From an optimization exercise on the open Yosys and OpenROAD flow, aimed at small area; shortcuts taken in it are not production practice. Only simulation tests tie the RTL to the original design; equivalence was not proved. Some runs may be left out. An edit can pass the tests and still lose a function that they never use. In runs 8 to 11 and 13 the design's own scripts or RTL, not TritonCTS, make the clock network. The clock input has no modelled driver; a real chip could not lean on it and would need a root buffer or a full tree.

### design/flow/config.mk
export PLATFORM = sky130hd
export DESIGN_NAME = counter_peripheral
export DESIGN_NICKNAME = counter_peripheral
export VERILOG_FILES = /design/flow/design.v
export SDC_FILE = /design/flow/constraint.sdc
export NUM_CORES = 4
export LEC_CHECK = 0
export CAP_MARGIN = 20
export CORE_MARGIN = 2
export CORE_UTILIZATION = 40
export SLEW_MARGIN = 20
### design/flow/constraint.sdc
create_clock -name core_clock -period 4.0 [get_ports {clk}]
set_input_delay 0.8000 -clock core_clock [delete_from_list [all_inputs] [get_ports {clk}]]
set_output_delay 0.8000 -clock core_clock [all_outputs]
set_load 0.01 [all_outputs]
### design/flow/design.v
module counter_peripheral (
    input  logic        clk,
    input  logic        rst_n,
    input  logic        awvalid,
    output logic        awready,
    input  logic [31:0] awaddr,
    input  logic        wvalid,
    output logic        wready,
    input  logic [31:0] wdata,
    input  logic [3:0]  wstrb,
    output logic        bvalid,
    input  logic        bready,
    output logic [1:0]  bresp,   
    input  logic        arvalid,
    output logic        arready,
    input  logic [31:0] araddr,
    output logic        rvalid,
    input  logic        rready,
    output logic [31:0] rdata,
    output logic [1:0]  rresp    
);
    logic [31:0] ctrl;
    logic [31:0] count;
    logic [31:0] init_val;
    logic        counting;
    logic        ctrl_prev;   
    typedef enum logic [1:0] {
        W_IDLE,
        W_WAIT_DATA,
        W_RESPONSE
    } write_state_t;
    write_state_t wr_state;
    logic [31:0] wr_addr_reg;
    typedef enum logic [1:0] {
        R_IDLE,
        R_RESPONSE
    } read_state_t;
    read_state_t rd_state;
    logic [31:0] rd_addr_reg;
    always_ff @(posedge clk or negedge rst_n) begin
        if (!rst_n) begin
            ctrl <= 32'd0;
            init_val <= 32'd0;
            wr_state <= W_IDLE;
            wr_addr_reg <= 32'd0;
            awready <= 1'b0;
            wready <= 1'b0;
            bvalid <= 1'b0;
            bresp <= 2'b00;
        end else begin
            case (wr_state)
                W_IDLE: begin
                    awready <= 1'b1;
                    wready <= 1'b1;
                    bvalid <= 1'b0;
                    if (awvalid && awready) begin
                        wr_addr_reg <= awaddr;
                        awready <= 1'b0;
                        if (wvalid && wready) begin
                            case (awaddr)
                                32'h00: ctrl <= wdata;
                                32'h08: init_val <= wdata;
                                default: ;
                            endcase
                            wr_state <= W_RESPONSE;
                            wready <= 1'b0;
                            bvalid <= 1'b1;
                            bresp <= 2'b00;  
                        end else begin
                            wr_state <= W_WAIT_DATA;
                        end
                    end else if (wvalid && wready) begin
                        wready <= 1'b0;
                        wr_state <= W_WAIT_DATA;  
                    end
                end
                W_WAIT_DATA: begin
                    if (wvalid && !wready) begin
                        wready <= 1'b1;
                        case (wr_addr_reg)
                            32'h00: ctrl <= wdata;
                            32'h08: init_val <= wdata;
                            default: ;
                        endcase
                        wr_state <= W_RESPONSE;
                        wready <= 1'b0;
                        bvalid <= 1'b1;
                        bresp <= 2'b00;
                    end else if (awvalid && !awready) begin
                        awready <= 1'b1;
                        wr_addr_reg <= awaddr;
                        case (awaddr)
                            32'h00: ctrl <= wdata;
                            32'h08: init_val <= wdata;
                            default: ;
                        endcase
                        wr_state <= W_RESPONSE;
                        awready <= 1'b0;
                        bvalid <= 1'b1;
                        bresp <= 2'b00;
                    end
                end
                W_RESPONSE: begin
                    if (bvalid && bready) begin
                        bvalid <= 1'b0;
                        wr_state <= W_IDLE;
                    end
                end
            endcase
        end
    end
    always_ff @(posedge clk or negedge rst_n) begin
        if (!rst_n) begin
            count <= 32'd0;
            counting <= 1'b0;
            ctrl_prev <= 1'b0;
        end else begin
            ctrl_prev <= ctrl[0];
            if (!ctrl_prev && ctrl[0]) begin
                count <= init_val;
                counting <= 1'b1;
            end else if (ctrl[0] && counting) begin
                count <= count + 1;
            end else if (!ctrl[0]) begin
                counting <= 1'b0;
            end
        end
    end
    always_ff @(posedge clk or negedge rst_n) begin
        if (!rst_n) begin
            rd_state <= R_IDLE;
            rd_addr_reg <= 32'd0;
            arready <= 1'b0;
            rvalid <= 1'b0;
            rdata <= 32'd0;
            rresp <= 2'b00;
        end else begin
            case (rd_state)
                R_IDLE: begin
                    arready <= 1'b1;
                    rvalid <= 1'b0;
                    if (arvalid && arready) begin
                        rd_addr_reg <= araddr;
                        arready <= 1'b0;
                        rvalid <= 1'b1;
                        rresp <= 2'b00;  
                        case (araddr)
                            32'h00: rdata <= ctrl;
                            32'h04: rdata <= count;
                            32'h08: rdata <= init_val;
                            default: begin
                                rdata <= 32'd0;
                                rresp <= 2'b10;  
                            end
                        endcase
                        rd_state <= R_RESPONSE;
                    end
                end
                R_RESPONSE: begin
                    if (rvalid && rready) begin
                        rvalid <= 1'b0;
                        rd_state <= R_IDLE;
                    end
                end
            endcase
        end
    end
endmodule
### design/flow/run.sh
#!/bin/bash
# synth_recipe.tcl (not shown) runs the flow's synth.tcl, then flattens the netlist and writes it again
# the make line also repeats each setting of config.mk as NAME=value (left out here)
make -C /OpenROAD-flow-scripts/flow DESIGN_CONFIG=/design/flow/config.mk WORK_HOME=/design/flow/orfs CLKGATE_MAP_FILE= SYNTH_SCRIPT=/design/flow/synth_recipe.tcl finish
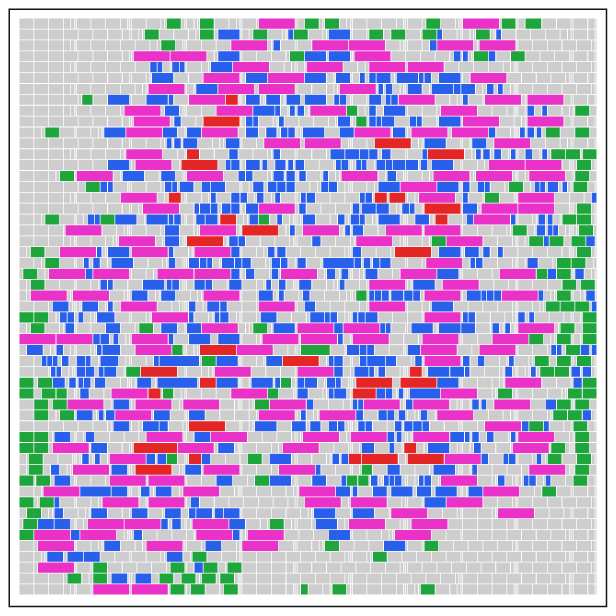
Figure 1: run 1, cell classes on the final placement.
Scale: 4 px per um. Fill, decap, tap and diode cells in gray.
| color | class | cells | share of their area |
|---|---|---|---|
| red | clock drivers and dummy loads | 32 | 5.7% |
| magenta | registers | 171 | 41% |
| blue | remaining logic cells | 533 | 38% |
| green | remaining buffers and delay cells | 156 | 15% |
row count: 53
post-layout util: 51.22%

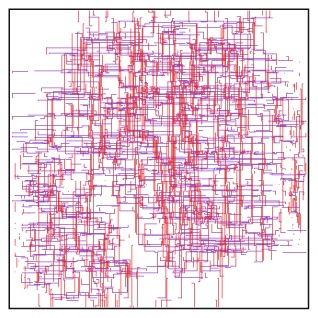
Figure 2: run 1, signal wires by layer.
Scale: 2 px per um. Only two layers are drawn.
| color | layer | wire length |
|---|---|---|
| red | M2 | 9,140 um |
| purple | M1 | 9,620 um |
DRT Wirelength: 20.22 mm
routed len/inst: 17.31 um
vias: 6,151
Global Route Usage Sum: 19.15%

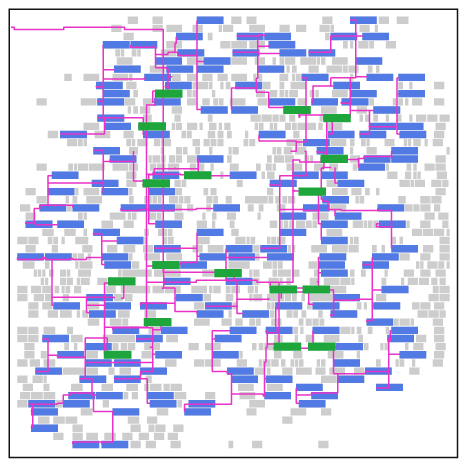
Figure 3: run 1, clock network drawn from the DEF.
Scale: 3 px per um.
[magenta] clock wires | length: 2,100 um
[green] clock-net drivers | count: 17
[blue] flip-flops | count: 171
routed clock nets: 18
Worst Skew: 0.01097 ns

==> summary.txt, run 1 <==
Worst setup path
  – Slowest-stage cell, CP: or4_4
  – Kind of cell adding the most delay to the critical path: simple AND/OR/NAND/NOR gates
  – CP endpoint kind: register
  – R2R Setup Slk: 1.52 ns
  – CP Launch Type: primary input
  – Crit path capture: init_val[13]
  – Crit path depth: 6
  – Maximum fanout along the worst path: 32
  – WP data required: 4.31 ns
  – WP data arrival: 3.09 ns
  – Reg2Reg Capture Point: init_val[0]
  – CP startpoint: awaddr[6]
  – Reg2Reg Depth: 8
  – WS Path Type: primary input to register
  – Crit Reg-Reg Startpoint: wr_state[1]

Cells and area
  – Sequential share of cell area: 40.12%
  – Filler instances: 1,878
  – Signal inverters: 11
  – Comb_multi_in: 522
  – Clock Network Area Fraction: 5.561%
  – Finished Cell Area: 10,670 um^2
  – Multi-input combinational area share: 36.33%
  – Clkbuf count: 17
  – Share of cells above drive strength 1: 18.16%
  – Sequential cell count: 171
  – Multi-input gate area in the final layout: 3875 um^2
  – Commonest cells after routing, fill and taps aside: 171 x dfrtp_1, 138 x clkdlybuf4s50_1, 74 x nand2_1
  – Most common cell after layout, fill and taps aside: dfrtp_1
  – Ant diodes: 1
  – Register area: 4279 um^2
  – Signal buffers: 156
  – Non-clk buf share: 14.35%
  – Area growth, synth to finish: 26.94%

Clock tree
  – Clock slew at reported path FFs: 0.07 ns
  – Hold Buf Count CTS: 0
  – Postcts setup bufs: 0
  – Total CTS buffers: 17
  – Clock Latency Late Sink: 0.43 ns
  – TritonCTS clock tree: done
  – Clk Tree Root Cell: clkbuf_16

Place
  – Worst slack at placement: 0.7548 ns
  – Routability Congestion: 0.7978
  – Port Buf Inserts: 140
  – DP Wirelength: 14.14 mm
  – Placed Area: 10,070 um^2

Yosys
  – Synth Area per Inst: 11.20 um^2
  – Mapped Area: 8402 um^2
  – Yosys cell types: 53
  – Primary FF master, synth: dfrtp_1
  – Cells after Synth: 750
  – Largest family of logic cells by synthesized area: multiplexers
  – Fraction of registers with async set/reset: 100.0%
  – Most common cell in the netlist: dfrtp_1
  – Area contributors post-synth: dfrtp_1 51%, mux2_4 11%, mux2_2 5.1%
  – Yosys top cell by area: dfrtp_1
  – Post-synthesis mux area share: 20.22%

Global routing
  – Grt ovf: 0
  – Initial antenna violation count: 1
  – GRT met1 Usage: 26.79%
  – Wire length of the first global-routing pass: 33.17 mm
  – Largest net degree at the start of global routing: 76
  – Number of global-route vias before repair: 6,249
  – GR Util met3: 3.976%

Floorplanning
  – Core ar.: 20,820 um^2
  – Well Taps: 275
  – Starting Density: 40.35%
  – I/O Pins: 148

Run
  – Maxcap violations: 0

STA
  – Max Fclk: 359.8 MHz
  – Fin worst setup slack: 1.220 ns
  – Hold Vio Cnt, Final: 0
  – Crit path time final: 2.780 ns
  – Hold Slack: 0.3998 ns
  – Slew HR: 39.02%
  – Setup-failing EPs final: 0
  – Fin. max-slew vios: 0
  – RSZ-0062 raised after global routing: false

Run status
  – Status: timing/DRC/antenna clean

Drt
  – Met3 wire length: 1.159 mm
  – DR top layer: met4
  – Met2 WL: 9.140 mm
  – Vias/cell: 5.266
  – Drt first pass iters: 5
  – Iteration-0 DRC Markers: 366

Min path
  – Min-delay worst type: primary input to async pin
Figure 4. Signal routing as the flow saved it (run 1).
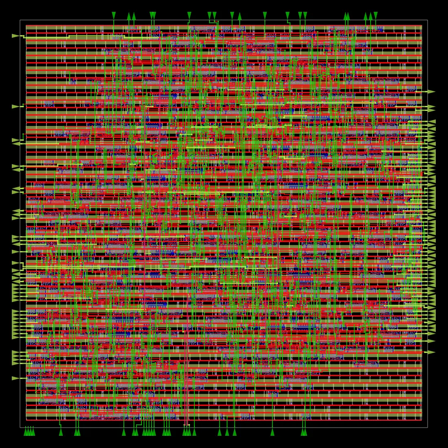

--- run 2 (diff from run 1) ---
==> design/flow/design.v (replaced) <==
module counter_peripheral (
    input  logic        clk,
    input  logic        rst_n,
    input  logic        awvalid,
    output logic        awready,
    input  logic [31:0] awaddr,
    input  logic        wvalid,
    output logic        wready,
    input  logic [31:0] wdata,
    input  logic [3:0]  wstrb,
    output logic        bvalid,
    input  logic        bready,
    output logic [1:0]  bresp,
    input  logic        arvalid,
    output logic        arready,
    input  logic [31:0] araddr,
    output logic        rvalid,
    input  logic        rready,
    output logic [31:0] rdata,
    output logic [1:0]  rresp
);
    logic [31:1] ctrl_hi;      
    logic        ctrl0;        
    logic        ctrl_v;       
    logic [31:0] init_val;
    logic        init_v;       
    logic [31:0] count;
    logic        count_v;      
    logic        ctrl_prev;    
    logic        wait_st;
    logic        wa_ctrl, wa_init;    
    logic        rerr;
    wire aw_hi0 = (awaddr[31:4] == 28'd0) && (awaddr[1:0] == 2'd0);
    wire aw_c   = aw_hi0 && (awaddr[3:2] == 2'b00);
    wire aw_i   = aw_hi0 && (awaddr[3:2] == 2'b10);
    wire ar_hi0 = (araddr[31:4] == 28'd0) && (araddr[1:0] == 2'd0);
    wire ar_c   = ar_hi0 && (araddr[3:2] == 2'b00);
    wire ar_n   = ar_hi0 && (araddr[3:2] == 2'b01);
    wire ar_i   = ar_hi0 && (araddr[3:2] == 2'b10);
    wire idle    = !bvalid && !wait_st;
    wire aw_hs   = idle && awvalid && awready;
    wire w_hs    = idle && wvalid && wready;
    wire wr_aw   = wait_st && !awready && awvalid;    
    wire wr_w    = wait_st && !wready && wvalid;      
    wire wr_now  = (aw_hs && w_hs) || wr_aw;          
    wire we_ctrl = (wr_now && aw_c) || (wr_w && wa_ctrl);
    wire we_init = (wr_now && aw_i) || (wr_w && wa_init);
    wire aw_take = aw_hs || wr_aw;
    assign bresp = 2'b00;
    assign rresp = {rerr, 1'b0};
    always_ff @(posedge clk or negedge rst_n) begin
        if (!rst_n) begin
            awready <= 1'b0;
            wready  <= 1'b0;
            bvalid  <= 1'b0;
            wait_st <= 1'b0;
            wa_ctrl <= 1'b1;
            wa_init <= 1'b0;
        end else begin
            if (aw_take) begin
                wa_ctrl <= aw_c;
                wa_init <= aw_i;
            end
            if (bvalid) begin
                if (bready) bvalid <= 1'b0;
            end else if (!wait_st) begin
                if (aw_hs) begin
                    awready <= 1'b0;
                    if (w_hs) begin
                        wready <= 1'b0;
                        bvalid <= 1'b1;
                    end else begin
                        wready  <= 1'b1;
                        wait_st <= 1'b1;
                    end
                end else if (w_hs) begin
                    awready <= 1'b1;
                    wready  <= 1'b0;
                    wait_st <= 1'b1;
                end else begin
                    awready <= 1'b1;
                    wready  <= 1'b1;
                end
            end else if (wr_w) begin
                wready  <= 1'b0;
                bvalid  <= 1'b1;
                wait_st <= 1'b0;
            end else if (wr_aw) begin
                awready <= 1'b0;
                bvalid  <= 1'b1;
                wait_st <= 1'b0;
            end
        end
    end
    always_ff @(posedge clk or negedge rst_n) begin
        if (!rst_n) begin
            ctrl0     <= 1'b0;
            ctrl_v    <= 1'b0;
            init_v    <= 1'b0;
            count_v   <= 1'b0;
            ctrl_prev <= 1'b0;
        end else begin
            ctrl_prev <= ctrl0;
            if (we_ctrl) begin
                ctrl0  <= wdata[0];
                ctrl_v <= 1'b1;
            end
            if (we_init) init_v <= 1'b1;
            if (ctrl0 && !ctrl_prev) count_v <= 1'b1;
        end
    end
    always_ff @(posedge clk) begin
        if (we_ctrl) ctrl_hi <= wdata[31:1];
        if (we_init) init_val <= wdata;
        if (ctrl0) begin
            if (!ctrl_prev) count <= init_v ? init_val : 32'd0;
            else            count <= count + 32'd1;
        end
    end
    always_ff @(posedge clk or negedge rst_n) begin
        if (!rst_n) begin
            arready <= 1'b0;
            rvalid  <= 1'b0;
        end else if (rvalid) begin
            if (rready) rvalid <= 1'b0;
        end else begin
            arready <= 1'b1;
            if (arvalid && arready) begin
                arready <= 1'b0;
                rvalid  <= 1'b1;
            end
        end
    end
    always_ff @(posedge clk) begin
        if (!rvalid) begin
            rerr  <= !(ar_c || ar_n || ar_i);
            rdata <= ({32{ar_c}} & {ctrl_v ? ctrl_hi : 31'd0, ctrl0})
                   | ({32{ar_n && count_v}} & count)
                   | ({32{ar_i && init_v}} & init_val);
        end
    end
endmodule
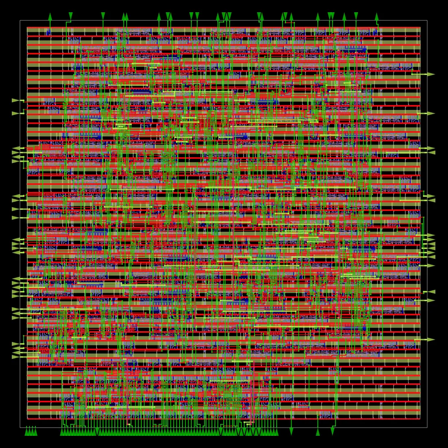
Figure 5: run 2, signal routing as the flow saved it.
Global Route Usage Sum: 19.04%
DRT Wirelength: 14.83 mm

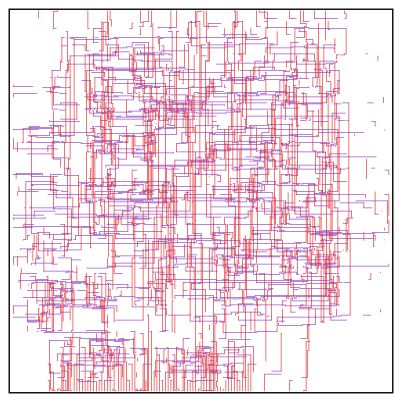
Figure 6: run 2, signal wires by layer.
Scale: 3 px per um. Only two layers are drawn.
| color | layer | wire length |
|---|---|---|
| red | M2 | 7,290 um |
| purple | M1 | 6,450 um |
routed len/inst: 18.46 um
vias: 4,423

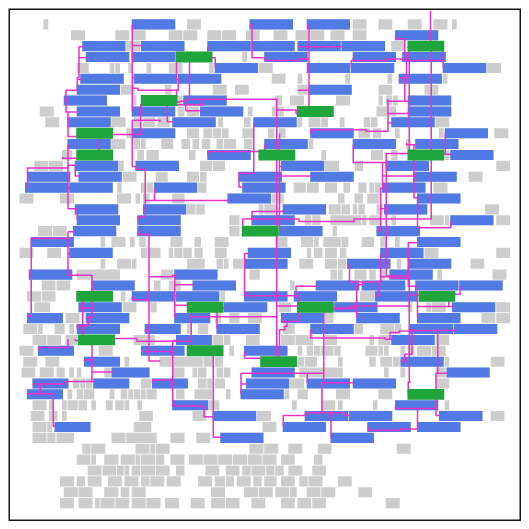
Figure 7: run 2, clock network drawn from the DEF.
Scale: 4 px per um.
[magenta] clock wires | length: 1,690 um
[green] clock-net drivers | count: 17
[blue] flip-flops | count: 141
routed clock nets: 18
Worst Skew: 0.007601 ns

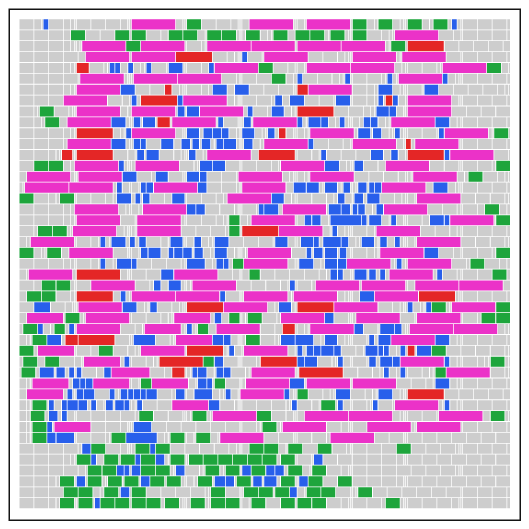
Figure 8: run 2, cell classes on the final placement.
Scale: 4 px per um. Fill, decap, tap and diode cells in gray.
| color | class | cells | share of their area |
|---|---|---|---|
| magenta | registers | 141 | 52% |
| red | clock drivers and dummy loads | 32 | 7.4% |
| green | remaining buffers and delay cells | 152 | 18% |
| blue | remaining logic cells | 290 | 23% |
post-layout util: 55.35%
Core ar.: 15,030 um^2
sequential share of cell area: 50.12%
row count: 45
Finished Cell Area: 8320 um^2

==> run 2 against run 1 <==
Against the previous run: register-to-register slack better by 0.23 ns; worst setup slack better by 0.15 ns; utilization is 4.1 points higher; final area is 22% lower; first-iteration DRC count is 41% higher; critical path depth is 1 higher; critical endpoint is now init_val[18]; via count is 28% lower; still clean.
==> summary.txt, run 2 <==
Worst setup path
  – Crit path depth: 7 (was 6)
  – Maximum fanout along the worst path: 32 (unchanged)
  – Slowest-stage cell, CP: buf_4 (was or4_4)
  – Reg2Reg Capture Point: init_val[18] (was init_val[0])
  – Crit Reg-Reg Startpoint: wait_st (was wr_state[1])
  – Reg2Reg Depth: 7 (was 8)
  – WP data arrival: 2.69 ns (was 3.09 ns)
  – CP startpoint: awaddr[13] (was awaddr[6])
  – Kind of cell adding the most delay to the critical path: simple AND/OR/NAND/NOR gates (unchanged)
  – WS Path Type: primary input to register (unchanged)
  – Crit path capture: init_val[18] (was init_val[13])
  – R2R Setup Slk: 1.75 ns (was 1.52 ns)
  – CP Launch Type: primary input (unchanged)
  – CP endpoint kind: register (unchanged)

Cells and area
  – Area growth, synth to finish: 36.69% (was 26.94%)
  – Multi-input combinational area share: 21.76% (was 36.33%)
  – Clkbuf count: 17 (unchanged)
  – Filler instances: 1,281 (was 1,878)
  – Ant diodes: 0 (was 1)
  – Signal inverters: 4 (was 11)
  – Comb_multi_in: 286 (was 522)
  – Share of cells above drive strength 1: 9.106% (was 18.16%)
  – Most common cell after layout, fill and taps aside: clkdlybuf4s50_1 (was dfrtp_1)
  – Commonest cells after routing, fill and taps aside: 140 x clkdlybuf4s50_1, 128 x edfxtp_1, 49 x nand2_1 (was 171 x dfrtp_1, 138 x clkdlybuf4s50_1, 74 x nand2_1)
  – Clock Network Area Fraction: 7.188% (was 5.561%)
  – Register area: 4170 um^2 (was 4279 um^2)
  – Multi-input gate area in the final layout: 1810 um^2 (was 3875 um^2)
  – Non-clk buf share: 17.92% (was 14.35%)
  – Signal buffers: 152 (was 156)

Yosys
  – Fraction of registers with async set/reset: 9.220% (was 100.0%)
  – Post-synthesis mux area share: 0.7605% (was 20.22%)
  – Largest family of logic cells by synthesized area: simple AND/OR/NAND/NOR gates (was multiplexers)
  – Cells after Synth: 453 (was 750)
  – Most common cell in the netlist: edfxtp_1 (was dfrtp_1)
  – Mapped Area: 6087 um^2 (was 8402 um^2)
  – Area contributors post-synth: edfxtp_1 63%, a222oi_1 5.1%, dfrtp_1 4.9% (was dfrtp_1 51%, mux2_4 11%, mux2_2 5.1%)
  – Yosys cell types: 40 (was 53)
  – Yosys top cell by area: edfxtp_1 (was dfrtp_1)
  – Synth Area per Inst: 13.44 um^2 (was 11.20 um^2)
  – Primary FF master, synth: edfxtp_1 (was dfrtp_1)

STA
  – Max Fclk: 381.0 MHz (was 359.8 MHz)
  – Slew HR: 32.97% (was 39.02%)
  – Crit path time final: 2.625 ns (was 2.780 ns)
  – Hold Slack: 0.4576 ns (was 0.3998 ns)
  – Setup-failing EPs final: 0 (unchanged)
  – Hold Vio Cnt, Final: 0 (unchanged)
  – Fin. max-slew vios: 0 (unchanged)
  – RSZ-0062 raised after global routing: false (unchanged)

Place
  – Routability Congestion: 0.8355 (was 0.7978)
  – DP Wirelength: 9.743 mm (was 14.14 mm)
  – Placed Area: 7722 um^2 (was 10,070 um^2)
  – Port Buf Inserts: 140 (unchanged)
  – Worst slack at placement: 0.9552 ns (was 0.7548 ns)

Global routing
  – Number of global-route vias before repair: 4,507 (was 6,249)
  – Wire length of the first global-routing pass: 23.39 mm (was 33.17 mm)
  – Grt ovf: 0 (unchanged)
  – Initial antenna violation count: 0 (was 1)
  – Largest net degree at the start of global routing: 35 (was 76)
  – GR Util met3: 4.523% (was 3.976%)
  – GRT met1 Usage: 24.44% (was 26.79%)

Drt
  – Met3 wire length: 814 um (was 1.159 mm)
  – Vias/cell: 5.508 (was 5.266)
  – Iteration-0 DRC Markers: 516 (was 366)
  – Met2 WL: 7.288 mm (was 9.140 mm)
  – DR top layer: met4 (unchanged)

Run status
  – Status: timing/DRC/antenna clean (unchanged)

Clock tree
  – Clock Latency Late Sink: 0.43 ns (about the same)
  – Clock slew at reported path FFs: 0.06 ns (was 0.07 ns)
  – Total CTS buffers: 17 (unchanged)
  – Postcts setup bufs: 0 (unchanged)
  – Hold Buf Count CTS: 0 (unchanged)
  – TritonCTS clock tree: done (unchanged)
  – Clk Tree Root Cell: clkbuf_16 (unchanged)

Run
  – Maxcap violations: 0 (unchanged)

Floorplanning
  – I/O Pins: 148 (unchanged)
  – Starting Density: 40.49% (was 40.35%)
  – Well Taps: 188 (was 275)
--- run 3 (diff from run 2) ---
==> design/flow/flow/run.sh (new file) <==
#!/bin/bash
# Standard layout, but ports are buffered with the smallest buffer (buf_1).
set -euo pipefail
export BUFFER_PORTS_ARGS="-buffer_cell sky130_fd_sc_hd__buf_1"
bash standard.sh > standard_flow.log 2>&1
==> design/flow/standard.sh (new file) <==
#!/bin/bash
# synth_recipe.tcl (not shown) runs the flow's synth.tcl, then flattens the netlist and writes it again
# the make line also repeats each setting of config.mk as NAME=value (left out here)
make -C /OpenROAD-flow-scripts/flow DESIGN_CONFIG=/design/flow/config.mk WORK_HOME=/design/flow/orfs CLKGATE_MAP_FILE= SYNTH_SCRIPT=/design/flow/synth_recipe.tcl "${@:-finish}"
--- a/design/flow/config.mk
+++ b/design/flow/config.mk
@@ -8,4 +8,5 @@
 export CAP_MARGIN = 20
 export CORE_MARGIN = 2
 export CORE_UTILIZATION = 40
+export CTS_BUF_LIST = sky130_fd_sc_hd__clkbuf_2 sky130_fd_sc_hd__clkbuf_4
 export SLEW_MARGIN = 20
removed: design/flow/run.sh
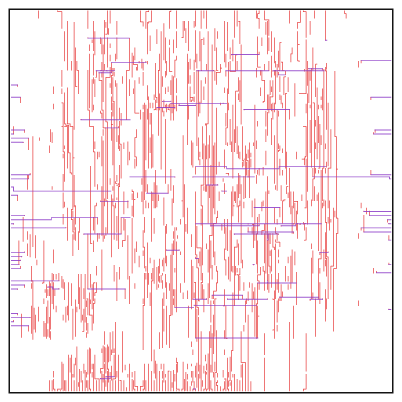
Figure 9: run 3, signal wires by layer.
Scale: 3 px per um. Only two layers are drawn.
| color | layer | wire length |
|---|---|---|
| red | M2 | 6,810 um |
| purple | M3 | 795 um |
DRT Wirelength: 14.05 mm
vias: 4,309

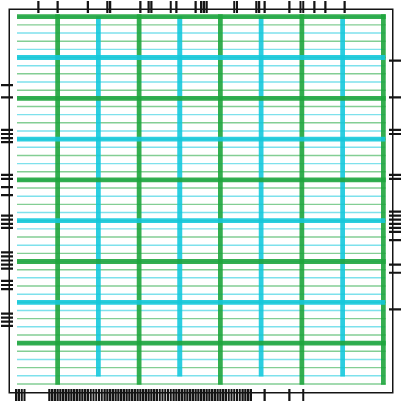
Figure 10: run 3, supply network.
Scale: 3 px per um. Pins as bars on the die edge.
| color | net |
|---|---|
| green | VSS |
| cyan | VDD |
signal pins: 148
met4 straps: 9
met1 rails: 46
rows: 45
DIE WIDTH: 127.4 um
Die Ht: 127.4 um

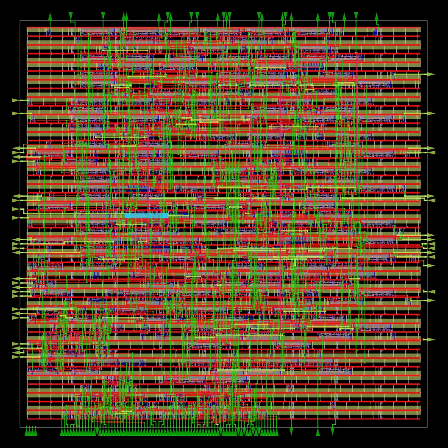
Figure 11: run 3, signal routing as the flow saved it.
routed len/inst: 17.57 um
DR top layer: met5
routed metal-1 wire length: 6.225 mm

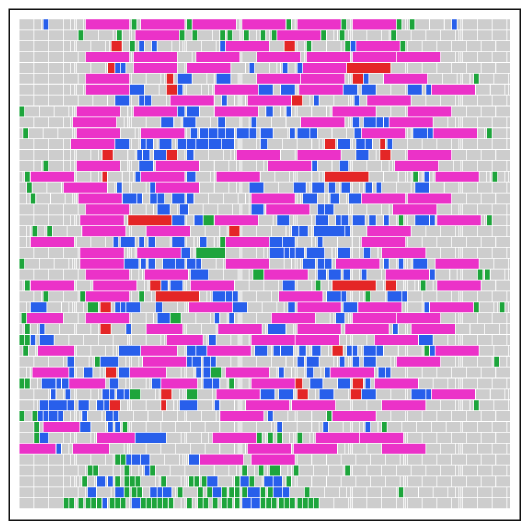
Figure 12: run 3, cell classes on the final placement.
Scale: 4 px per um. Fill, decap, tap and diode cells in gray.
| color | class | cells | share of their area |
|---|---|---|---|
| blue | remaining logic cells | 290 | 26% |
| magenta | registers | 141 | 60% |
| red | clock drivers and dummy loads | 32 | 4.8% |
| green | remaining buffers and delay cells | 149 | 8.7% |
sequential share of cell area: 58.16%
post-layout util: 47.70%
Finished Cell Area: 7171 um^2

==> run 3 against run 2 <==
Against the previous run: clock skew is 0.0085 ns higher; synthesized area stayed put; still clean; first-iteration DRC count is 20% lower; utilization is 7.6 points lower; final area is 14% lower; die area stayed put.
==> summary.txt, run 3 <==
Worst setup path
  – Crit Reg-Reg Startpoint: wait_st (unchanged)
  – CP startpoint: wait_st (was awaddr[13])
  – Kind of cell adding the most delay to the critical path: buffers and inverters (was simple AND/OR/NAND/NOR gates)
  – CP endpoint kind: register (unchanged)
  – WP data required: 4.24 ns (was 4.06 ns)
  – WS Path Type: register to register (was primary input to register)
  – Crit path depth: 7 (unchanged)
  – R2R Setup Slk: 1.59 ns (was 1.75 ns)
  – Crit path capture: ctrl_hi[4] (was init_val[18])
  – Reg2Reg Capture Point: ctrl_hi[4] (was init_val[18])
  – Reg2Reg Depth: 7 (unchanged)

Clock tree
  – Clock Latency Late Sink: 0.53 ns (was 0.43 ns)
  – Total CTS buffers: 17 (unchanged)
  – Hold Buf Count CTS: 0 (unchanged)

Cells and area
  – Multi-input gate area in the final layout: 1810 um^2 (unchanged)
  – Clkbuf count: 18 (was 17)
  – Commonest cells after routing, fill and taps aside: 140 x buf_1, 128 x edfxtp_1, 49 x nand2_1 (was 140 x clkdlybuf4s50_1, 128 x edfxtp_1, 49 x nand2_1)
  – Most common cell after layout, fill and taps aside: buf_1 (was clkdlybuf4s50_1)
  – Area growth, synth to finish: 17.80% (was 36.69%)
  – Share of cells above drive strength 1: 8.333% (was 9.106%)
  – Sequential cell count: 141 (unchanged)
  – Multi-input combinational area share: 25.25% (was 21.76%)
  – Clock Network Area Fraction: 4.659% (was 7.188%)
  – Filler instances: 1,364 (was 1,281)

STA
  – Crit path time final: 2.412 ns (was 2.625 ns)
  – Fin. max-slew vios: 0 (unchanged)
  – Fin worst setup slack: 1.588 ns (was 1.375 ns)
  – Max Fclk: 414.5 MHz (was 381.0 MHz)
  – Hold Vio Cnt, Final: 0 (unchanged)

Yosys
  – Largest family of logic cells by synthesized area: simple AND/OR/NAND/NOR gates (unchanged)
  – Primary FF master, synth: edfxtp_1 (unchanged)
  – Most common cell in the netlist: edfxtp_1 (unchanged)
  – Yosys cell types: 40 (unchanged)
  – Cells after Synth: 453 (unchanged)
  – Mapped Area: 6087 um^2 (unchanged)
  – Yosys top cell by area: edfxtp_1 (unchanged)

Global routing
  – Wire length of the first global-routing pass: 22.58 mm (was 23.39 mm)
  – GR Util met3: 4.481% (was 4.523%)
  – Grt ovf: 0 (unchanged)
  – Global Route Usage Sum: 18.16% (was 19.04%)
  – Number of global-route vias before repair: 4,394 (was 4,507)
  – Largest net degree at the start of global routing: 34 (was 35)
  – GRT met1 Usage: 23.78% (was 24.44%)

Drt
  – Iteration-0 DRC Markers: 411 (was 516)
  – Drt first pass iters: 8 (was 9)
  – Met3 wire length: 794 um (was 814 um)
  – Met2 WL: 6.812 mm (was 7.288 mm)

Place
  – Worst slack at placement: 1.068 ns (was 0.9552 ns)
  – Port Buf Inserts: 140 (unchanged)

Run
  – Maxcap violations: 0 (unchanged)

Floorplanning
  – I/O Pins: 148 (unchanged)
  – Starting Density: 40.49% (unchanged)

Run status
  – Status: timing/DRC/antenna clean (unchanged)
Figure 13. Clock network drawn from the DEF (run 3).
Scale: 4 px per um.
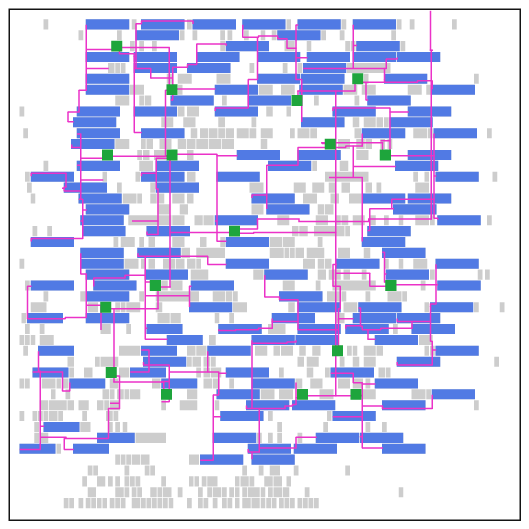

--- run 4 (diff from run 3) ---
==> design/flow/flow/run.sh (replaced) <==
#!/bin/bash
# Standard layout with the smallest port buffers (buf_1) and a clock tree without dummy loads.
set -euo pipefail
export BUFFER_PORTS_ARGS="-buffer_cell sky130_fd_sc_hd__buf_1"
export CTS_ARGS='-sink_clustering_enable -repair_clock_nets -dont_use_dummy_load -buf_list "sky130_fd_sc_hd__clkbuf_4 sky130_fd_sc_hd__clkbuf_8"'
bash standard.sh > standard_flow.log 2>&1
--- a/design/flow/config.mk
+++ b/design/flow/config.mk
@@ -8,5 +8,4 @@
 export CAP_MARGIN = 20
 export CORE_MARGIN = 2
 export CORE_UTILIZATION = 40
-export CTS_BUF_LIST = sky130_fd_sc_hd__clkbuf_2 sky130_fd_sc_hd__clkbuf_4
 export SLEW_MARGIN = 20
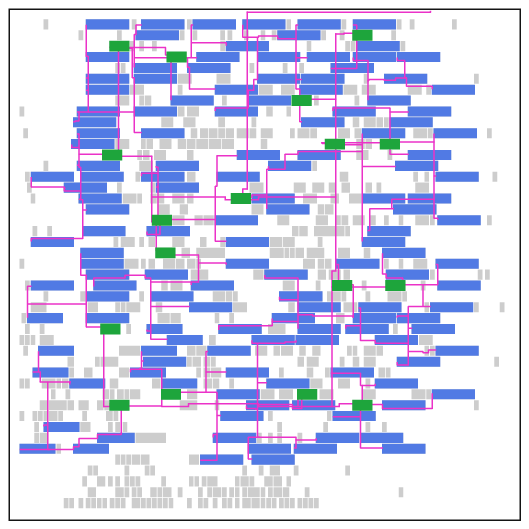
Figure 14: run 4, clock network drawn from the DEF.
Scale: 4 px per um.
[magenta] clock wires | length: 1,660 um
[green] clock-net drivers | count: 17
[blue] flip-flops | count: 141
routed clock nets: 18
Worst Skew: 0.01883 ns
Clock Latency Late Sink: 0.45 ns

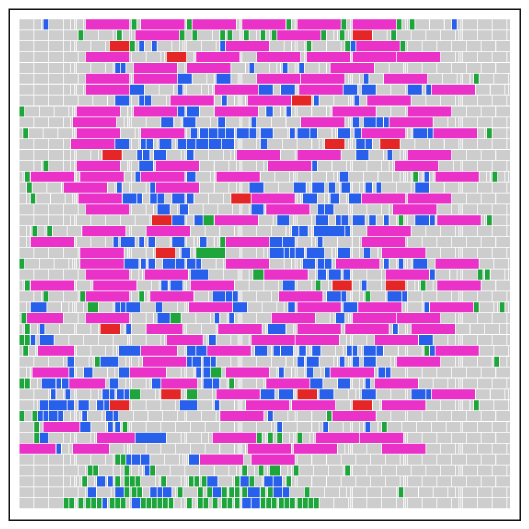
Figure 15: run 4, cell classes on the final placement.
Scale: 4 px per um. Fill, decap, tap and diode cells in gray.
| color | class | cells | share of their area |
|---|---|---|---|
| magenta | registers | 141 | 61% |
| red | clock-net drivers | 17 | 3.4% |
| green | remaining buffers and delay cells | 149 | 8.9% |
| blue | remaining logic cells | 290 | 27% |
sequential share of cell area: 58.98%
post-layout util: 47.03%
Finished Cell Area: 7071 um^2

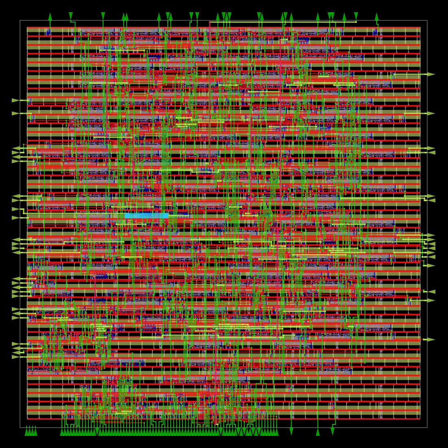
Figure 16: run 4, signal routing as the flow saved it.
routed metal-1 wire length: 6.089 mm
vias: 4,292
DRT Wirelength: 13.91 mm

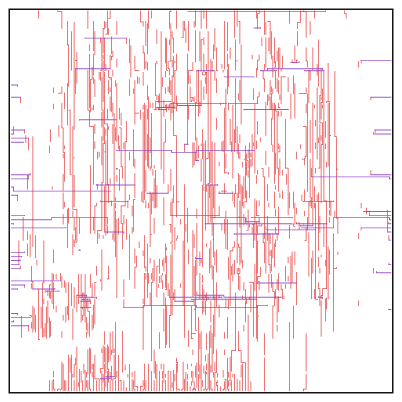
Figure 17: run 4, signal wires by layer.
Scale: 3 px per um. Only two layers are drawn.
| color | layer | wire length |
|---|---|---|
| purple | M3 | 901 um |
| red | M2 | 6,650 um |
routed len/inst: 17.72 um
Global Route Usage Sum: 18.08%

==> run 4 against run 3 <==
Against the previous run: maximum frequency fell by 2.1%; non-clock buffer count did not move; clock skew rose by 0.0027 ns; synthesized cell count did not move; utilization fell by 0.67 points; critical path type is now primary input to register; register-to-register slack barely moved; still clean on timing, DRC and antenna; hold slack improved by 0.11 ns; count of clock-buffer cells in the layout fell by 1; critical endpoint unchanged; sequential share of layout area rose by 0.82 points.
==> summary.txt, run 4 <==
Worst setup path
  – CP Launch Type: primary input (was register)
  – Crit Reg-Reg Startpoint: wait_st (unchanged)
  – CP startpoint: awaddr[13] (was wait_st)
  – WS Path Type: primary input to register (was register to register)
  – WP data arrival: 2.60 ns (was 2.65 ns)
  – R2R Setup Slk: 1.60 ns (was 1.59 ns)
  – Slowest-stage cell, CP: inv_1 (was dfrtp_1)
  – WP data required: 4.13 ns (was 4.24 ns)
  – Crit path depth: 7 (unchanged)
  – Maximum fanout along the worst path: 21 (unchanged)

STA
  – Setup-failing EPs final: 0 (unchanged)
  – RSZ-0062 raised after global routing: false (unchanged)
  – Crit path time final: 2.465 ns (was 2.412 ns)
  – Hold Vio Cnt, Final: 0 (unchanged)
  – Fin worst setup slack: 1.535 ns (was 1.588 ns)
  – Hold Slack: 0.3843 ns (was 0.2771 ns)

Cells and area
  – Multi-input combinational area share: 25.61% (was 25.25%)
  – Signal buffers: 149 (unchanged)
  – Register area: 4170 um^2 (unchanged)
  – Non-clk buf share: 8.565% (was 8.445%)
  – Sequential cell count: 141 (unchanged)
  – Clkbuf count: 17 (was 18)
  – Signal inverters: 4 (unchanged)
  – Filler instances: 1,372 (was 1,364)
  – Clock Network Area Fraction: 3.309% (was 4.659%)
  – Most common cell after layout, fill and taps aside: buf_1 (unchanged)
  – Commonest cells after routing, fill and taps aside: 140 x buf_1, 128 x edfxtp_1, 49 x nand2_1 (unchanged)
  – Comb_multi_in: 286 (unchanged)

Global routing
  – GR Util met3: 4.858% (was 4.481%)
  – Initial antenna violation count: 1 (unchanged)
  – Grt ovf: 0 (unchanged)
  – Wire length of the first global-routing pass: 22.47 mm (was 22.58 mm)
  – GRT met1 Usage: 23.71% (was 23.78%)
  – Number of global-route vias before repair: 4,356 (was 4,394)

Floorplanning
  – Well Taps: 188 (unchanged)
  – DIE WIDTH: 127.4 um (unchanged)
  – Row count: 45 (unchanged)
  – I/O Pins: 148 (unchanged)
  – Starting Density: 40.49% (unchanged)

Yosys
  – Yosys top cell by area: edfxtp_1 (unchanged)
  – Largest family of logic cells by synthesized area: simple AND/OR/NAND/NOR gates (unchanged)
  – Yosys cell types: 40 (unchanged)
  – Area contributors post-synth: edfxtp_1 63%, a222oi_1 5.1%, dfrtp_1 4.9% (unchanged)
  – Cells after Synth: 453 (unchanged)
  – Most common cell in the netlist: edfxtp_1 (unchanged)
  – Post-synthesis mux area share: 0.7605% (unchanged)

Drt
  – Met2 WL: 6.649 mm (was 6.812 mm)
  – Vias/cell: 5.468 (was 5.386)
  – Drt first pass iters: 9 (was 8)
  – DR top layer: met5 (unchanged)

Place
  – Placed Area: 6837 um^2 (unchanged)
  – Port Buf Inserts: 140 (unchanged)
  – Routability Congestion: 0.8189 (unchanged)
  – Worst slack at placement: 1.068 ns (unchanged)

Clock tree
  – TritonCTS clock tree: done (unchanged)
  – Clk Tree Root Cell: clkbuf_8 (was clkbuf_4)
  – Hold Buf Count CTS: 0 (unchanged)

Run status
  – Status: timing/DRC/antenna clean (unchanged)

Min path
  – Min-delay worst type: primary input to async pin (unchanged)
--- run 5 (diff from run 4) ---
--- a/design/flow/design.v
+++ b/design/flow/design.v
@@ -92,6 +92,8 @@
             end
         end
     end
+    wire load = ctrl0 && !ctrl_prev;    
+    wire inc  = ctrl0 && ctrl_prev;     
     always_ff @(posedge clk or negedge rst_n) begin
         if (!rst_n) begin
             ctrl0     <= 1'b0;
@@ -106,16 +108,14 @@
                 ctrl_v <= 1'b1;
             end
             if (we_init) init_v <= 1'b1;
-            if (ctrl0 && !ctrl_prev) count_v <= 1'b1;
+            if (load) count_v <= 1'b1;
         end
     end
+    wire [31:0] cnt_inc = count + {31'd0, inc};    
     always_ff @(posedge clk) begin
-        if (we_ctrl) ctrl_hi <= wdata[31:1];
-        if (we_init) init_val <= wdata;
-        if (ctrl0) begin
-            if (!ctrl_prev) count <= init_v ? init_val : 32'd0;
-            else            count <= count + 32'd1;
-        end
+        ctrl_hi  <= ({31{we_ctrl}} & wdata[31:1]) | ({31{!we_ctrl}} & ctrl_hi);
+        init_val <= ({32{we_init}} & wdata) | ({32{!we_init}} & init_val);
+        count    <= ({32{load && init_v}} & init_val) | ({32{!load}} & cnt_inc);
     end
     always_ff @(posedge clk or negedge rst_n) begin
         if (!rst_n) begin
@@ -132,11 +132,10 @@
         end
     end
     always_ff @(posedge clk) begin
-        if (!rvalid) begin
-            rerr  <= !(ar_c || ar_n || ar_i);
-            rdata <= ({32{ar_c}} & {ctrl_v ? ctrl_hi : 31'd0, ctrl0})
-                   | ({32{ar_n && count_v}} & count)
-                   | ({32{ar_i && init_v}} & init_val);
-        end
+        rerr  <= (rvalid && rerr) || (!rvalid && !(ar_c || ar_n || ar_i));
+        rdata <= ({32{rvalid}} & rdata)
+               | ({32{!rvalid && ar_c}} & {ctrl_v ? ctrl_hi : 31'd0, ctrl0})
+               | ({32{!rvalid && ar_n && count_v}} & count)
+               | ({32{!rvalid && ar_i && init_v}} & init_val);
     end
 endmodule
==> design/flow/flow/run.sh (replaced) <==
#!/bin/bash
# Standard layout with the smallest port buffers (buf_1) and a clock tree without dummy loads.
set -euo pipefail
export BUFFER_PORTS_ARGS="-buffer_cell sky130_fd_sc_hd__buf_1"
export CTS_ARGS='-sink_clustering_enable -repair_clock_nets -dont_use_dummy_load -buf_list "sky130_fd_sc_hd__clkbuf_2 sky130_fd_sc_hd__clkbuf_4" -sink_clustering_size 20'
bash standard.sh > standard_flow.log 2>&1
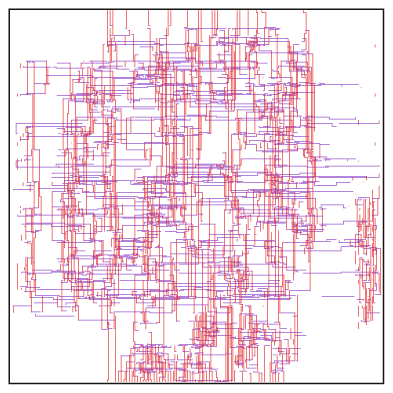
Figure 18: run 5, signal wires by layer.
Scale: 3 px per um. Only two layers are drawn.
| color | layer | wire length |
|---|---|---|
| red | M2 | 6,720 um |
| purple | M1 | 6,070 um |
routed len/inst: 16.87 um
Global Route Usage Sum: 18.49%
vias: 4,447
DRT Wirelength: 13.83 mm

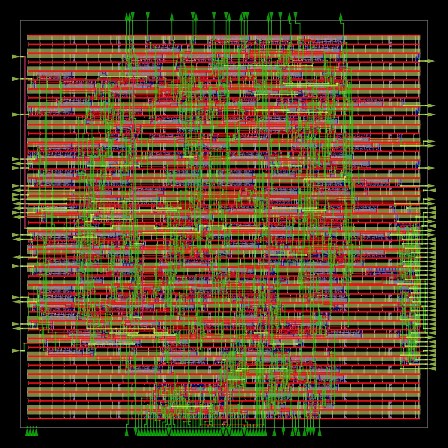
Figure 19: run 5, signal routing as the flow saved it.
met3 wire length: 814 um
routed metal-1 wire length: 6.073 mm
DR top layer: met4

==> run 5 against run 4 <==
Against the previous run: first-iteration DRC count shrank 50%; register-to-register slack lost 0.03 ns; critical path depth rose by 1; utilization up 0.16 points.
==> summary.txt, run 5 <==
Run status
  – Status: timing/DRC/antenna clean (unchanged)

Worst setup path
  – Crit Reg-Reg Startpoint: ctrl0 (was wait_st)
  – CP Launch Type: register (was primary input)
  – Reg2Reg Depth: 8 (was 7)
  – Kind of cell adding the most delay to the critical path: simple AND/OR/NAND/NOR gates (unchanged)
  – Maximum fanout along the worst path: 10 (was 21)
  – R2R Setup Slk: 1.57 ns (was 1.60 ns)
  – WP data required: 4.41 ns (was 4.13 ns)
  – Slowest-stage cell, CP: nor2_1 (was inv_1)

Yosys
  – Primary FF master, synth: edfxtp_1 (unchanged)
  – Cells after Synth: 503 (was 453)
  – Area contributors post-synth: edfxtp_1 33%, dfxtp_1 22%, a221o_1 5.4% (was edfxtp_1 63%, a222oi_1 5.1%, dfrtp_1 4.9%)
  – Fraction of registers with async set/reset: 9.220% (unchanged)
  – Yosys cell types: 46 (was 40)
  – Yosys top cell by area: edfxtp_1 (unchanged)
  – Largest family of logic cells by synthesized area: compound AO/OA/AOI/OAI gates (was simple AND/OR/NAND/NOR gates)
  – Synth Area per Inst: 11.50 um^2 (was 13.44 um^2)

Floorplanning
  – Core ar.: 13,990 um^2 (was 15,030 um^2)
  – DIE WIDTH: 124.3 um (was 127.4 um)
  – Well Taps: 180 (was 188)
  – Die Ht: 124.3 um (was 127.4 um)
  – Starting Density: 41.37% (was 40.49%)
  – Row count: 43 (was 45)

Cells and area
  – Clock Network Area Fraction: 1.933% (was 3.309%)
  – Non-clk buf share: 9.098% (was 8.565%)
  – Signal inverters: 8 (was 4)
  – Sequential cell count: 141 (unchanged)
  – Commonest cells after routing, fill and taps aside: 140 x buf_1, 64 x edfxtp_1, 64 x dfxtp_1 (was 140 x buf_1, 128 x edfxtp_1, 49 x nand2_1)
  – Comb_multi_in: 323 (was 286)

Clock tree
  – Postcts setup bufs: 0 (unchanged)
  – TritonCTS clock tree: done (unchanged)

Global routing
  – GR Util met3: 4.897% (was 4.858%)
  – Wire length of the first global-routing pass: 22.76 mm (was 22.47 mm)
  – Number of global-route vias before repair: 4,504 (was 4,356)
  – Largest net degree at the start of global routing: 47 (was 34)
  – Initial antenna violation count: 1 (unchanged)

STA
  – Fin worst setup slack: 1.567 ns (was 1.535 ns)
  – RSZ-0062 raised after global routing: false (unchanged)
  – Slew HR: 50.59% (was 44.92%)
  – Max Fclk: 411.0 MHz (was 405.7 MHz)
  – Hold Slack: 0.2918 ns (was 0.3843 ns)
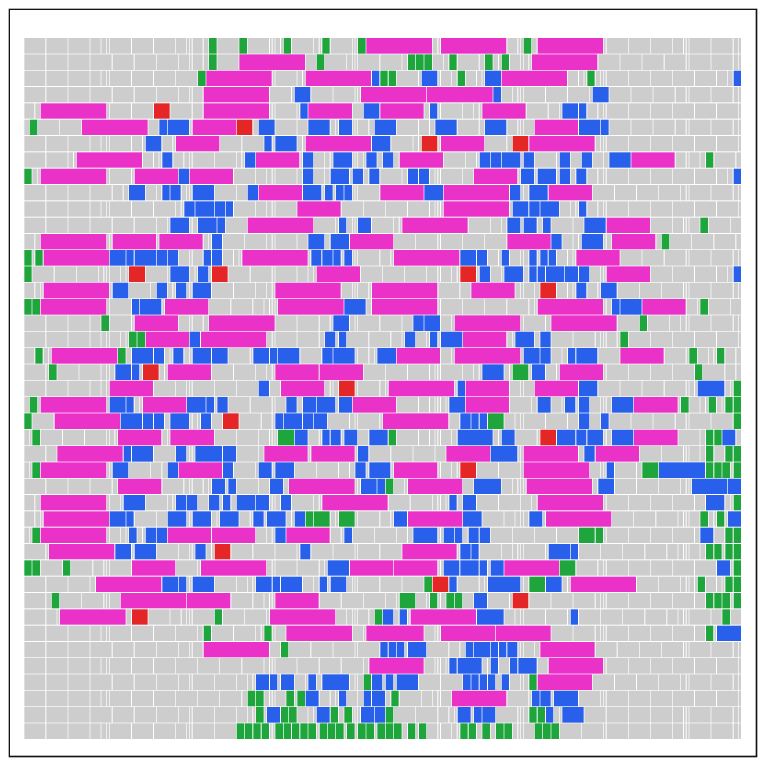
Figure 20: run 5, cell classes on the final placement.
Scale: 6 px per um. Fill, decap, tap and diode cells in gray.
| color | class | cells | share of their area |
|---|---|---|---|
| magenta | registers | 141 | 55% |
| red | clock-net drivers | 17 | 2.0% |
| green | remaining buffers and delay cells | 150 | 9.4% |
| blue | remaining logic cells | 331 | 33% |
Finished Cell Area: 6601 um^2
sequential share of cell area: 53.47%

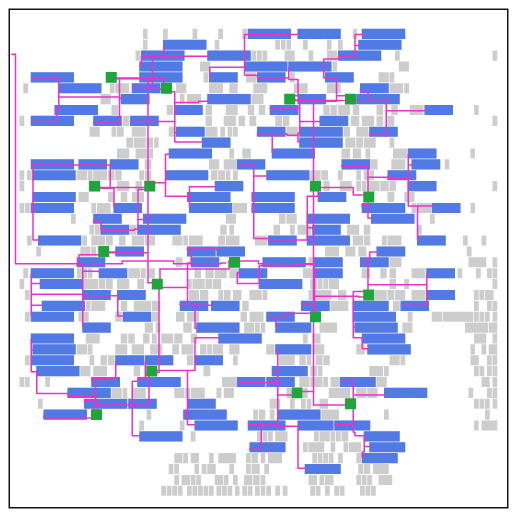
Figure 21: run 5, clock network drawn from the DEF.
Scale: 4 px per um.
[magenta] clock wires | length: 1,490 um
[green] clock-net drivers | count: 17
[blue] flip-flops | count: 141
routed clock nets: 18
flops lie: spread over the die
Worst Skew: 0.04362 ns
Clock Latency Late Sink: 0.55 ns

Figure 22. Supply network (run 5).
Scale: 3 px per um. Pins as bars on the die edge.
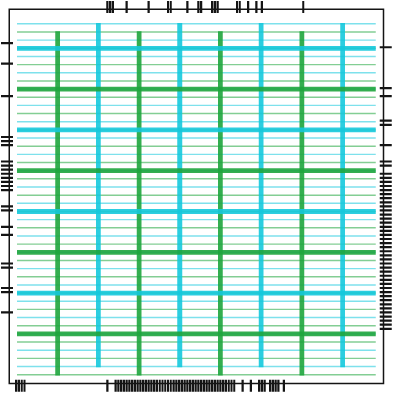

--- run 6 (diff from run 5) ---
==> design/flow/flow/run.sh (replaced) <==
#!/bin/bash
# The standard layout with three changes that only affect area:
#  - after the standard synthesis, its combinational cells are re-mapped by ABC
#    with an area-oriented script (registers are left exactly as synthesized);
#  - ports are buffered with the smallest buffer, buf_1;
#  - the clock tree uses small clock buffers and no dummy loads.
set -euo pipefail
HERE=$(pwd)
RES=$HERE/orfs/results/$FLOW_PLATFORM/counter_peripheral/base
export BUFFER_PORTS_ARGS="-buffer_cell sky130_fd_sc_hd__buf_1"
export CTS_ARGS='-sink_clustering_enable -repair_clock_nets -dont_use_dummy_load -buf_list "sky130_fd_sc_hd__clkbuf_4"'

bash standard.sh synth > standard_synth.log 2>&1

# Re-map the logic of the standard netlist.
cp $RES/1_2_yosys.v $HERE/standard_netlist.v
printf 'set_driving_cell sky130_fd_sc_hd__buf_1\nset_load 5\n' > $HERE/abc.constr
YOSYS=$FLOW_HOME/../tools/install/yosys/bin/yosys
[[ -x $YOSYS ]] || YOSYS=yosys
LIB=$FLOW_HOME/platforms/$FLOW_PLATFORM/lib/sky130_fd_sc_hd__tt_025C_1v80.lib \
NETLIST_IN=$HERE/standard_netlist.v NETLIST_OUT=$HERE/remapped_netlist.v \
ABC_SCRIPT=$HERE/flow/area.abc ABC_CONSTR=$HERE/abc.constr \
  $YOSYS -c $HERE/flow/remap.ys > remap_yosys.log 2>&1
cp $HERE/remapped_netlist.v $RES/1_2_yosys.v
rm -f $RES/1_synth.odb $RES/1_synth.sdc

bash standard.sh > standard_flow.log 2>&1
==> design/flow/flow/area.abc (new file) <==
strash
ifraig
scorr
dc2
strash
&get -n
&dch -f
&nf -R 1000
&put
stime -c
==> design/flow/flow/remap.ys (new file) <==
# Re-map the combinational cells of the standard synthesis netlist for area.
# Flip-flops (and tie cells) are kept as black boxes, so the registers keep
# their instance names, cell types and output nets.
yosys read_liberty -ignore_miss_func $::env(LIB)
yosys read_verilog $::env(NETLIST_IN)
yosys hierarchy -top $::env(FLOW_TOP)
yosys blackbox sky130_fd_sc_hd__df* sky130_fd_sc_hd__edf* sky130_fd_sc_hd__sdf* sky130_fd_sc_hd__conb_1
yosys flatten
yosys rename -hide w:*.*
yosys opt_clean
yosys stat -liberty $::env(LIB)
yosys abc -script $::env(ABC_SCRIPT) -liberty $::env(LIB) -dont_use sky130_fd_sc_hd__lpflow_bleeder_1 -dont_use sky130_fd_sc_hd__lpflow_clkbufkapwr_1 -dont_use sky130_fd_sc_hd__lpflow_clkbufkapwr_16 -dont_use sky130_fd_sc_hd__lpflow_clkbufkapwr_2 -dont_use sky130_fd_sc_hd__lpflow_clkbufkapwr_4 -dont_use sky130_fd_sc_hd__lpflow_clkbufkapwr_8 -dont_use sky130_fd_sc_hd__lpflow_clkinvkapwr_1 -dont_use sky130_fd_sc_hd__lpflow_clkinvkapwr_16 -dont_use sky130_fd_sc_hd__lpflow_clkinvkapwr_2 -dont_use sky130_fd_sc_hd__lpflow_clkinvkapwr_4 -dont_use sky130_fd_sc_hd__lpflow_clkinvkapwr_8 -dont_use sky130_fd_sc_hd__lpflow_decapkapwr_12 -dont_use sky130_fd_sc_hd__lpflow_decapkapwr_3 -dont_use sky130_fd_sc_hd__lpflow_decapkapwr_4 -dont_use sky130_fd_sc_hd__lpflow_decapkapwr_6 -dont_use sky130_fd_sc_hd__lpflow_decapkapwr_8 -dont_use sky130_fd_sc_hd__lpflow_inputiso0n_1 -dont_use sky130_fd_sc_hd__lpflow_inputiso0p_1 -dont_use sky130_fd_sc_hd__lpflow_inputiso1n_1 -dont_use sky130_fd_sc_hd__lpflow_inputiso1p_1 -dont_use sky130_fd_sc_hd__lpflow_inputisolatch_1 -dont_use sky130_fd_sc_hd__lpflow_isobufsrc_1 -dont_use sky130_fd_sc_hd__lpflow_isobufsrc_16 -dont_use sky130_fd_sc_hd__lpflow_isobufsrc_2 -dont_use sky130_fd_sc_hd__lpflow_isobufsrc_4 -dont_use sky130_fd_sc_hd__lpflow_isobufsrc_8 -dont_use sky130_fd_sc_hd__lpflow_isobufsrckapwr_16 -dont_use sky130_fd_sc_hd__lpflow_lsbuf_lh_hl_isowell_tap_1 -dont_use sky130_fd_sc_hd__lpflow_lsbuf_lh_hl_isowell_tap_2 -dont_use sky130_fd_sc_hd__lpflow_lsbuf_lh_hl_isowell_tap_4 -dont_use sky130_fd_sc_hd__lpflow_lsbuf_lh_isowell_4 -dont_use sky130_fd_sc_hd__lpflow_lsbuf_lh_isowell_tap_1 -dont_use sky130_fd_sc_hd__lpflow_lsbuf_lh_isowell_tap_2 -dont_use sky130_fd_sc_hd__lpflow_lsbuf_lh_isowell_tap_4 -dont_use sky130_fd_sc_hd__probe_p_8 -dont_use sky130_fd_sc_hd__probec_p_8  -constr $::env(ABC_CONSTR) -D 4000
yosys opt_clean -purge
yosys stat -liberty $::env(LIB)
yosys write_verilog -noattr -nohex -nodec $::env(NETLIST_OUT)
--- a/design/flow/config.mk
+++ b/design/flow/config.mk
@@ -7,5 +7,5 @@
 export LEC_CHECK = 0
 export CAP_MARGIN = 20
 export CORE_MARGIN = 2
-export CORE_UTILIZATION = 40
+export CORE_UTILIZATION = 60
 export SLEW_MARGIN = 20
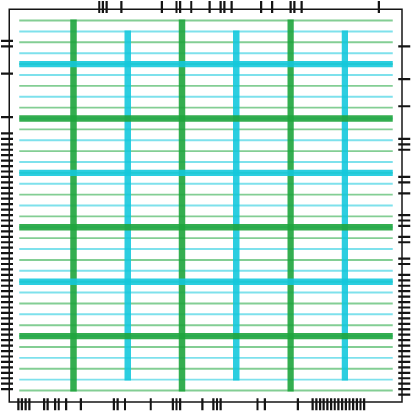
Figure 23: run 6, supply network.
Scale: 4 px per um. Pins as bars on the die edge.
| color | net |
|---|---|
| cyan | VDD |
| green | VSS |
met1 rails: 35
signal pins: 148
met5 straps: 6
met4 straps: 6
Core ar.: 8636 um^2
Die Ht: 97.84 um
DIE WIDTH: 97.84 um

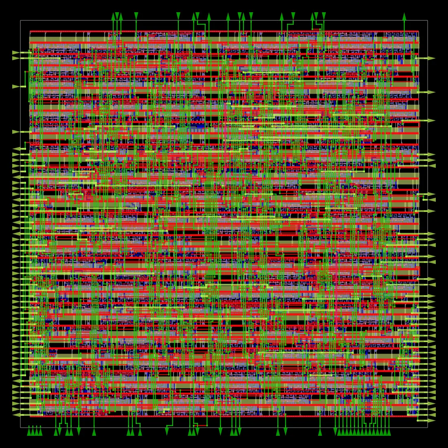
Figure 24: run 6, signal routing as the flow saved it.
met3 wire length: 966 um
DRT Wirelength: 12.44 mm
vias: 4,248
met2 WL: 6.430 mm
routed metal-1 wire length: 4.993 mm

==> run 6 against run 5 <==
Against the previous run: still clean; worst setup slack lost 1.1 ns; die area decreased by 38%; utilization is 25 points higher; synthesized cell count fell by 14%; sequential share of layout area is 3.4 points higher; critical path type unchanged.
==> summary.txt, run 6 <==
Drt
  – Vias/cell: 5.975 (was 5.423)
  – DR top layer: met4 (unchanged)
  – Routed len/inst: 17.50 um (was 16.87 um)
  – Drt first pass iters: 6 (was 5)
  – Iteration-0 DRC Markers: 205 (was 247)

Cells and area
  – Most common cell after layout, fill and taps aside: buf_1 (unchanged)
  – Ant diodes: 0 (was 1)
  – Share of cells above drive strength 1: 5.638% (was 6.416%)
  – Signal inverters: 7 (was 8)
  – Area growth, synth to finish: 17.45% (was 14.08%)
  – Sequential cell count: 141 (unchanged)
  – Clkbuf count: 17 (unchanged)
  – Comb_multi_in: 287 (was 323)
  – Multi-input combinational area share: 28.47% (was 31.60%)
  – Filler instances: 667 (was 1,313)
  – Non-clk buf share: 10.00% (was 9.098%)
  – Clock Network Area Fraction: 2.056% (was 1.933%)
  – Multi-input gate area in the final layout: 1767 um^2 (was 2086 um^2)
  – Signal buffers: 151 (was 150)
  – Commonest cells after routing, fill and taps aside: 140 x buf_1, 64 x edfxtp_1, 64 x dfxtp_1 (unchanged)
  – Register area: 3530 um^2 (unchanged)

STA
  – Slew HR: 42.54% (was 50.59%)
  – RSZ-0062 raised after global routing: false (unchanged)
  – Fin. max-slew vios: 0 (unchanged)
  – Fin worst setup slack: 0.4375 ns (was 1.567 ns)
  – Max Fclk: 280.7 MHz (was 411.0 MHz)
  – Hold Vio Cnt, Final: 0 (unchanged)
  – Crit path time final: 3.562 ns (was 2.433 ns)
  – Hold Slack: 0.3012 ns (was 0.2918 ns)
  – Setup-failing EPs final: 0 (unchanged)

Run status
  – Status: timing/DRC/antenna clean (unchanged)

Yosys
  – Cells after Synth: 433 (was 503)
  – Mapped Area: 5284 um^2 (was 5787 um^2)
  – Synth Area per Inst: 12.20 um^2 (was 11.50 um^2)

Worst setup path
  – CP startpoint: ctrl0 (unchanged)
  – CP Launch Type: register (unchanged)
  – Reg2Reg Capture Point: count[29] (was count[14])
  – Crit path depth: 13 (was 8)
  – Slowest-stage cell, CP: dfrtp_1 (was nor2_1)
  – Most used cell along the critical path: nand3_1 (was ha_1)
  – Maximum fanout along the worst path: 8 (was 10)
  – Reg2Reg Depth: 13 (was 8)
  – Crit path capture: count[29] (was count[14])
  – WP data arrival: 3.95 ns (was 2.84 ns)
  – WP data required: 4.38 ns (was 4.41 ns)
  – Kind of cell adding the most delay to the critical path: simple AND/OR/NAND/NOR gates (unchanged)
  – CP peak stage delay: 0.47 ns (was 0.51 ns)
  – Crit Reg-Reg Startpoint: ctrl0 (unchanged)
  – R2R Setup Slk: 0.44 ns (was 1.57 ns)
  – CP endpoint kind: register (unchanged)

Place
  – Port Buf Inserts: 140 (unchanged)
  – Routability Congestion: 0.8541 (was 0.7983)
  – Worst slack at placement: 0.2579 ns (was 1.141 ns)
  – Placed Area: 6063 um^2 (was 6471 um^2)

Global routing
  – Initial antenna violation count: 0 (was 1)
  – Number of global-route vias before repair: 4,218 (was 4,504)
  – Met2 GRT Util: 45.68% (was 30.83%)
  – Wire length of the first global-routing pass: 19.69 mm (was 22.76 mm)
  – GRT met1 Usage: 31.88% (was 23.17%)
  – Largest net degree at the start of global routing: 34 (was 47)
  – GR Util met3: 8.232% (was 4.897%)
  – Grt ovf: 0 (unchanged)
  – Global Route Usage Sum: 26.27% (was 18.49%)

Floorplanning
  – Starting Density: 61.19% (was 41.37%)
  – I/O Pins: 148 (unchanged)
  – Well Taps: 108 (was 180)

Clock tree
  – TritonCTS Sinks: 141 (unchanged)
  – TritonCTS clock tree: done (unchanged)
  – Clk Tree Root Cell: clkbuf_4 (unchanged)
  – Clock slew at reported path FFs: 0.10 ns (about the same)
  – Hold Buf Count CTS: 0 (unchanged)
  – Postcts setup bufs: 0 (unchanged)

Min path
  – Min-delay worst type: primary input to async pin (unchanged)
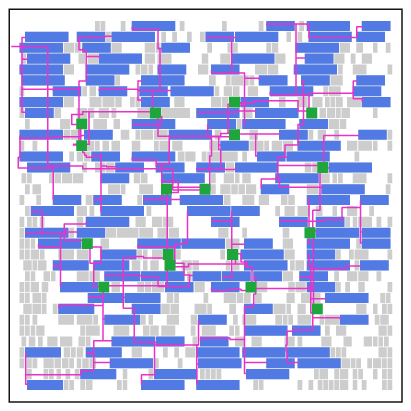
Figure 25: run 6, clock network drawn from the DEF.
Scale: 4 px per um.
[blue] flip-flops | count: 141
[green] clock-net drivers | count: 17
[magenta] clock wires | length: 1,390 um
flops lie: spread over the die
Worst Skew: 0.04374 ns
Clock Latency Late Sink: 0.51 ns

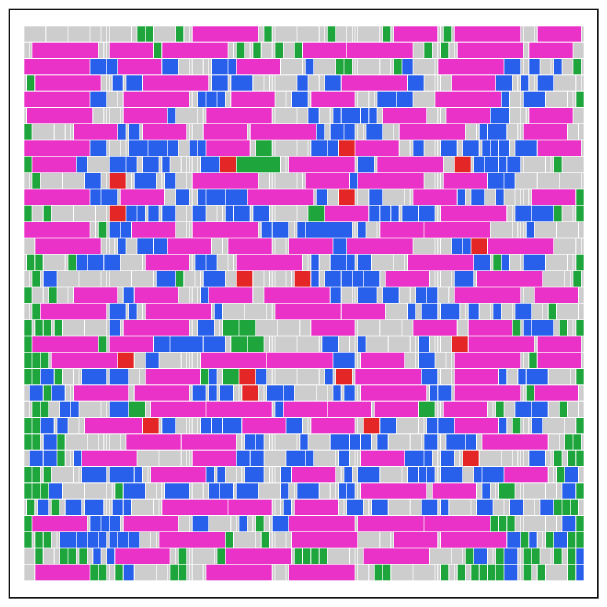
Figure 26: run 6, cell classes on the final placement.
Scale: 6 px per um. Fill, decap, tap and diode cells in gray.
| color | class | cells | share of their area |
|---|---|---|---|
| magenta | registers | 141 | 58% |
| blue | remaining logic cells | 294 | 30% |
| red | clock-net drivers | 17 | 2.1% |
| green | remaining buffers and delay cells | 151 | 10% |
post-layout util: 71.86%
Finished Cell Area: 6206 um^2
sequential share of cell area: 56.88%
row count: 34

Figure 27. Signal wires by layer (run 6).
Scale: 4 px per um. Only two layers are drawn.
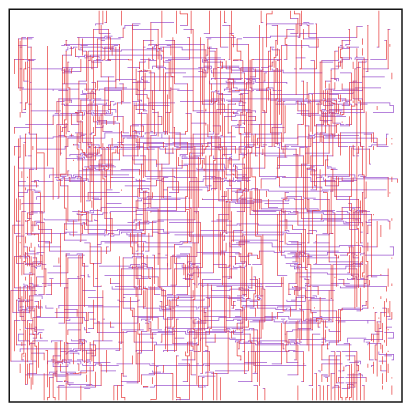

--- run 7 (diff from run 6) ---
--- a/design/flow/flow/run.sh
+++ b/design/flow/flow/run.sh
@@ -8,7 +8,7 @@
 HERE=$(pwd)
 RES=$HERE/orfs/results/$FLOW_PLATFORM/counter_peripheral/base
 export BUFFER_PORTS_ARGS="-buffer_cell sky130_fd_sc_hd__buf_1"
-export CTS_ARGS='-sink_clustering_enable -repair_clock_nets -dont_use_dummy_load -buf_list "sky130_fd_sc_hd__clkbuf_4"'
+export CTS_ARGS='-sink_clustering_enable -repair_clock_nets -dont_use_dummy_load -buf_list "sky130_fd_sc_hd__clkbuf_4 sky130_fd_sc_hd__clkbuf_8"'
 
 bash standard.sh synth > standard_synth.log 2>&1
 
--- a/design/flow/config.mk
+++ b/design/flow/config.mk
@@ -7,5 +7,5 @@
 export LEC_CHECK = 0
 export CAP_MARGIN = 20
 export CORE_MARGIN = 2
-export CORE_UTILIZATION = 60
+export CORE_UTILIZATION = 40
 export SLEW_MARGIN = 20
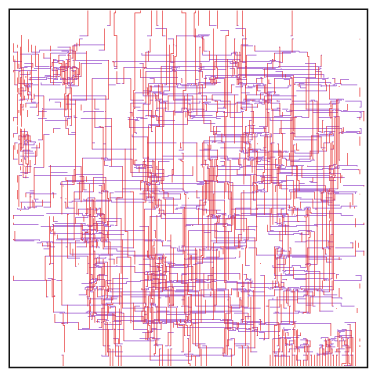
Figure 28: run 7, signal wires by layer.
Scale: 3 px per um. Only two layers are drawn.
| color | layer | wire length |
|---|---|---|
| purple | M1 | 5,540 um |
| red | M2 | 6,470 um |
vias: 4,186
routed len/inst: 16.93 um
Global Route Usage Sum: 19.21%
DRT Wirelength: 13.15 mm

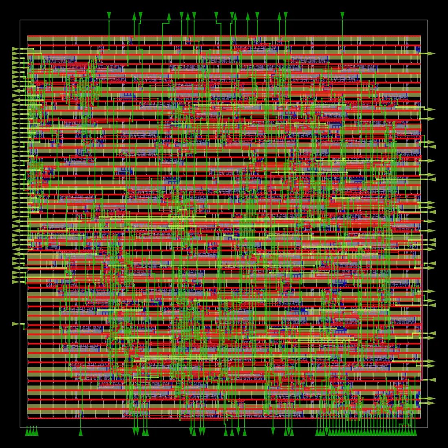
Figure 29: run 7, signal routing as the flow saved it.
met3 wire length: 1.089 mm
routed metal-1 wire length: 5.536 mm
met2 WL: 6.467 mm

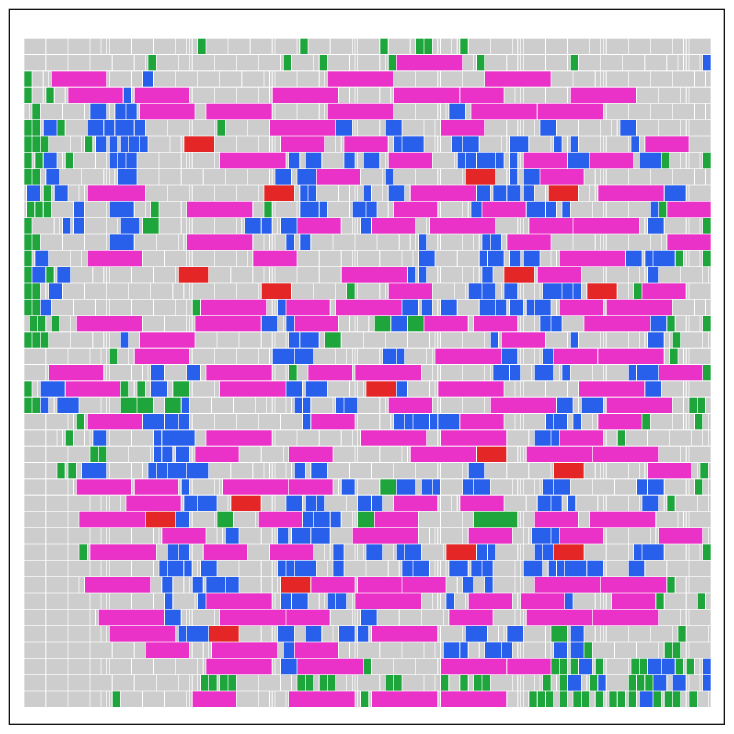
Figure 30: run 7, cell classes on the final placement.
Scale: 6 px per um. Fill, decap, tap and diode cells in gray.
| color | class | cells | share of their area |
|---|---|---|---|
| green | remaining buffers and delay cells | 153 | 10% |
| magenta | registers | 141 | 57% |
| red | clock-net drivers | 17 | 3.8% |
| blue | remaining logic cells | 294 | 29% |
row count: 41
post-layout util: 50.06%
sequential share of cell area: 55.19%
Finished Cell Area: 6395 um^2

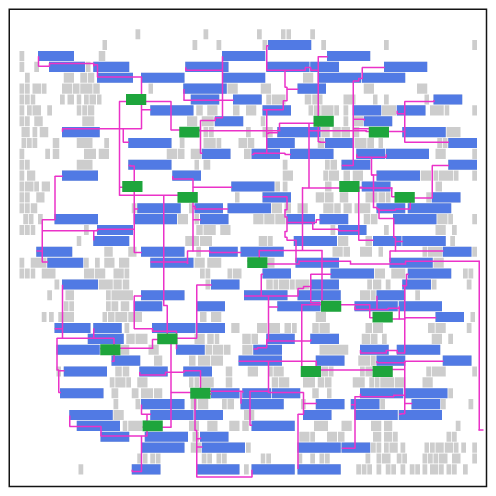
Figure 31: run 7, clock network drawn from the DEF.
Scale: 4 px per um.
[green] clock-net drivers | count: 17
[magenta] clock wires | length: 1,580 um
[blue] flip-flops | count: 141
flops lie: spread over the die
Worst Skew: 0.01745 ns
Clock Latency Late Sink: 0.43 ns

==> run 7 against run 6 <==
Against the previous run: still clean on timing, DRC and antenna; hold slack better by 0.086 ns; maximum frequency up 0.10%; non-clock buffer count up 2; wire length up 5.7%; first-iteration DRC count up 38%; worst setup slack better by 0.0037 ns; final area up 3.0%; global-route usage down 7.1 points; highest routed layer unchanged.
==> summary.txt, run 7 <==
Run status
  – Status: timing/DRC/antenna clean (unchanged)

STA
  – Max Fclk: 281.0 MHz (was 280.7 MHz)
  – Hold Slack: 0.3868 ns (was 0.3012 ns)
  – RSZ-0062 raised after global routing: false (unchanged)
  – Slew HR: 50.30% (was 42.54%)
  – Crit path time final: 3.559 ns (was 3.562 ns)
  – Hold Vio Cnt, Final: 0 (unchanged)

Place
  – Port Buf Inserts: 140 (unchanged)
  – Placed Area: 6158 um^2 (was 6063 um^2)
  – Worst slack at placement: 0.3146 ns (was 0.2579 ns)

Cells and area
  – Share of cells above drive strength 1: 5.950% (was 5.638%)
  – Ant diodes: 0 (unchanged)
  – Most common cell after layout, fill and taps aside: buf_1 (unchanged)
  – Filler instances: 1,174 (was 667)
  – Register area: 3530 um^2 (unchanged)
  – Multi-input gate area in the final layout: 1754 um^2 (was 1767 um^2)
  – Signal buffers: 153 (was 151)
  – Signal inverters: 7 (unchanged)
  – Comb_multi_in: 287 (unchanged)
  – Non-clk buf share: 9.939% (was 10.00%)
  – Multi-input combinational area share: 27.43% (was 28.47%)

Global routing
  – Largest net degree at the start of global routing: 34 (unchanged)
  – Initial antenna violation count: 0 (unchanged)
  – Wire length of the first global-routing pass: 21.01 mm (was 19.69 mm)
  – GRT met1 Usage: 24.05% (was 31.88%)
  – Number of global-route vias before repair: 4,261 (was 4,218)

Floorplanning
  – I/O Pins: 148 (unchanged)
  – Die Ht: 118.9 um (was 97.84 um)
  – Starting Density: 41.37% (was 61.19%)
  – Well Taps: 172 (was 108)
  – Core ar.: 12,770 um^2 (was 8636 um^2)
  – DIE WIDTH: 118.9 um (was 97.84 um)

Clock tree
  – TritonCTS Sinks: 141 (unchanged)
  – TritonCTS clock tree: done (unchanged)
  – Hold Buf Count CTS: 0 (unchanged)
  – Total CTS buffers: 17 (unchanged)
  – Clk Tree Root Cell: clkbuf_8 (was clkbuf_4)

Worst setup path
  – CP Launch Type: register (unchanged)
  – Crit Reg-Reg Startpoint: ctrl0 (unchanged)
  – Slowest-stage cell, CP: dfrtp_1 (unchanged)
  – WP data required: 4.31 ns (was 4.38 ns)
  – WP data arrival: 3.86 ns (was 3.95 ns)
  – Most used cell along the critical path: nand3_1 (unchanged)
  – CP endpoint kind: register (unchanged)
  – CP peak stage delay: 0.48 ns (was 0.47 ns)
  – Reg2Reg Capture Point: count[29] (unchanged)
  – R2R Setup Slk: 0.44 ns (about the same)
  – Reg2Reg Depth: 14 (was 13)
  – Crit path capture: count[29] (unchanged)

Min path
  – Min-delay worst type: primary input to async pin (unchanged)

Run
  – Maxcap violations: 0 (unchanged)

Drt
  – DR top layer: met4 (unchanged)
  – Iteration-0 DRC Markers: 282 (was 205)
  – Drt first pass iters: 5 (was 6)
  – Vias/cell: 5.387 (was 5.975)

Yosys
  – Cells after Synth: 433 (unchanged)
Figure 32. Supply network (run 7).
Scale: 3 px per um. Pins as bars on the die edge.
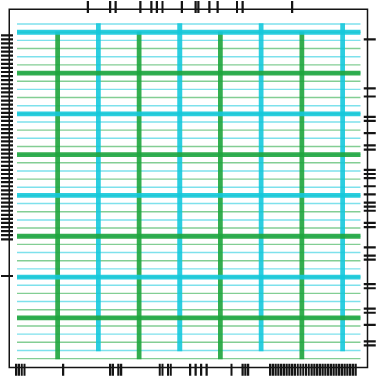

--- run 8 (diff from run 7) ---
--- a/design/flow/design.v
+++ b/design/flow/design.v
@@ -111,7 +111,12 @@
             if (load) count_v <= 1'b1;
         end
     end
-    wire [31:0] cnt_inc = count + {31'd0, inc};    
+    logic [31:0] ones;                              
+    assign ones[0] = 1'b1;
+    for (genvar i = 1; i < 32; i++) begin : g_ones
+        assign ones[i] = ones[i-1] & count[i-1];
+    end
+    wire [31:0] cnt_inc = count ^ ({32{inc}} & ones);    
     always_ff @(posedge clk) begin
         ctrl_hi  <= ({31{we_ctrl}} & wdata[31:1]) | ({31{!we_ctrl}} & ctrl_hi);
         init_val <= ({32{we_init}} & wdata) | ({32{!we_init}} & init_val);
--- a/design/flow/flow/run.sh
+++ b/design/flow/flow/run.sh
@@ -1,14 +1,20 @@
 #!/bin/bash
-# The standard layout with three changes that only affect area:
+# The standard layout with changes that only affect area:
 #  - after the standard synthesis, its combinational cells are re-mapped by ABC
 #    with an area-oriented script (registers are left exactly as synthesized);
 #  - ports are buffered with the smallest buffer, buf_1;
-#  - the clock tree uses small clock buffers and no dummy loads.
+#  - the clock tree is a small balanced two-level tree (flow/manual_cts.tcl):
+#    clock port -> one root buffer -> a few leaf buffers -> the flip-flops.
 set -euo pipefail
 HERE=$(pwd)
 RES=$HERE/orfs/results/$FLOW_PLATFORM/counter_peripheral/base
 export BUFFER_PORTS_ARGS="-buffer_cell sky130_fd_sc_hd__buf_1"
-export CTS_ARGS='-sink_clustering_enable -repair_clock_nets -dont_use_dummy_load -buf_list "sky130_fd_sc_hd__clkbuf_4 sky130_fd_sc_hd__clkbuf_8"'
+export PRE_CTS_TCL=$HERE/flow/pre_cts.tcl
+export MCTS_DIR=$HERE/flow
+export MCTS_CLOCK_PORT=clk
+export MCTS_LEAF=sky130_fd_sc_hd__buf_12
+export MCTS_ROOT=sky130_fd_sc_hd__buf_8
+export MCTS_MAX_SINKS=24
 
 bash standard.sh synth > standard_synth.log 2>&1
 
==> design/flow/flow/manual_cts.tcl (new file) <==
# A small balanced clock tree: the clock port drives one root buffer, which
# drives a few leaf buffers; each leaf buffer drives one cluster of the
# clock sinks (clusters of nearly equal size, found by k-means on the sink
# locations). Every sink is two buffers from the port.
proc manual_cts_build { leaf_master root_master max_sinks } {
  set db [ord::get_db]
  set block [ord::get_db_block]
  set clk_net [$block findNet $::env(MCTS_CLOCK_PORT)]
  set sinks {}
  foreach it [$clk_net getITerms] {
    set inst [$it getInst]
    lappend sinks [list $it {*}[$inst getLocation]]
  }
  set n [llength $sinks]
  set k [expr {int(ceil(double($n) / $max_sinks))}]
  if { $k < 1 } { set k 1 }
  # k-means with capacity: seed centres along the x-sorted list
  set sorted [lsort -real -index 1 $sinks]
  set centres {}
  for {set c 0} {$c < $k} {incr c} {
    set lo [expr {$c * $n / $k}]
    set hi [expr {($c + 1) * $n / $k - 1}]
    set tx 0.0; set ty 0.0
    for {set i $lo} {$i <= $hi} {incr i} {
      set s [lindex $sorted $i]
      set tx [expr {$tx + [lindex $s 1]}]; set ty [expr {$ty + [lindex $s 2]}]
    }
    set m [expr {$hi - $lo + 1}]
    lappend centres [list [expr {$tx / $m}] [expr {$ty / $m}]]
  }
  set cap [expr {int(ceil(double($n) / $k))}]
  for {set iter 0} {$iter < 30} {incr iter} {
    # all (sink, centre) distances, assign greedily by distance with capacity
    set pairs {}
    set i 0
    foreach s $sinks {
      set c 0
      foreach ctr $centres {
        set d [expr {abs([lindex $s 1] - [lindex $ctr 0]) + abs([lindex $s 2] - [lindex $ctr 1])}]
        lappend pairs [list $d $i $c]
        incr c
      }
      incr i
    }
    set pairs [lsort -real -index 0 $pairs]
    array unset assign
    array unset count
    for {set c 0} {$c < $k} {incr c} { set count($c) 0 }
    foreach p $pairs {
      lassign $p d i c
      if { [info exists assign($i)] } { continue }
      if { $count($c) >= $cap } { continue }
      set assign($i) $c
      incr count($c)
    }
    set new {}
    array unset sx
    array unset sy
    for {set c 0} {$c < $k} {incr c} { set sx($c) 0.0; set sy($c) 0.0 }
    for {set i 0} {$i < $n} {incr i} {
      set c $assign($i)
      set s [lindex $sinks $i]
      set sx($c) [expr {$sx($c) + [lindex $s 1]}]; set sy($c) [expr {$sy($c) + [lindex $s 2]}]
    }
    for {set c 0} {$c < $k} {incr c} {
      lappend new [list [expr {$sx($c) / max(1, $count($c))}] [expr {$sy($c) / max(1, $count($c))}]]
    }
    set centres $new
  }
  set lm [$db findMaster $leaf_master]
  set rm [$db findMaster $root_master]
  # root buffer at the centre of the leaf buffers
  set rx 0.0; set ry 0.0
  foreach ctr $centres { set rx [expr {$rx + [lindex $ctr 0]}]; set ry [expr {$ry + [lindex $ctr 1]}] }
  set rx [expr {int($rx / $k)}]; set ry [expr {int($ry / $k)}]
  set root [odb::dbInst_create $block $rm clkbuf_root]
  $root setLocation $rx $ry
  $root setPlacementStatus PLACED
  set root_net [odb::dbNet_create $block clknet_root]
  $root_net setSigType CLOCK
  [$root findITerm X] connect $root_net
  set leaves {}
  for {set c 0} {$c < $k} {incr c} {
    set leaf [odb::dbInst_create $block $lm clkbuf_leaf_$c]
    $leaf setLocation [expr {int([lindex $centres $c 0])}] [expr {int([lindex $centres $c 1])}]
    $leaf setPlacementStatus PLACED
    set net [odb::dbNet_create $block clknet_leaf_$c]
    $net setSigType CLOCK
    [$leaf findITerm X] connect $net
    [$leaf findITerm A] connect $root_net
    lappend leaves $net
  }
  for {set i 0} {$i < $n} {incr i} {
    set it [lindex $sinks $i 0]
    $it disconnect
    $it connect [lindex $leaves $assign($i)]
  }
  [$root findITerm A] connect $clk_net
  $clk_net setSigType CLOCK
  puts "manual CTS: $n sinks, $k leaf buffers ($leaf_master), root $root_master, cluster sizes [lmap c [lsort -integer [array names count]] {set count($c)}]"
}
==> design/flow/flow/pre_cts.tcl (new file) <==
# Sourced by ORFS's CTS step before clock_tree_synthesis: replace TritonCTS
# by the small balanced tree of manual_cts.tcl. The rest of the CTS step
# (legalisation, timing repair) runs as usual.
source [file join $::env(MCTS_DIR) manual_cts.tcl]
rename clock_tree_synthesis __tritoncts_unused
proc clock_tree_synthesis { args } {
  manual_cts_build $::env(MCTS_LEAF) $::env(MCTS_ROOT) $::env(MCTS_MAX_SINKS)
  set_propagated_clock [all_clocks]
}
--- a/design/flow/config.mk
+++ b/design/flow/config.mk
@@ -7,5 +7,6 @@
 export LEC_CHECK = 0
 export CAP_MARGIN = 20
 export CORE_MARGIN = 2
-export CORE_UTILIZATION = 40
+export CORE_UTILIZATION = 60
+export GPL_TIMING_DRIVEN = 0
 export SLEW_MARGIN = 20
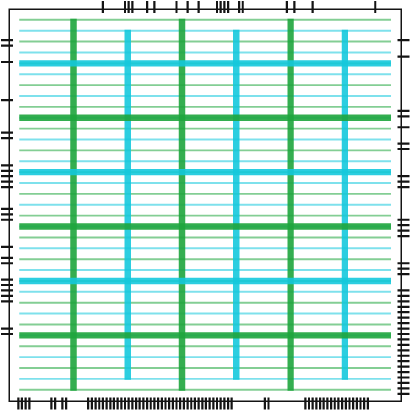
Figure 33: run 8, supply network.
Scale: 4 px per um. Pins as bars on the die edge.
| color | net |
|---|---|
| green | VSS |
| cyan | VDD |
met4 straps: 6
met1 rails: 35
met5 straps: 6
rows: 34
Die Ht: 97.66 um
Core ar.: 8593 um^2
DIE WIDTH: 97.66 um

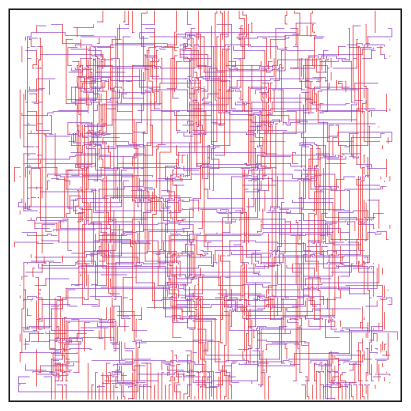
Figure 34: run 8, signal wires by layer.
Scale: 4 px per um. Only two layers are drawn.
| color | layer | wire length |
|---|---|---|
| red | M2 | 6,190 um |
| purple | M1 | 5,330 um |
vias: 4,203
DRT Wirelength: 12.43 mm
routed len/inst: 17.68 um

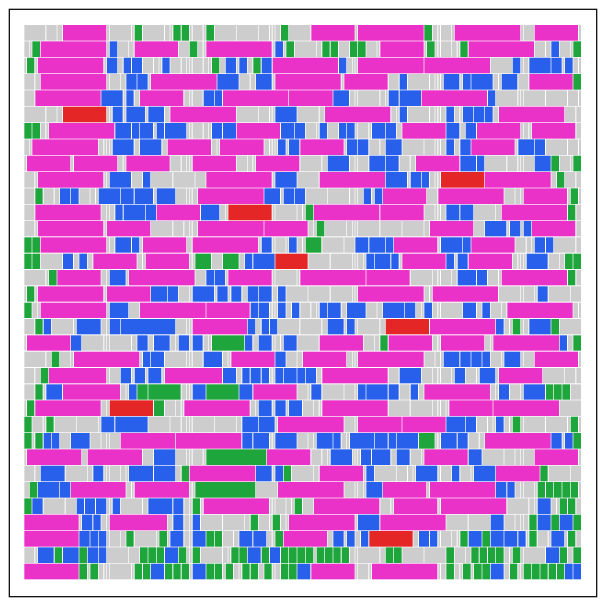
Figure 35: run 8, cell classes on the final placement.
Scale: 6 px per um. Fill, decap, tap and diode cells in gray.
| color | class | cells | share of their area |
|---|---|---|---|
| blue | remaining logic cells | 296 | 29% |
| magenta | registers | 141 | 58% |
| red | clock-net drivers | 7 | 2.2% |
| green | remaining buffers and delay cells | 151 | 11% |
post-layout util: 72.71%
Finished Cell Area: 6248 um^2
row count: 34
sequential share of cell area: 56.55%

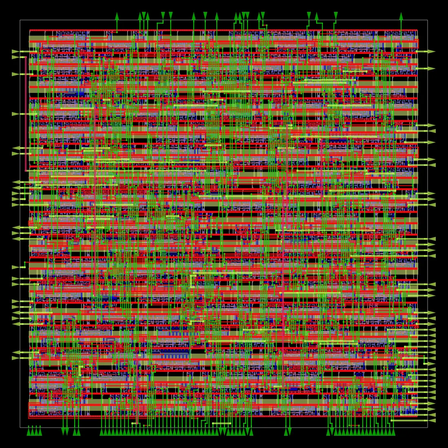
Figure 36: run 8, signal routing as the flow saved it.
Global Route Usage Sum: 26.22%
met2 WL: 6.188 mm

==> run 8 against run 7 <==
Against the previous run: critical path type unchanged; synthesized area decreased by 0.40%; register-to-register slack worse by 0.10 ns; utilization rose by 23 points; hold slack better by 0.074 ns; still clean; sequential share of layout area grew 1.4 points; final cell count shrank 9.5%; critical endpoint is now count[31].
==> summary.txt, run 8 <==
Cells and area
  – Filler instances: 646 (was 1,174)
  – Commonest cells after routing, fill and taps aside: 140 x buf_1, 64 x edfxtp_1, 64 x dfxtp_1 (unchanged)
  – Area growth, synth to finish: 18.74% (was 21.03%)
  – Ant diodes: 0 (unchanged)
  – Sequential cell count: 141 (unchanged)
  – Multi-input combinational area share: 28.17% (was 27.43%)
  – Share of cells above drive strength 1: 5.210% (was 5.950%)
  – Comb_multi_in: 291 (was 287)
  – Signal inverters: 5 (was 7)
  – Most common cell after layout, fill and taps aside: buf_1 (unchanged)
  – Multi-input gate area in the final layout: 1760 um^2 (was 1754 um^2)
  – Register area: 3533 um^2 (was 3530 um^2)

Worst setup path
  – Slowest-stage cell, CP: dfrtp_2 (was dfrtp_1)
  – Most used cell along the critical path: nand4_1 (was nand3_1)
  – WP data arrival: 3.88 ns (was 3.86 ns)
  – Reg2Reg Depth: 17 (was 14)
  – CP peak stage delay: 0.49 ns (was 0.48 ns)
  – CP endpoint kind: register (unchanged)
  – Reg2Reg Capture Point: count[31] (was count[29])
  – CP Launch Type: register (unchanged)
  – CP startpoint: ctrl0 (unchanged)
  – WP data required: 4.22 ns (was 4.31 ns)
  – Crit path capture: count[31] (was count[29])
  – Kind of cell adding the most delay to the critical path: simple AND/OR/NAND/NOR gates (unchanged)
  – WS Path Type: register to register (unchanged)
  – Maximum fanout along the worst path: 11 (was 8)
  – Crit Reg-Reg Startpoint: ctrl0 (unchanged)
  – Crit path depth: 17 (was 14)
  – R2R Setup Slk: 0.34 ns (was 0.44 ns)

Min path
  – Hold_sp: rdata[15]
  – Min-delay worst type: register to register (was primary input to async pin)
  – Hold EP: rdata[15]

STA
  – Setup-failing EPs final: 0 (unchanged)
  – Worst-margin pin slew: 0.9996 ns (was 0.7456 ns)
  – Crit path time final: 3.658 ns (was 3.559 ns)
  – Hold Vio Cnt, Final: 0 (unchanged)
  – Fin worst setup slack: 0.3415 ns (was 0.4413 ns)
  – Hold Slack: 0.4605 ns (was 0.3868 ns)
  – Slew HR: 33.36% (was 50.30%)
  – Worst Skew: 0.01642 ns (was 0.01745 ns)
  – RSZ-0062 raised after global routing: false (unchanged)
  – Fin. max-slew vios: 0 (unchanged)
  – Max Fclk: 273.3 MHz (was 281.0 MHz)

Clock tree
  – Clock Latency Late Sink: 0.34 ns (was 0.43 ns)
  – Clock slew at reported path FFs: 0.09 ns (was 0.07 ns)
  – Hold Buf Count CTS: 0 (unchanged)
  – Postcts setup bufs: 0 (unchanged)

Place
  – Worst slack at placement: 0.06646 ns (was 0.3146 ns)
  – Placed Area: 6101 um^2 (was 6158 um^2)
  – DP Wirelength: 8.479 mm (was 8.735 mm)
  – Routability Congestion: 0.7832 (was 0.7765)
  – Port Buf Inserts: 140 (unchanged)

Global routing
  – Initial antenna violation count: 0 (unchanged)
  – Met2 GRT Util: 45.52% (was 31.47%)
  – Largest net degree at the start of global routing: 38 (was 34)
  – GRT met1 Usage: 36.90% (was 24.05%)
  – Number of global-route vias before repair: 4,223 (was 4,261)
  – GR Util met3: 2.014% (was 5.891%)
  – Grt ovf: 0 (unchanged)

Drt
  – DR top layer: met4 (unchanged)
  – Vias/cell: 5.979 (was 5.387)
  – Met3 wire length: 737 um (was 1.089 mm)
  – DR DRC count: 0 (unchanged)
  – Routed metal-1 wire length: 5.332 mm (was 5.536 mm)
  – Iteration-0 DRC Markers: 429 (was 282)
  – Drt first pass iters: 9 (was 5)

Yosys
  – Cells after Synth: 435 (was 433)
  – Mapped Area: 5263 um^2 (was 5284 um^2)
  – Synth Area per Inst: 12.10 um^2 (was 12.20 um^2)

Floorplanning
  – Starting Density: 61.24% (was 41.37%)
  – Well Taps: 108 (was 172)
  – Full die area: 9537 um^2 (was 14,140 um^2)
  – I/O Pins: 148 (unchanged)

Run
  – Maxcap violations: 0 (unchanged)

Run status
  – Status: timing/DRC/antenna clean (unchanged)
Figure 37. Clock network drawn from the DEF (run 8).
Scale: 4 px per um.
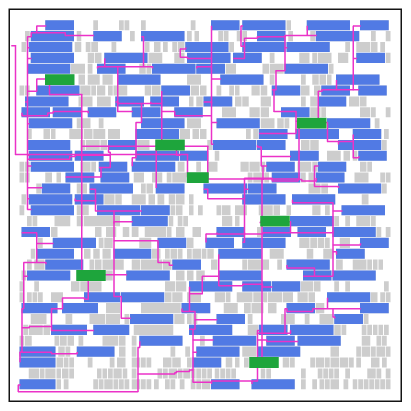

--- run 9 (diff from run 8) ---
--- a/design/flow/config.mk
+++ b/design/flow/config.mk
@@ -8,5 +8,4 @@
 export CAP_MARGIN = 20
 export CORE_MARGIN = 2
 export CORE_UTILIZATION = 60
-export GPL_TIMING_DRIVEN = 0
 export SLEW_MARGIN = 20
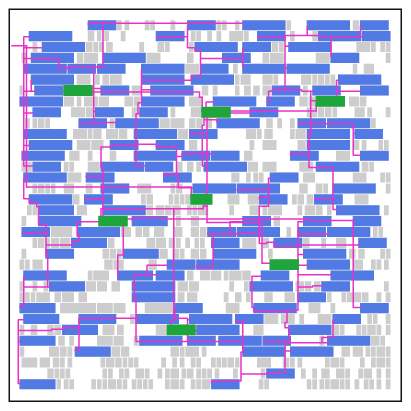
Figure 38: run 9, clock network drawn from the DEF.
Scale: 4 px per um.
[magenta] clock wires | length: 1,320 um
[blue] flip-flops | count: 141
[green] clock-net drivers | count: 7
flops lie: spread over the die
Clock Latency Late Sink: 0.34 ns

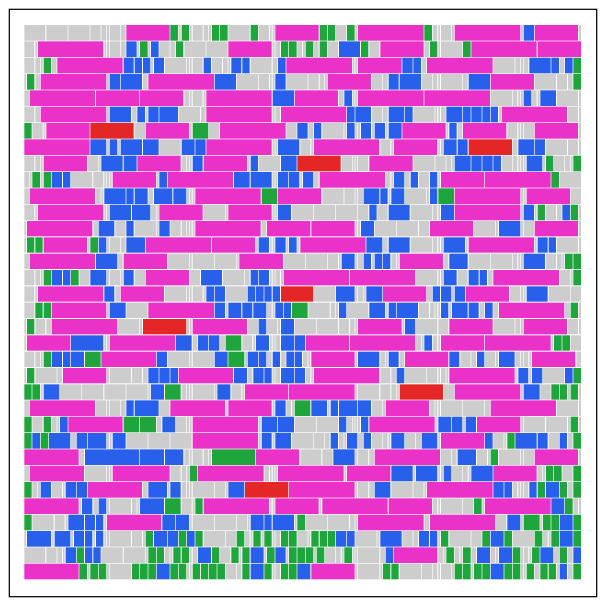
Figure 39: run 9, cell classes on the final placement.
Scale: 6 px per um. Fill, decap, tap and diode cells in gray.
| color | class | cells | share of their area |
|---|---|---|---|
| magenta | registers | 141 | 58% |
| green | remaining buffers and delay cells | 154 | 11% |
| red | clock-net drivers | 7 | 2.2% |
| blue | remaining logic cells | 296 | 29% |
sequential share of cell area: 56.89%
Finished Cell Area: 6205 um^2

==> run 9 against run 8 <==
Against the previous run: synthesized area unchanged; via count increased by 1.8%; critical path depth unchanged; sequential share of layout area increased by 0.34 points; die area unchanged; worst setup slack improved by 0.045 ns; first-iteration DRC count decreased by 31%; global-route usage decreased by 0.21 points; final cell count increased by 0.43%; final area decreased by 0.70%; largest cell class unchanged.
==> summary.txt, run 9 <==
STA
  – Setup-failing EPs final: 0 (unchanged)
  – Max Fclk: 276.7 MHz (was 273.3 MHz)
  – RSZ-0062 raised after global routing: false (unchanged)
  – Worst-margin pin slew: 0.7496 ns (was 0.9996 ns)
  – Crit path time final: 3.614 ns (was 3.658 ns)
  – Slew HR: 50.03% (was 33.36%)
  – Fin worst setup slack: 0.3864 ns (was 0.3415 ns)
  – Fin. max-slew vios: 0 (unchanged)
  – Worst Skew: 0.01272 ns (was 0.01642 ns)
  – Hold Vio Cnt, Final: 0 (unchanged)

Floorplanning
  – DIE WIDTH: 97.66 um (unchanged)
  – Core ar.: 8593 um^2 (unchanged)
  – Die Ht: 97.66 um (unchanged)
  – Well Taps: 108 (unchanged)
  – Row count: 34 (unchanged)
  – Full die area: 9537 um^2 (unchanged)
  – I/O Pins: 148 (unchanged)

Cells and area
  – Ant diodes: 0 (unchanged)
  – Sequential cell count: 141 (unchanged)
  – Filler instances: 625 (was 646)
  – Area growth, synth to finish: 17.90% (was 18.74%)
  – Signal inverters: 5 (unchanged)
  – Post-layout util: 72.20% (was 72.71%)
  – Comb_multi_in: 291 (unchanged)
  – Most common cell after layout, fill and taps aside: buf_1 (unchanged)
  – Register area: 3530 um^2 (was 3533 um^2)
  – Multi-input combinational area share: 28.09% (was 28.17%)
  – Multi-input gate area in the final layout: 1743 um^2 (was 1760 um^2)
  – Share of cells above drive strength 1: 4.013% (was 5.210%)

Yosys
  – Cells after Synth: 435 (unchanged)
  – Synth Area per Inst: 12.10 um^2 (unchanged)
  – Mapped Area: 5263 um^2 (unchanged)

Worst setup path
  – Crit path depth: 17 (unchanged)
  – CP peak stage delay: 0.47 ns (was 0.49 ns)
  – WS Path Type: register to register (unchanged)
  – CP startpoint: ctrl_prev (was ctrl0)
  – Maximum fanout along the worst path: 8 (was 11)
  – Crit path capture: count[31] (unchanged)
  – Slowest-stage cell, CP: dfrtp_1 (was dfrtp_2)
  – Most used cell along the critical path: nor2_1 (was nand4_1)
  – Crit Reg-Reg Startpoint: ctrl_prev (was ctrl0)
  – WP data arrival: 3.84 ns (was 3.88 ns)
  – Kind of cell adding the most delay to the critical path: simple AND/OR/NAND/NOR gates (unchanged)
  – R2R Setup Slk: 0.39 ns (was 0.34 ns)
  – CP endpoint kind: register (unchanged)
  – CP Launch Type: register (unchanged)

Global routing
  – Met2 GRT Util: 47.16% (was 45.52%)
  – GR Util met3: 2.662% (was 2.014%)
  – Number of global-route vias before repair: 4,272 (was 4,223)
  – Initial antenna violation count: 0 (unchanged)
  – GRT met1 Usage: 34.57% (was 36.90%)
  – Grt ovf: 0 (unchanged)
  – Largest net degree at the start of global routing: 37 (was 38)

Drt
  – Iteration-0 DRC Markers: 294 (was 429)
  – Met2 WL: 6.417 mm (was 6.188 mm)
  – Routed metal-1 wire length: 4.992 mm (was 5.332 mm)
  – Vias/cell: 6.058 (was 5.979)
  – Drt first pass iters: 6 (was 9)
  – DR top layer: met4 (unchanged)

Place
  – Worst slack at placement: 0.4389 ns (was 0.06646 ns)
  – Routability Congestion: 0.8251 (was 0.7832)
  – DP Wirelength: 8.224 mm (was 8.479 mm)

Min path
  – Hold_sp: rdata[26] (was rdata[15])
  – Hold EP: rdata[26] (was rdata[15])

Run status
  – Status: timing/DRC/antenna clean (unchanged)

Clock tree
  – Clock slew at reported path FFs: 0.10 ns (was 0.09 ns)
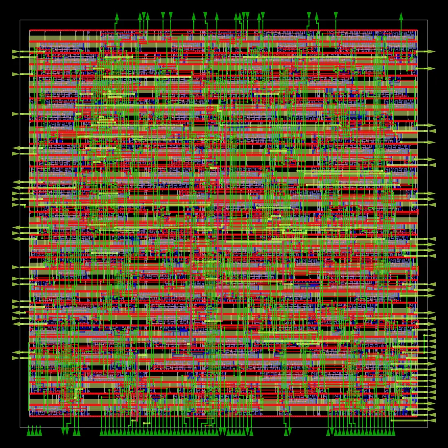
Figure 40: run 9, signal routing as the flow saved it.
met3 wire length: 842 um
routed len/inst: 17.58 um

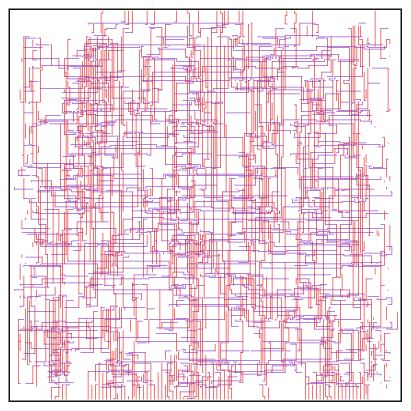
Figure 41: run 9, signal wires by layer.
Scale: 4 px per um. Only two layers are drawn.
| color | layer | wire length |
|---|---|---|
| red | M2 | 6,420 um |
| purple | M1 | 4,990 um |
DRT Wirelength: 12.41 mm
Global Route Usage Sum: 26.00%
vias: 4,277

--- run 10 (diff from run 9) ---
--- a/design/flow/flow/run.sh
+++ b/design/flow/flow/run.sh
@@ -14,7 +14,7 @@
 export MCTS_CLOCK_PORT=clk
 export MCTS_LEAF=sky130_fd_sc_hd__buf_12
 export MCTS_ROOT=sky130_fd_sc_hd__buf_8
-export MCTS_MAX_SINKS=24
+export MCTS_MAX_SINKS=29
 
 bash standard.sh synth > standard_synth.log 2>&1
 
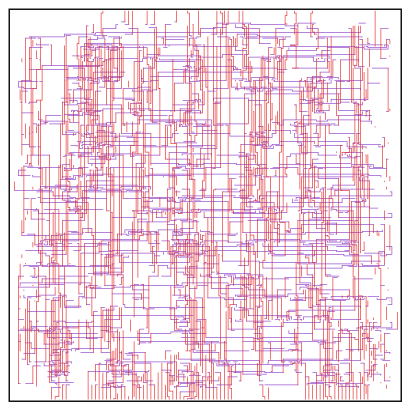
Figure 42: run 10, signal wires by layer.
Scale: 4 px per um. Only two layers are drawn.
| color | layer | wire length |
|---|---|---|
| red | M2 | 6,440 um |
| purple | M1 | 4,960 um |
vias: 4,272
routed len/inst: 17.63 um
Global Route Usage Sum: 25.98%
DRT Wirelength: 12.43 mm

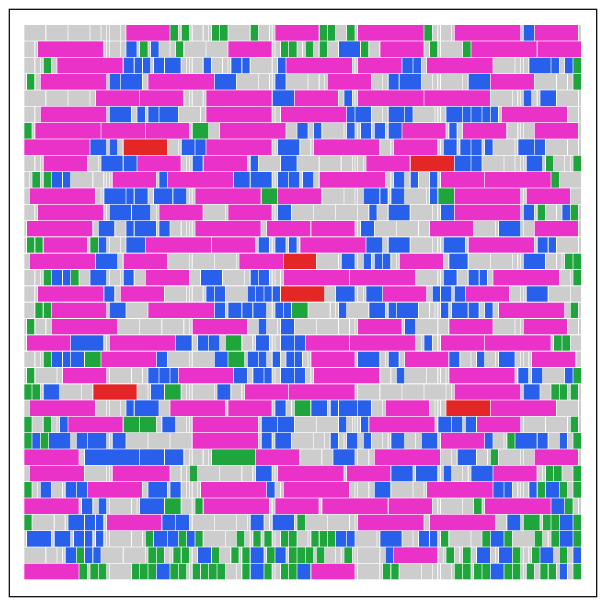
Figure 43: run 10, cell classes on the final placement.
Scale: 6 px per um. Fill, decap, tap and diode cells in gray.
| color | class | cells | share of their area |
|---|---|---|---|
| blue | remaining logic cells | 296 | 29% |
| magenta | registers | 141 | 58% |
| red | clock-net drivers | 6 | 1.9% |
| green | remaining buffers and delay cells | 154 | 11% |
sequential share of cell area: 57.07%
Finished Cell Area: 6185 um^2
post-layout util: 71.97%

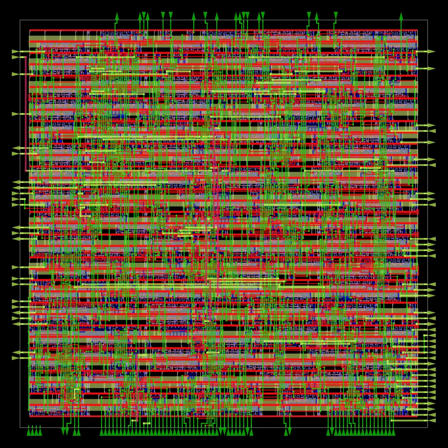
Figure 44: run 10, signal routing as the flow saved it.
met2 WL: 6.441 mm
routed metal-1 wire length: 4.959 mm

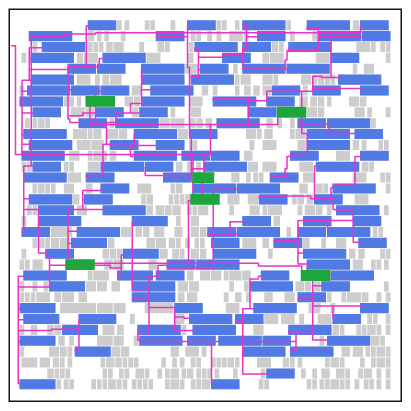
Figure 45: run 10, clock network drawn from the DEF.
Scale: 4 px per um.
[green] clock-net drivers | count: 6
[magenta] clock wires | length: 1,360 um
[blue] flip-flops | count: 141
routed clock nets: 7
Worst Skew: 0.01024 ns

==> run 10 against run 9 <==
Against the previous run: maximum frequency down 0.94%; final cell count down 0.14%; critical path depth unchanged; via count down 0.12%; largest cell class unchanged.
==> summary.txt, run 10 <==
Cells and area
  – Signal inverters: 5 (unchanged)
  – Multi-input combinational area share: 28.18% (was 28.09%)
  – Multi-input gate area in the final layout: 1743 um^2 (unchanged)
  – Most common cell after layout, fill and taps aside: buf_1 (unchanged)
  – Ant diodes: 0 (unchanged)
  – Comb_multi_in: 291 (unchanged)
  – Share of cells above drive strength 1: 3.853% (was 4.013%)

Worst setup path
  – WP data arrival: 3.87 ns (was 3.84 ns)
  – Reg2Reg Capture Point: count[31] (unchanged)
  – Slowest-stage cell, CP: dfxtp_1 (was dfrtp_1)
  – Kind of cell adding the most delay to the critical path: simple AND/OR/NAND/NOR gates (unchanged)
  – Crit path capture: count[31] (unchanged)
  – Crit Reg-Reg Startpoint: count[0] (was ctrl_prev)
  – Most used cell along the critical path: nor2_1 (unchanged)
  – Maximum fanout along the worst path: 7 (was 8)
  – Crit path depth: 17 (unchanged)

Global routing
  – Wire length of the first global-routing pass: 20.46 mm (unchanged)
  – Number of global-route vias before repair: 4,264 (was 4,272)
  – GR Util met3: 2.518% (was 2.662%)
  – Initial antenna violation count: 0 (unchanged)
  – Met2 GRT Util: 47.59% (was 47.16%)
  – Grt ovf: 0 (unchanged)

Place
  – Port Buf Inserts: 140 (unchanged)
  – Worst slack at placement: 0.4389 ns (unchanged)
  – Placed Area: 6070 um^2 (unchanged)
  – DP Wirelength: 8.224 mm (unchanged)

Drt
  – DR DRC count: 0 (unchanged)
  – Iteration-0 DRC Markers: 305 (was 294)
  – DR top layer: met4 (unchanged)
  – Drt first pass iters: 8 (was 6)
  – Met3 wire length: 901 um (was 842 um)

Clock tree
  – Postcts setup bufs: 0 (unchanged)
  – Clock Latency Late Sink: 0.34 ns (about the same)
  – Clock slew at reported path FFs: 0.11 ns (was 0.10 ns)

STA
  – Slew HR: 50.18% (was 50.03%)
  – Fin worst setup slack: 0.3522 ns (was 0.3864 ns)
  – Hold Slack: 0.4646 ns (was 0.4618 ns)
  – Hold Vio Cnt, Final: 0 (unchanged)
  – Setup-failing EPs final: 0 (unchanged)
  – RSZ-0062 raised after global routing: false (unchanged)

Run
  – Maxcap violations: 0 (unchanged)

Yosys
  – Cells after Synth: 435 (unchanged)
  – Mapped Area: 5263 um^2 (unchanged)
  – Synth Area per Inst: 12.10 um^2 (unchanged)

Floorplanning
  – Row count: 34 (unchanged)
  – Core ar.: 8593 um^2 (unchanged)
  – Well Taps: 108 (unchanged)
  – Die Ht: 97.66 um (unchanged)
  – DIE WIDTH: 97.66 um (unchanged)
  – Starting Density: 61.24% (unchanged)

Min path
  – Hold EP: rdata[18] (was rdata[26])
  – Hold_sp: rdata[18] (was rdata[26])

Run status
  – Status: timing/DRC/antenna clean (unchanged)
--- run 11 (diff from run 10) ---
--- a/design/flow/flow/run.sh
+++ b/design/flow/flow/run.sh
@@ -14,7 +14,7 @@
 export MCTS_CLOCK_PORT=clk
 export MCTS_LEAF=sky130_fd_sc_hd__buf_12
 export MCTS_ROOT=sky130_fd_sc_hd__buf_8
-export MCTS_MAX_SINKS=29
+export MCTS_MAX_SINKS=24
 
 bash standard.sh synth > standard_synth.log 2>&1
 
--- a/design/flow/config.mk
+++ b/design/flow/config.mk
@@ -5,7 +5,7 @@
 export SDC_FILE = /design/flow/constraint.sdc
 export NUM_CORES = 4
 export LEC_CHECK = 0
-export CAP_MARGIN = 20
+export CAP_MARGIN = 0
 export CORE_MARGIN = 2
 export CORE_UTILIZATION = 60
-export SLEW_MARGIN = 20
+export SLEW_MARGIN = 0
==> run 11 against run 10 <==
Against the previous run: worst setup slack better by 0.034 ns; critical path depth stayed put; synthesized cell count stayed put; clock skew is 0.0025 ns higher; die area stayed put; critical path type unchanged; critical endpoint unchanged.
==> summary.txt, run 11 <==
Worst setup path
  – WP data required: 4.23 ns (was 4.22 ns)
  – Crit Reg-Reg Startpoint: ctrl_prev (was count[0])
  – Slowest-stage cell, CP: dfrtp_1 (was dfxtp_1)
  – Crit path depth: 17 (unchanged)
  – Most used cell along the critical path: nor2_1 (unchanged)
  – WS Path Type: register to register (unchanged)
  – CP endpoint kind: register (unchanged)
  – CP startpoint: ctrl_prev (was count[0])
  – Maximum fanout along the worst path: 8 (was 7)
  – CP Launch Type: register (unchanged)
  – Kind of cell adding the most delay to the critical path: simple AND/OR/NAND/NOR gates (unchanged)

Place
  – Worst slack at placement: 0.4389 ns (unchanged)
  – Placed Area: 6070 um^2 (unchanged)

Global routing
  – GRT met1 Usage: 34.57% (was 33.95%)
  – Global Route Usage Sum: 26.00% (was 25.98%)
  – Grt ovf: 0 (unchanged)
  – Initial antenna violation count: 0 (unchanged)
  – Met2 GRT Util: 47.16% (was 47.59%)

Drt
  – Met3 wire length: 842 um (was 901 um)
  – Met2 WL: 6.417 mm (was 6.441 mm)
  – Routed metal-1 wire length: 4.992 mm (was 4.959 mm)
  – DR top layer: met4 (unchanged)
  – Vias/cell: 6.058 (was 6.060)
  – Vias: 4,277 (was 4,272)
  – DRT Wirelength: 12.41 mm (was 12.43 mm)
  – Drt first pass iters: 6 (was 8)

Cells and area
  – Ant diodes: 0 (unchanged)
  – Commonest cells after routing, fill and taps aside: 140 x buf_1, 64 x edfxtp_1, 64 x dfxtp_1 (unchanged)
  – Register area: 3530 um^2 (unchanged)
  – Share of cells above drive strength 1: 4.013% (was 3.853%)
  – Signal inverters: 5 (unchanged)
  – Area growth, synth to finish: 17.90% (was 17.52%)
  – Post-layout util: 72.20% (was 71.97%)
  – Comb_multi_in: 291 (unchanged)

STA
  – Setup-failing EPs final: 0 (unchanged)
  – Worst Skew: 0.01272 ns (was 0.01024 ns)
  – Hold Slack: 0.4618 ns (was 0.4646 ns)
  – Fin worst setup slack: 0.3864 ns (was 0.3522 ns)
  – Fin. max-slew vios: 0 (unchanged)
  – Slew HR: 50.03% (was 50.18%)
  – Hold Vio Cnt, Final: 0 (unchanged)

Yosys
  – Synth Area per Inst: 12.10 um^2 (unchanged)
  – Cells after Synth: 435 (unchanged)

Floorplanning
  – I/O Pins: 148 (unchanged)
  – Well Taps: 108 (unchanged)
  – Full die area: 9537 um^2 (unchanged)
  – Die Ht: 97.66 um (unchanged)

Run status
  – Status: timing/DRC/antenna clean (unchanged)

Clock tree
  – Clock Latency Late Sink: 0.34 ns (about the same)

Min path
  – Hold_sp: rdata[26] (was rdata[18])
  – Hold EP: rdata[26] (was rdata[18])
--- run 12 (diff from run 11) ---
==> design/flow/config.mk (replaced) <==
export PLATFORM = sky130hd
export DESIGN_NAME = counter_peripheral
export DESIGN_NICKNAME = counter_peripheral
export VERILOG_FILES = /design/flow/design.v
export SDC_FILE = /design/flow/constraint.sdc
export NUM_CORES = 4
export LEC_CHECK = 0
export CAP_MARGIN = 20
export CORE_MARGIN = 2
export CORE_UTILIZATION = 85
export SLEW_MARGIN = 20
==> run 12 against run 11 <==
Against the previous run: the run now fails in global placement (3_3_place_gp); synthesized area unchanged; synthesized cell count unchanged.
==> summary.txt, run 12 <==
Run status
  – Status: did not finish (was timing/DRC/antenna clean)
  – Failing step: global placement (3_3_place_gp)
  – Tool error: [ERROR GPL-0301] Utilization 105.017 % exceeds 100%.

Floorplanning
  – Starting Density: 88.36% (was 61.24%)
  – Row count: 28 (was 34)
  – DIE WIDTH: 82.69 um (was 97.66 um)
  – I/O Pins: 148 (unchanged)
  – Die Ht: 82.69 um (was 97.66 um)

Yosys
  – Synth Area per Inst: 12.10 um^2 (unchanged)
  – Mapped Area: 5263 um^2 (unchanged)
  – Yosys warns: 1 (unchanged)
  – Cells after Synth: 435 (unchanged)

Place
  – Port Buf Inserts: 140 (unchanged)
--- run 13 (diff from run 12) ---
--- a/design/flow/config.mk
+++ b/design/flow/config.mk
@@ -7,5 +7,5 @@
 export LEC_CHECK = 0
 export CAP_MARGIN = 20
 export CORE_MARGIN = 2
-export CORE_UTILIZATION = 85
+export CORE_UTILIZATION = 75
 export SLEW_MARGIN = 20
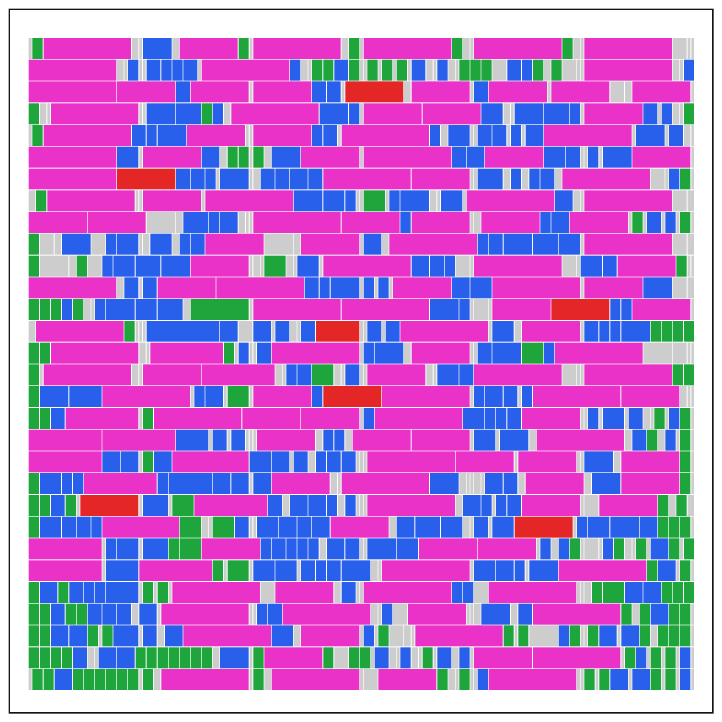
Figure 46: run 13, cell classes on the final placement.
Scale: 8 px per um. Fill, decap, tap and diode cells in gray.
| color | class | cells | share of their area |
|---|---|---|---|
| red | clock-net drivers | 7 | 2.2% |
| blue | remaining logic cells | 296 | 29% |
| magenta | registers | 141 | 58% |
| green | remaining buffers and delay cells | 152 | 10% |
row count: 30
Core ar.: 6794 um^2
post-layout util: 90.94%

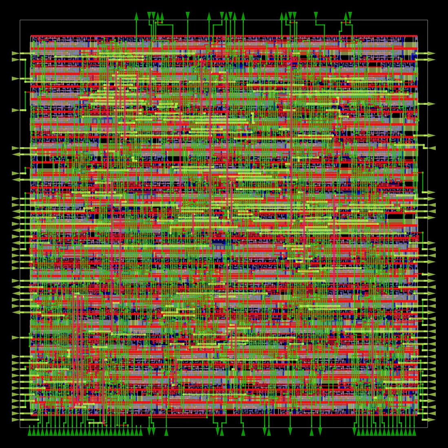
Figure 47: run 13, signal routing as the flow saved it.
met2 WL: 6.937 mm
routed len/inst: 19.69 um
routed metal-1 wire length: 4.838 mm
vias: 4,581
met3 wire length: 1.393 mm

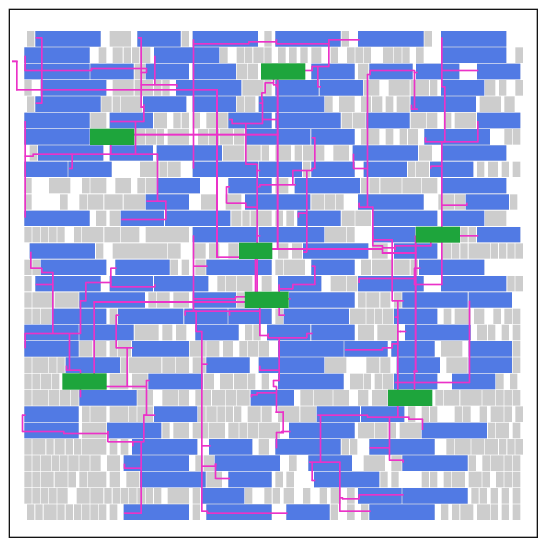
Figure 48: run 13, clock network drawn from the DEF.
Scale: 6 px per um.
[blue] flip-flops | count: 141
[magenta] clock wires | length: 1,170 um
[green] clock-net drivers | count: 7
routed clock nets: 8
flops lie: spread over the die

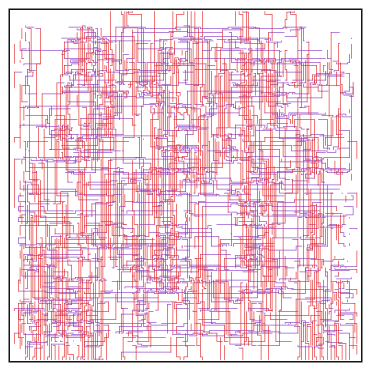
Figure 49: run 13, signal wires by layer.
Scale: 4 px per um. Only two layers are drawn.
| color | layer | wire length |
|---|---|---|
| purple | M1 | 4,840 um |
| red | M2 | 6,940 um |
DRT Wirelength: 13.63 mm
Global Route Usage Sum: 35.02%

==> run 13 against run 12 <==
Against the previous run: the run now finishes clean; synthesized cell count unchanged; synthesized area stayed put.
==> summary.txt, run 13 <==
Run status
  – Status: timing/DRC/antenna clean (was did not finish)

Cells and area
  – Commonest cells after routing, fill and taps aside: 140 x buf_1, 64 x edfxtp_1, 64 x dfxtp_1
  – Sequential share of cell area: 57.15%
  – Biggest Area Class: flip-flops and latches
  – Share of cells above drive strength 1: 4.027%
  – Ant diodes: 0
  – Signal inverters: 5
  – Sequential cell count: 141
  – Filler instances: 283
  – Multi-input combinational area share: 28.25%
  – Finished Cell Area: 6178 um^2
  – Area growth, synth to finish: 17.40%
  – Final nets: 705
  – Comb_multi_in: 291
  – Register area: 3531 um^2
  – Most common cell after layout, fill and taps aside: buf_1
  – Multi-input gate area in the final layout: 1745 um^2

STA
  – Max Fclk: 274.8 MHz
  – Worst Skew: 0.007046 ns
  – Fin. max-slew vios: 0
  – Crit path time final: 3.639 ns
  – Worst-margin pin slew: 0.9214 ns
  – Hold Vio Cnt, Final: 0
  – Hold Slack: 0.4618 ns
  – Fin worst setup slack: 0.3613 ns
  – Setup-failing EPs final: 0
  – RSZ-0062 raised after global routing: false
  – Crit share post-route: 90.97%
  – Slew HR: 38.48%

Place
  – Worst slack at placement: 0.3531 ns
  – Placed Cells: 685
  – Routability Congestion: 0.8391
  – Port Buf Inserts: 140 (unchanged)
  – DP Wirelength: 8.891 mm
  – Placed Area: 6040 um^2

Worst setup path
  – WS Path Type: register to register
  – Kind of cell adding the most delay to the critical path: simple AND/OR/NAND/NOR gates
  – Crit Reg-Reg Startpoint: count[0]
  – WP data arrival: 3.86 ns
  – Reg2Reg Depth: 17
  – Crit path depth: 17
  – Most used cell along the critical path: nor2_1
  – Slowest-stage cell, CP: dfxtp_1
  – Crit path capture: count[31]
  – WP data required: 4.23 ns
  – CP Launch Type: register
  – R2R Setup Slk: 0.36 ns
  – CP startpoint: count[0]
  – Reg2Reg Capture Point: count[31]
  – CP peak stage delay: 0.47 ns
  – Critical-path cell list: nand3_1 -> nor2_1 -> and4_1 -> nand4_1 -> nor2_1 -> nand2_1 -> nor2_2 -> and3_1 -> nand2_1 -> nor2_1 -> and3_1 -> and2_0 -> nand3_1 -> clkinv_1 -> nand4_1 -> a32oi_1 -> o21ai_0
  – CP endpoint kind: register
  – Maximum fanout along the worst path: 7

Clock tree
  – Hold Buf Count CTS: 0
  – Clock Latency Late Sink: 0.34 ns
  – Clock slew at reported path FFs: 0.09 ns
  – Postcts setup bufs: 0

Drt
  – DR DRC count: 0
  – Vias/cell: 6.620
  – DR top layer: met4
  – Drt first pass iters: 9
  – Iteration-0 DRC Markers: 533

Floorplanning
  – Die Ht: 87.77 um (was 82.69 um)
  – Full die area: 7703 um^2
  – I/O Pins: 148 (unchanged)
  – Well Taps: 96
  – Starting Density: 77.46% (was 88.36%)
  – DIE WIDTH: 87.77 um (was 82.69 um)

Yosys
  – Cells after Synth: 435 (unchanged)
  – Yosys warns: 1 (unchanged)
  – Synth Area per Inst: 12.10 um^2 (unchanged)
  – Mapped Area: 5263 um^2 (unchanged)

Min path
  – Hold_sp: rdata[18]
  – Min-delay worst type: register to register
  – Hold EP: rdata[18]

Global routing
  – GRT met1 Usage: 42.84%
  – Grt ovf: 0
  – Initial antenna violation count: 0
  – GR Util met3: 5.090%
  – Largest net degree at the start of global routing: 35
  – Met2 GRT Util: 62.53%
  – Number of global-route vias before repair: 4,536
  – Wire length of the first global-routing pass: 20.96 mm

Run
  – Maxcap violations: 0
--- run 14 (diff from run 13) ---
==> design/flow/flow/area.abc (replaced) <==
strash
ifraig
scorr
dc2
strash
&get -n
&dc2
&dch -f
&nf -R 1000
&put
stime -c
--- a/design/flow/config.mk
+++ b/design/flow/config.mk
@@ -7,5 +7,5 @@
 export LEC_CHECK = 0
 export CAP_MARGIN = 20
 export CORE_MARGIN = 2
-export CORE_UTILIZATION = 75
+export CORE_UTILIZATION = 80
 export SLEW_MARGIN = 20
==> run 14 against run 13 <==
Against the previous run: the flow now stops in global routing (5_1_grt); synthesized cell count is 0.69% higher; synthesized area is 0.97% lower.
==> summary.txt, run 14 <==
Floorplanning
  – Starting Density: 82.54% (was 77.46%)
  – Row count: 29 (was 30)
  – Die Ht: 84.71 um (was 87.77 um)
  – DIE WIDTH: 84.71 um (was 87.77 um)
  – I/O Pins: 148 (unchanged)

Clock tree
  – Resized cells post-CTS: 13 (was 0)
  – Hold Buf Count CTS: 0 (unchanged)
  – Postcts setup bufs: 1 (was 0)

Yosys
  – Cells after Synth: 438 (was 435)
  – Mapped Area: 5211 um^2 (was 5263 um^2)
  – Yosys warns: 1 (unchanged)
  – Synth Area per Inst: 11.90 um^2 (was 12.10 um^2)

Global routing
  – Global Route Usage Sum: 86.98%
  – GRT met1 Usage: 87.05%
  – Largest net degree at the start of global routing: 35
  – Grt ovf: 144
  – GR Util met3: 69.71%
  – Grt peak-use layer: met2
  – Met2 GRT Util: 101.1%

Place
  – Port Buf Inserts: 140 (unchanged)
  – Placed Area: 5936 um^2 (was 6040 um^2)
  – Routability Congestion: 0.8205 (was 0.8391)
  – Worst slack at placement: -0.1885 ns (was 0.3531 ns)
  – Placed Cells: 667 (was 685)
  – DP Wirelength: 10.70 mm (was 8.891 mm)

STA
  – Worst EP Category: register data pin
  – Worst endpoint after global-route timing repair: count[30]$_DFF_P_/D

Run status
  – Tool error: [ERROR GRT-0232] Routing congestion too high. Check the congestion heatmap in the GUI.
  – Failing step: global routing (5_1_grt)
  – Status: did not finish (was timing/DRC/antenna clean)

## port drivers added, routing unchanged
No port has a modelled driver above. Below, the same layouts with a new extraction and two added sets of constraints.
Step 1, drivers: a clkbuf_16 drives clk and a buf_2 each remaining input, both assumed.
Step 2 also shifts input and output timing later by t, the mid clock arrival at the registers, as if the neighbouring blocks saw the same clock.
Slacks: no drivers / after step 1 / after step 2; pairs: no drivers / after step 1.
run | shift t [ns] | setup WS [ns] | slew at the worst register clock pin (ns) | worst slew at a driven data input, ns
run 1 | 0.469 | 1.220 / 1.245 / 0.776 | 0.07 / 0.07 | 0.07
run 2 | 0.462 | 1.375 / 1.382 / 0.920 | 0.06 / 0.06 | 0.05
run 3 | 0.562 | 1.588 / 1.588 / 1.099 | 0.12 / 0.12 | 0.06
run 4 | 0.469 | 1.535 / 1.545 / 1.076 | 0.08 / 0.08 | 0.07
run 5 | 0.556 | 1.567 / 1.567 / 1.123 | 0.12 / 0.12 | 0.06
run 6 | 0.519 | 0.438 / 0.438 / 0.438 | 0.12 / 0.12 | 0.05
run 7 | 0.460 | 0.441 / 0.441 / 0.441 | 0.08 / 0.08 | 0.05
run 8 | 0.366 | 0.342 / 0.342 / 0.342 | 0.10 / 0.10 | 0.05
run 9 | 0.367 | 0.386 / 0.386 / 0.386 | 0.10 / 0.10 | 0.05
run 10 | 0.364 | 0.352 / 0.352 / 0.352 | 0.11 / 0.11 | 0.05
run 11 | 0.367 | 0.386 / 0.386 / 0.386 | 0.10 / 0.10 | 0.05
run 13 | 0.373 | 0.361 / 0.361 / 0.361 | 0.09 / 0.09 | 0.05
After both steps setup and hold are still met in every run listed. The setup slack of run 3, which loses most, moves by 0.000 ns with the drivers and by -0.489 ns with both steps.
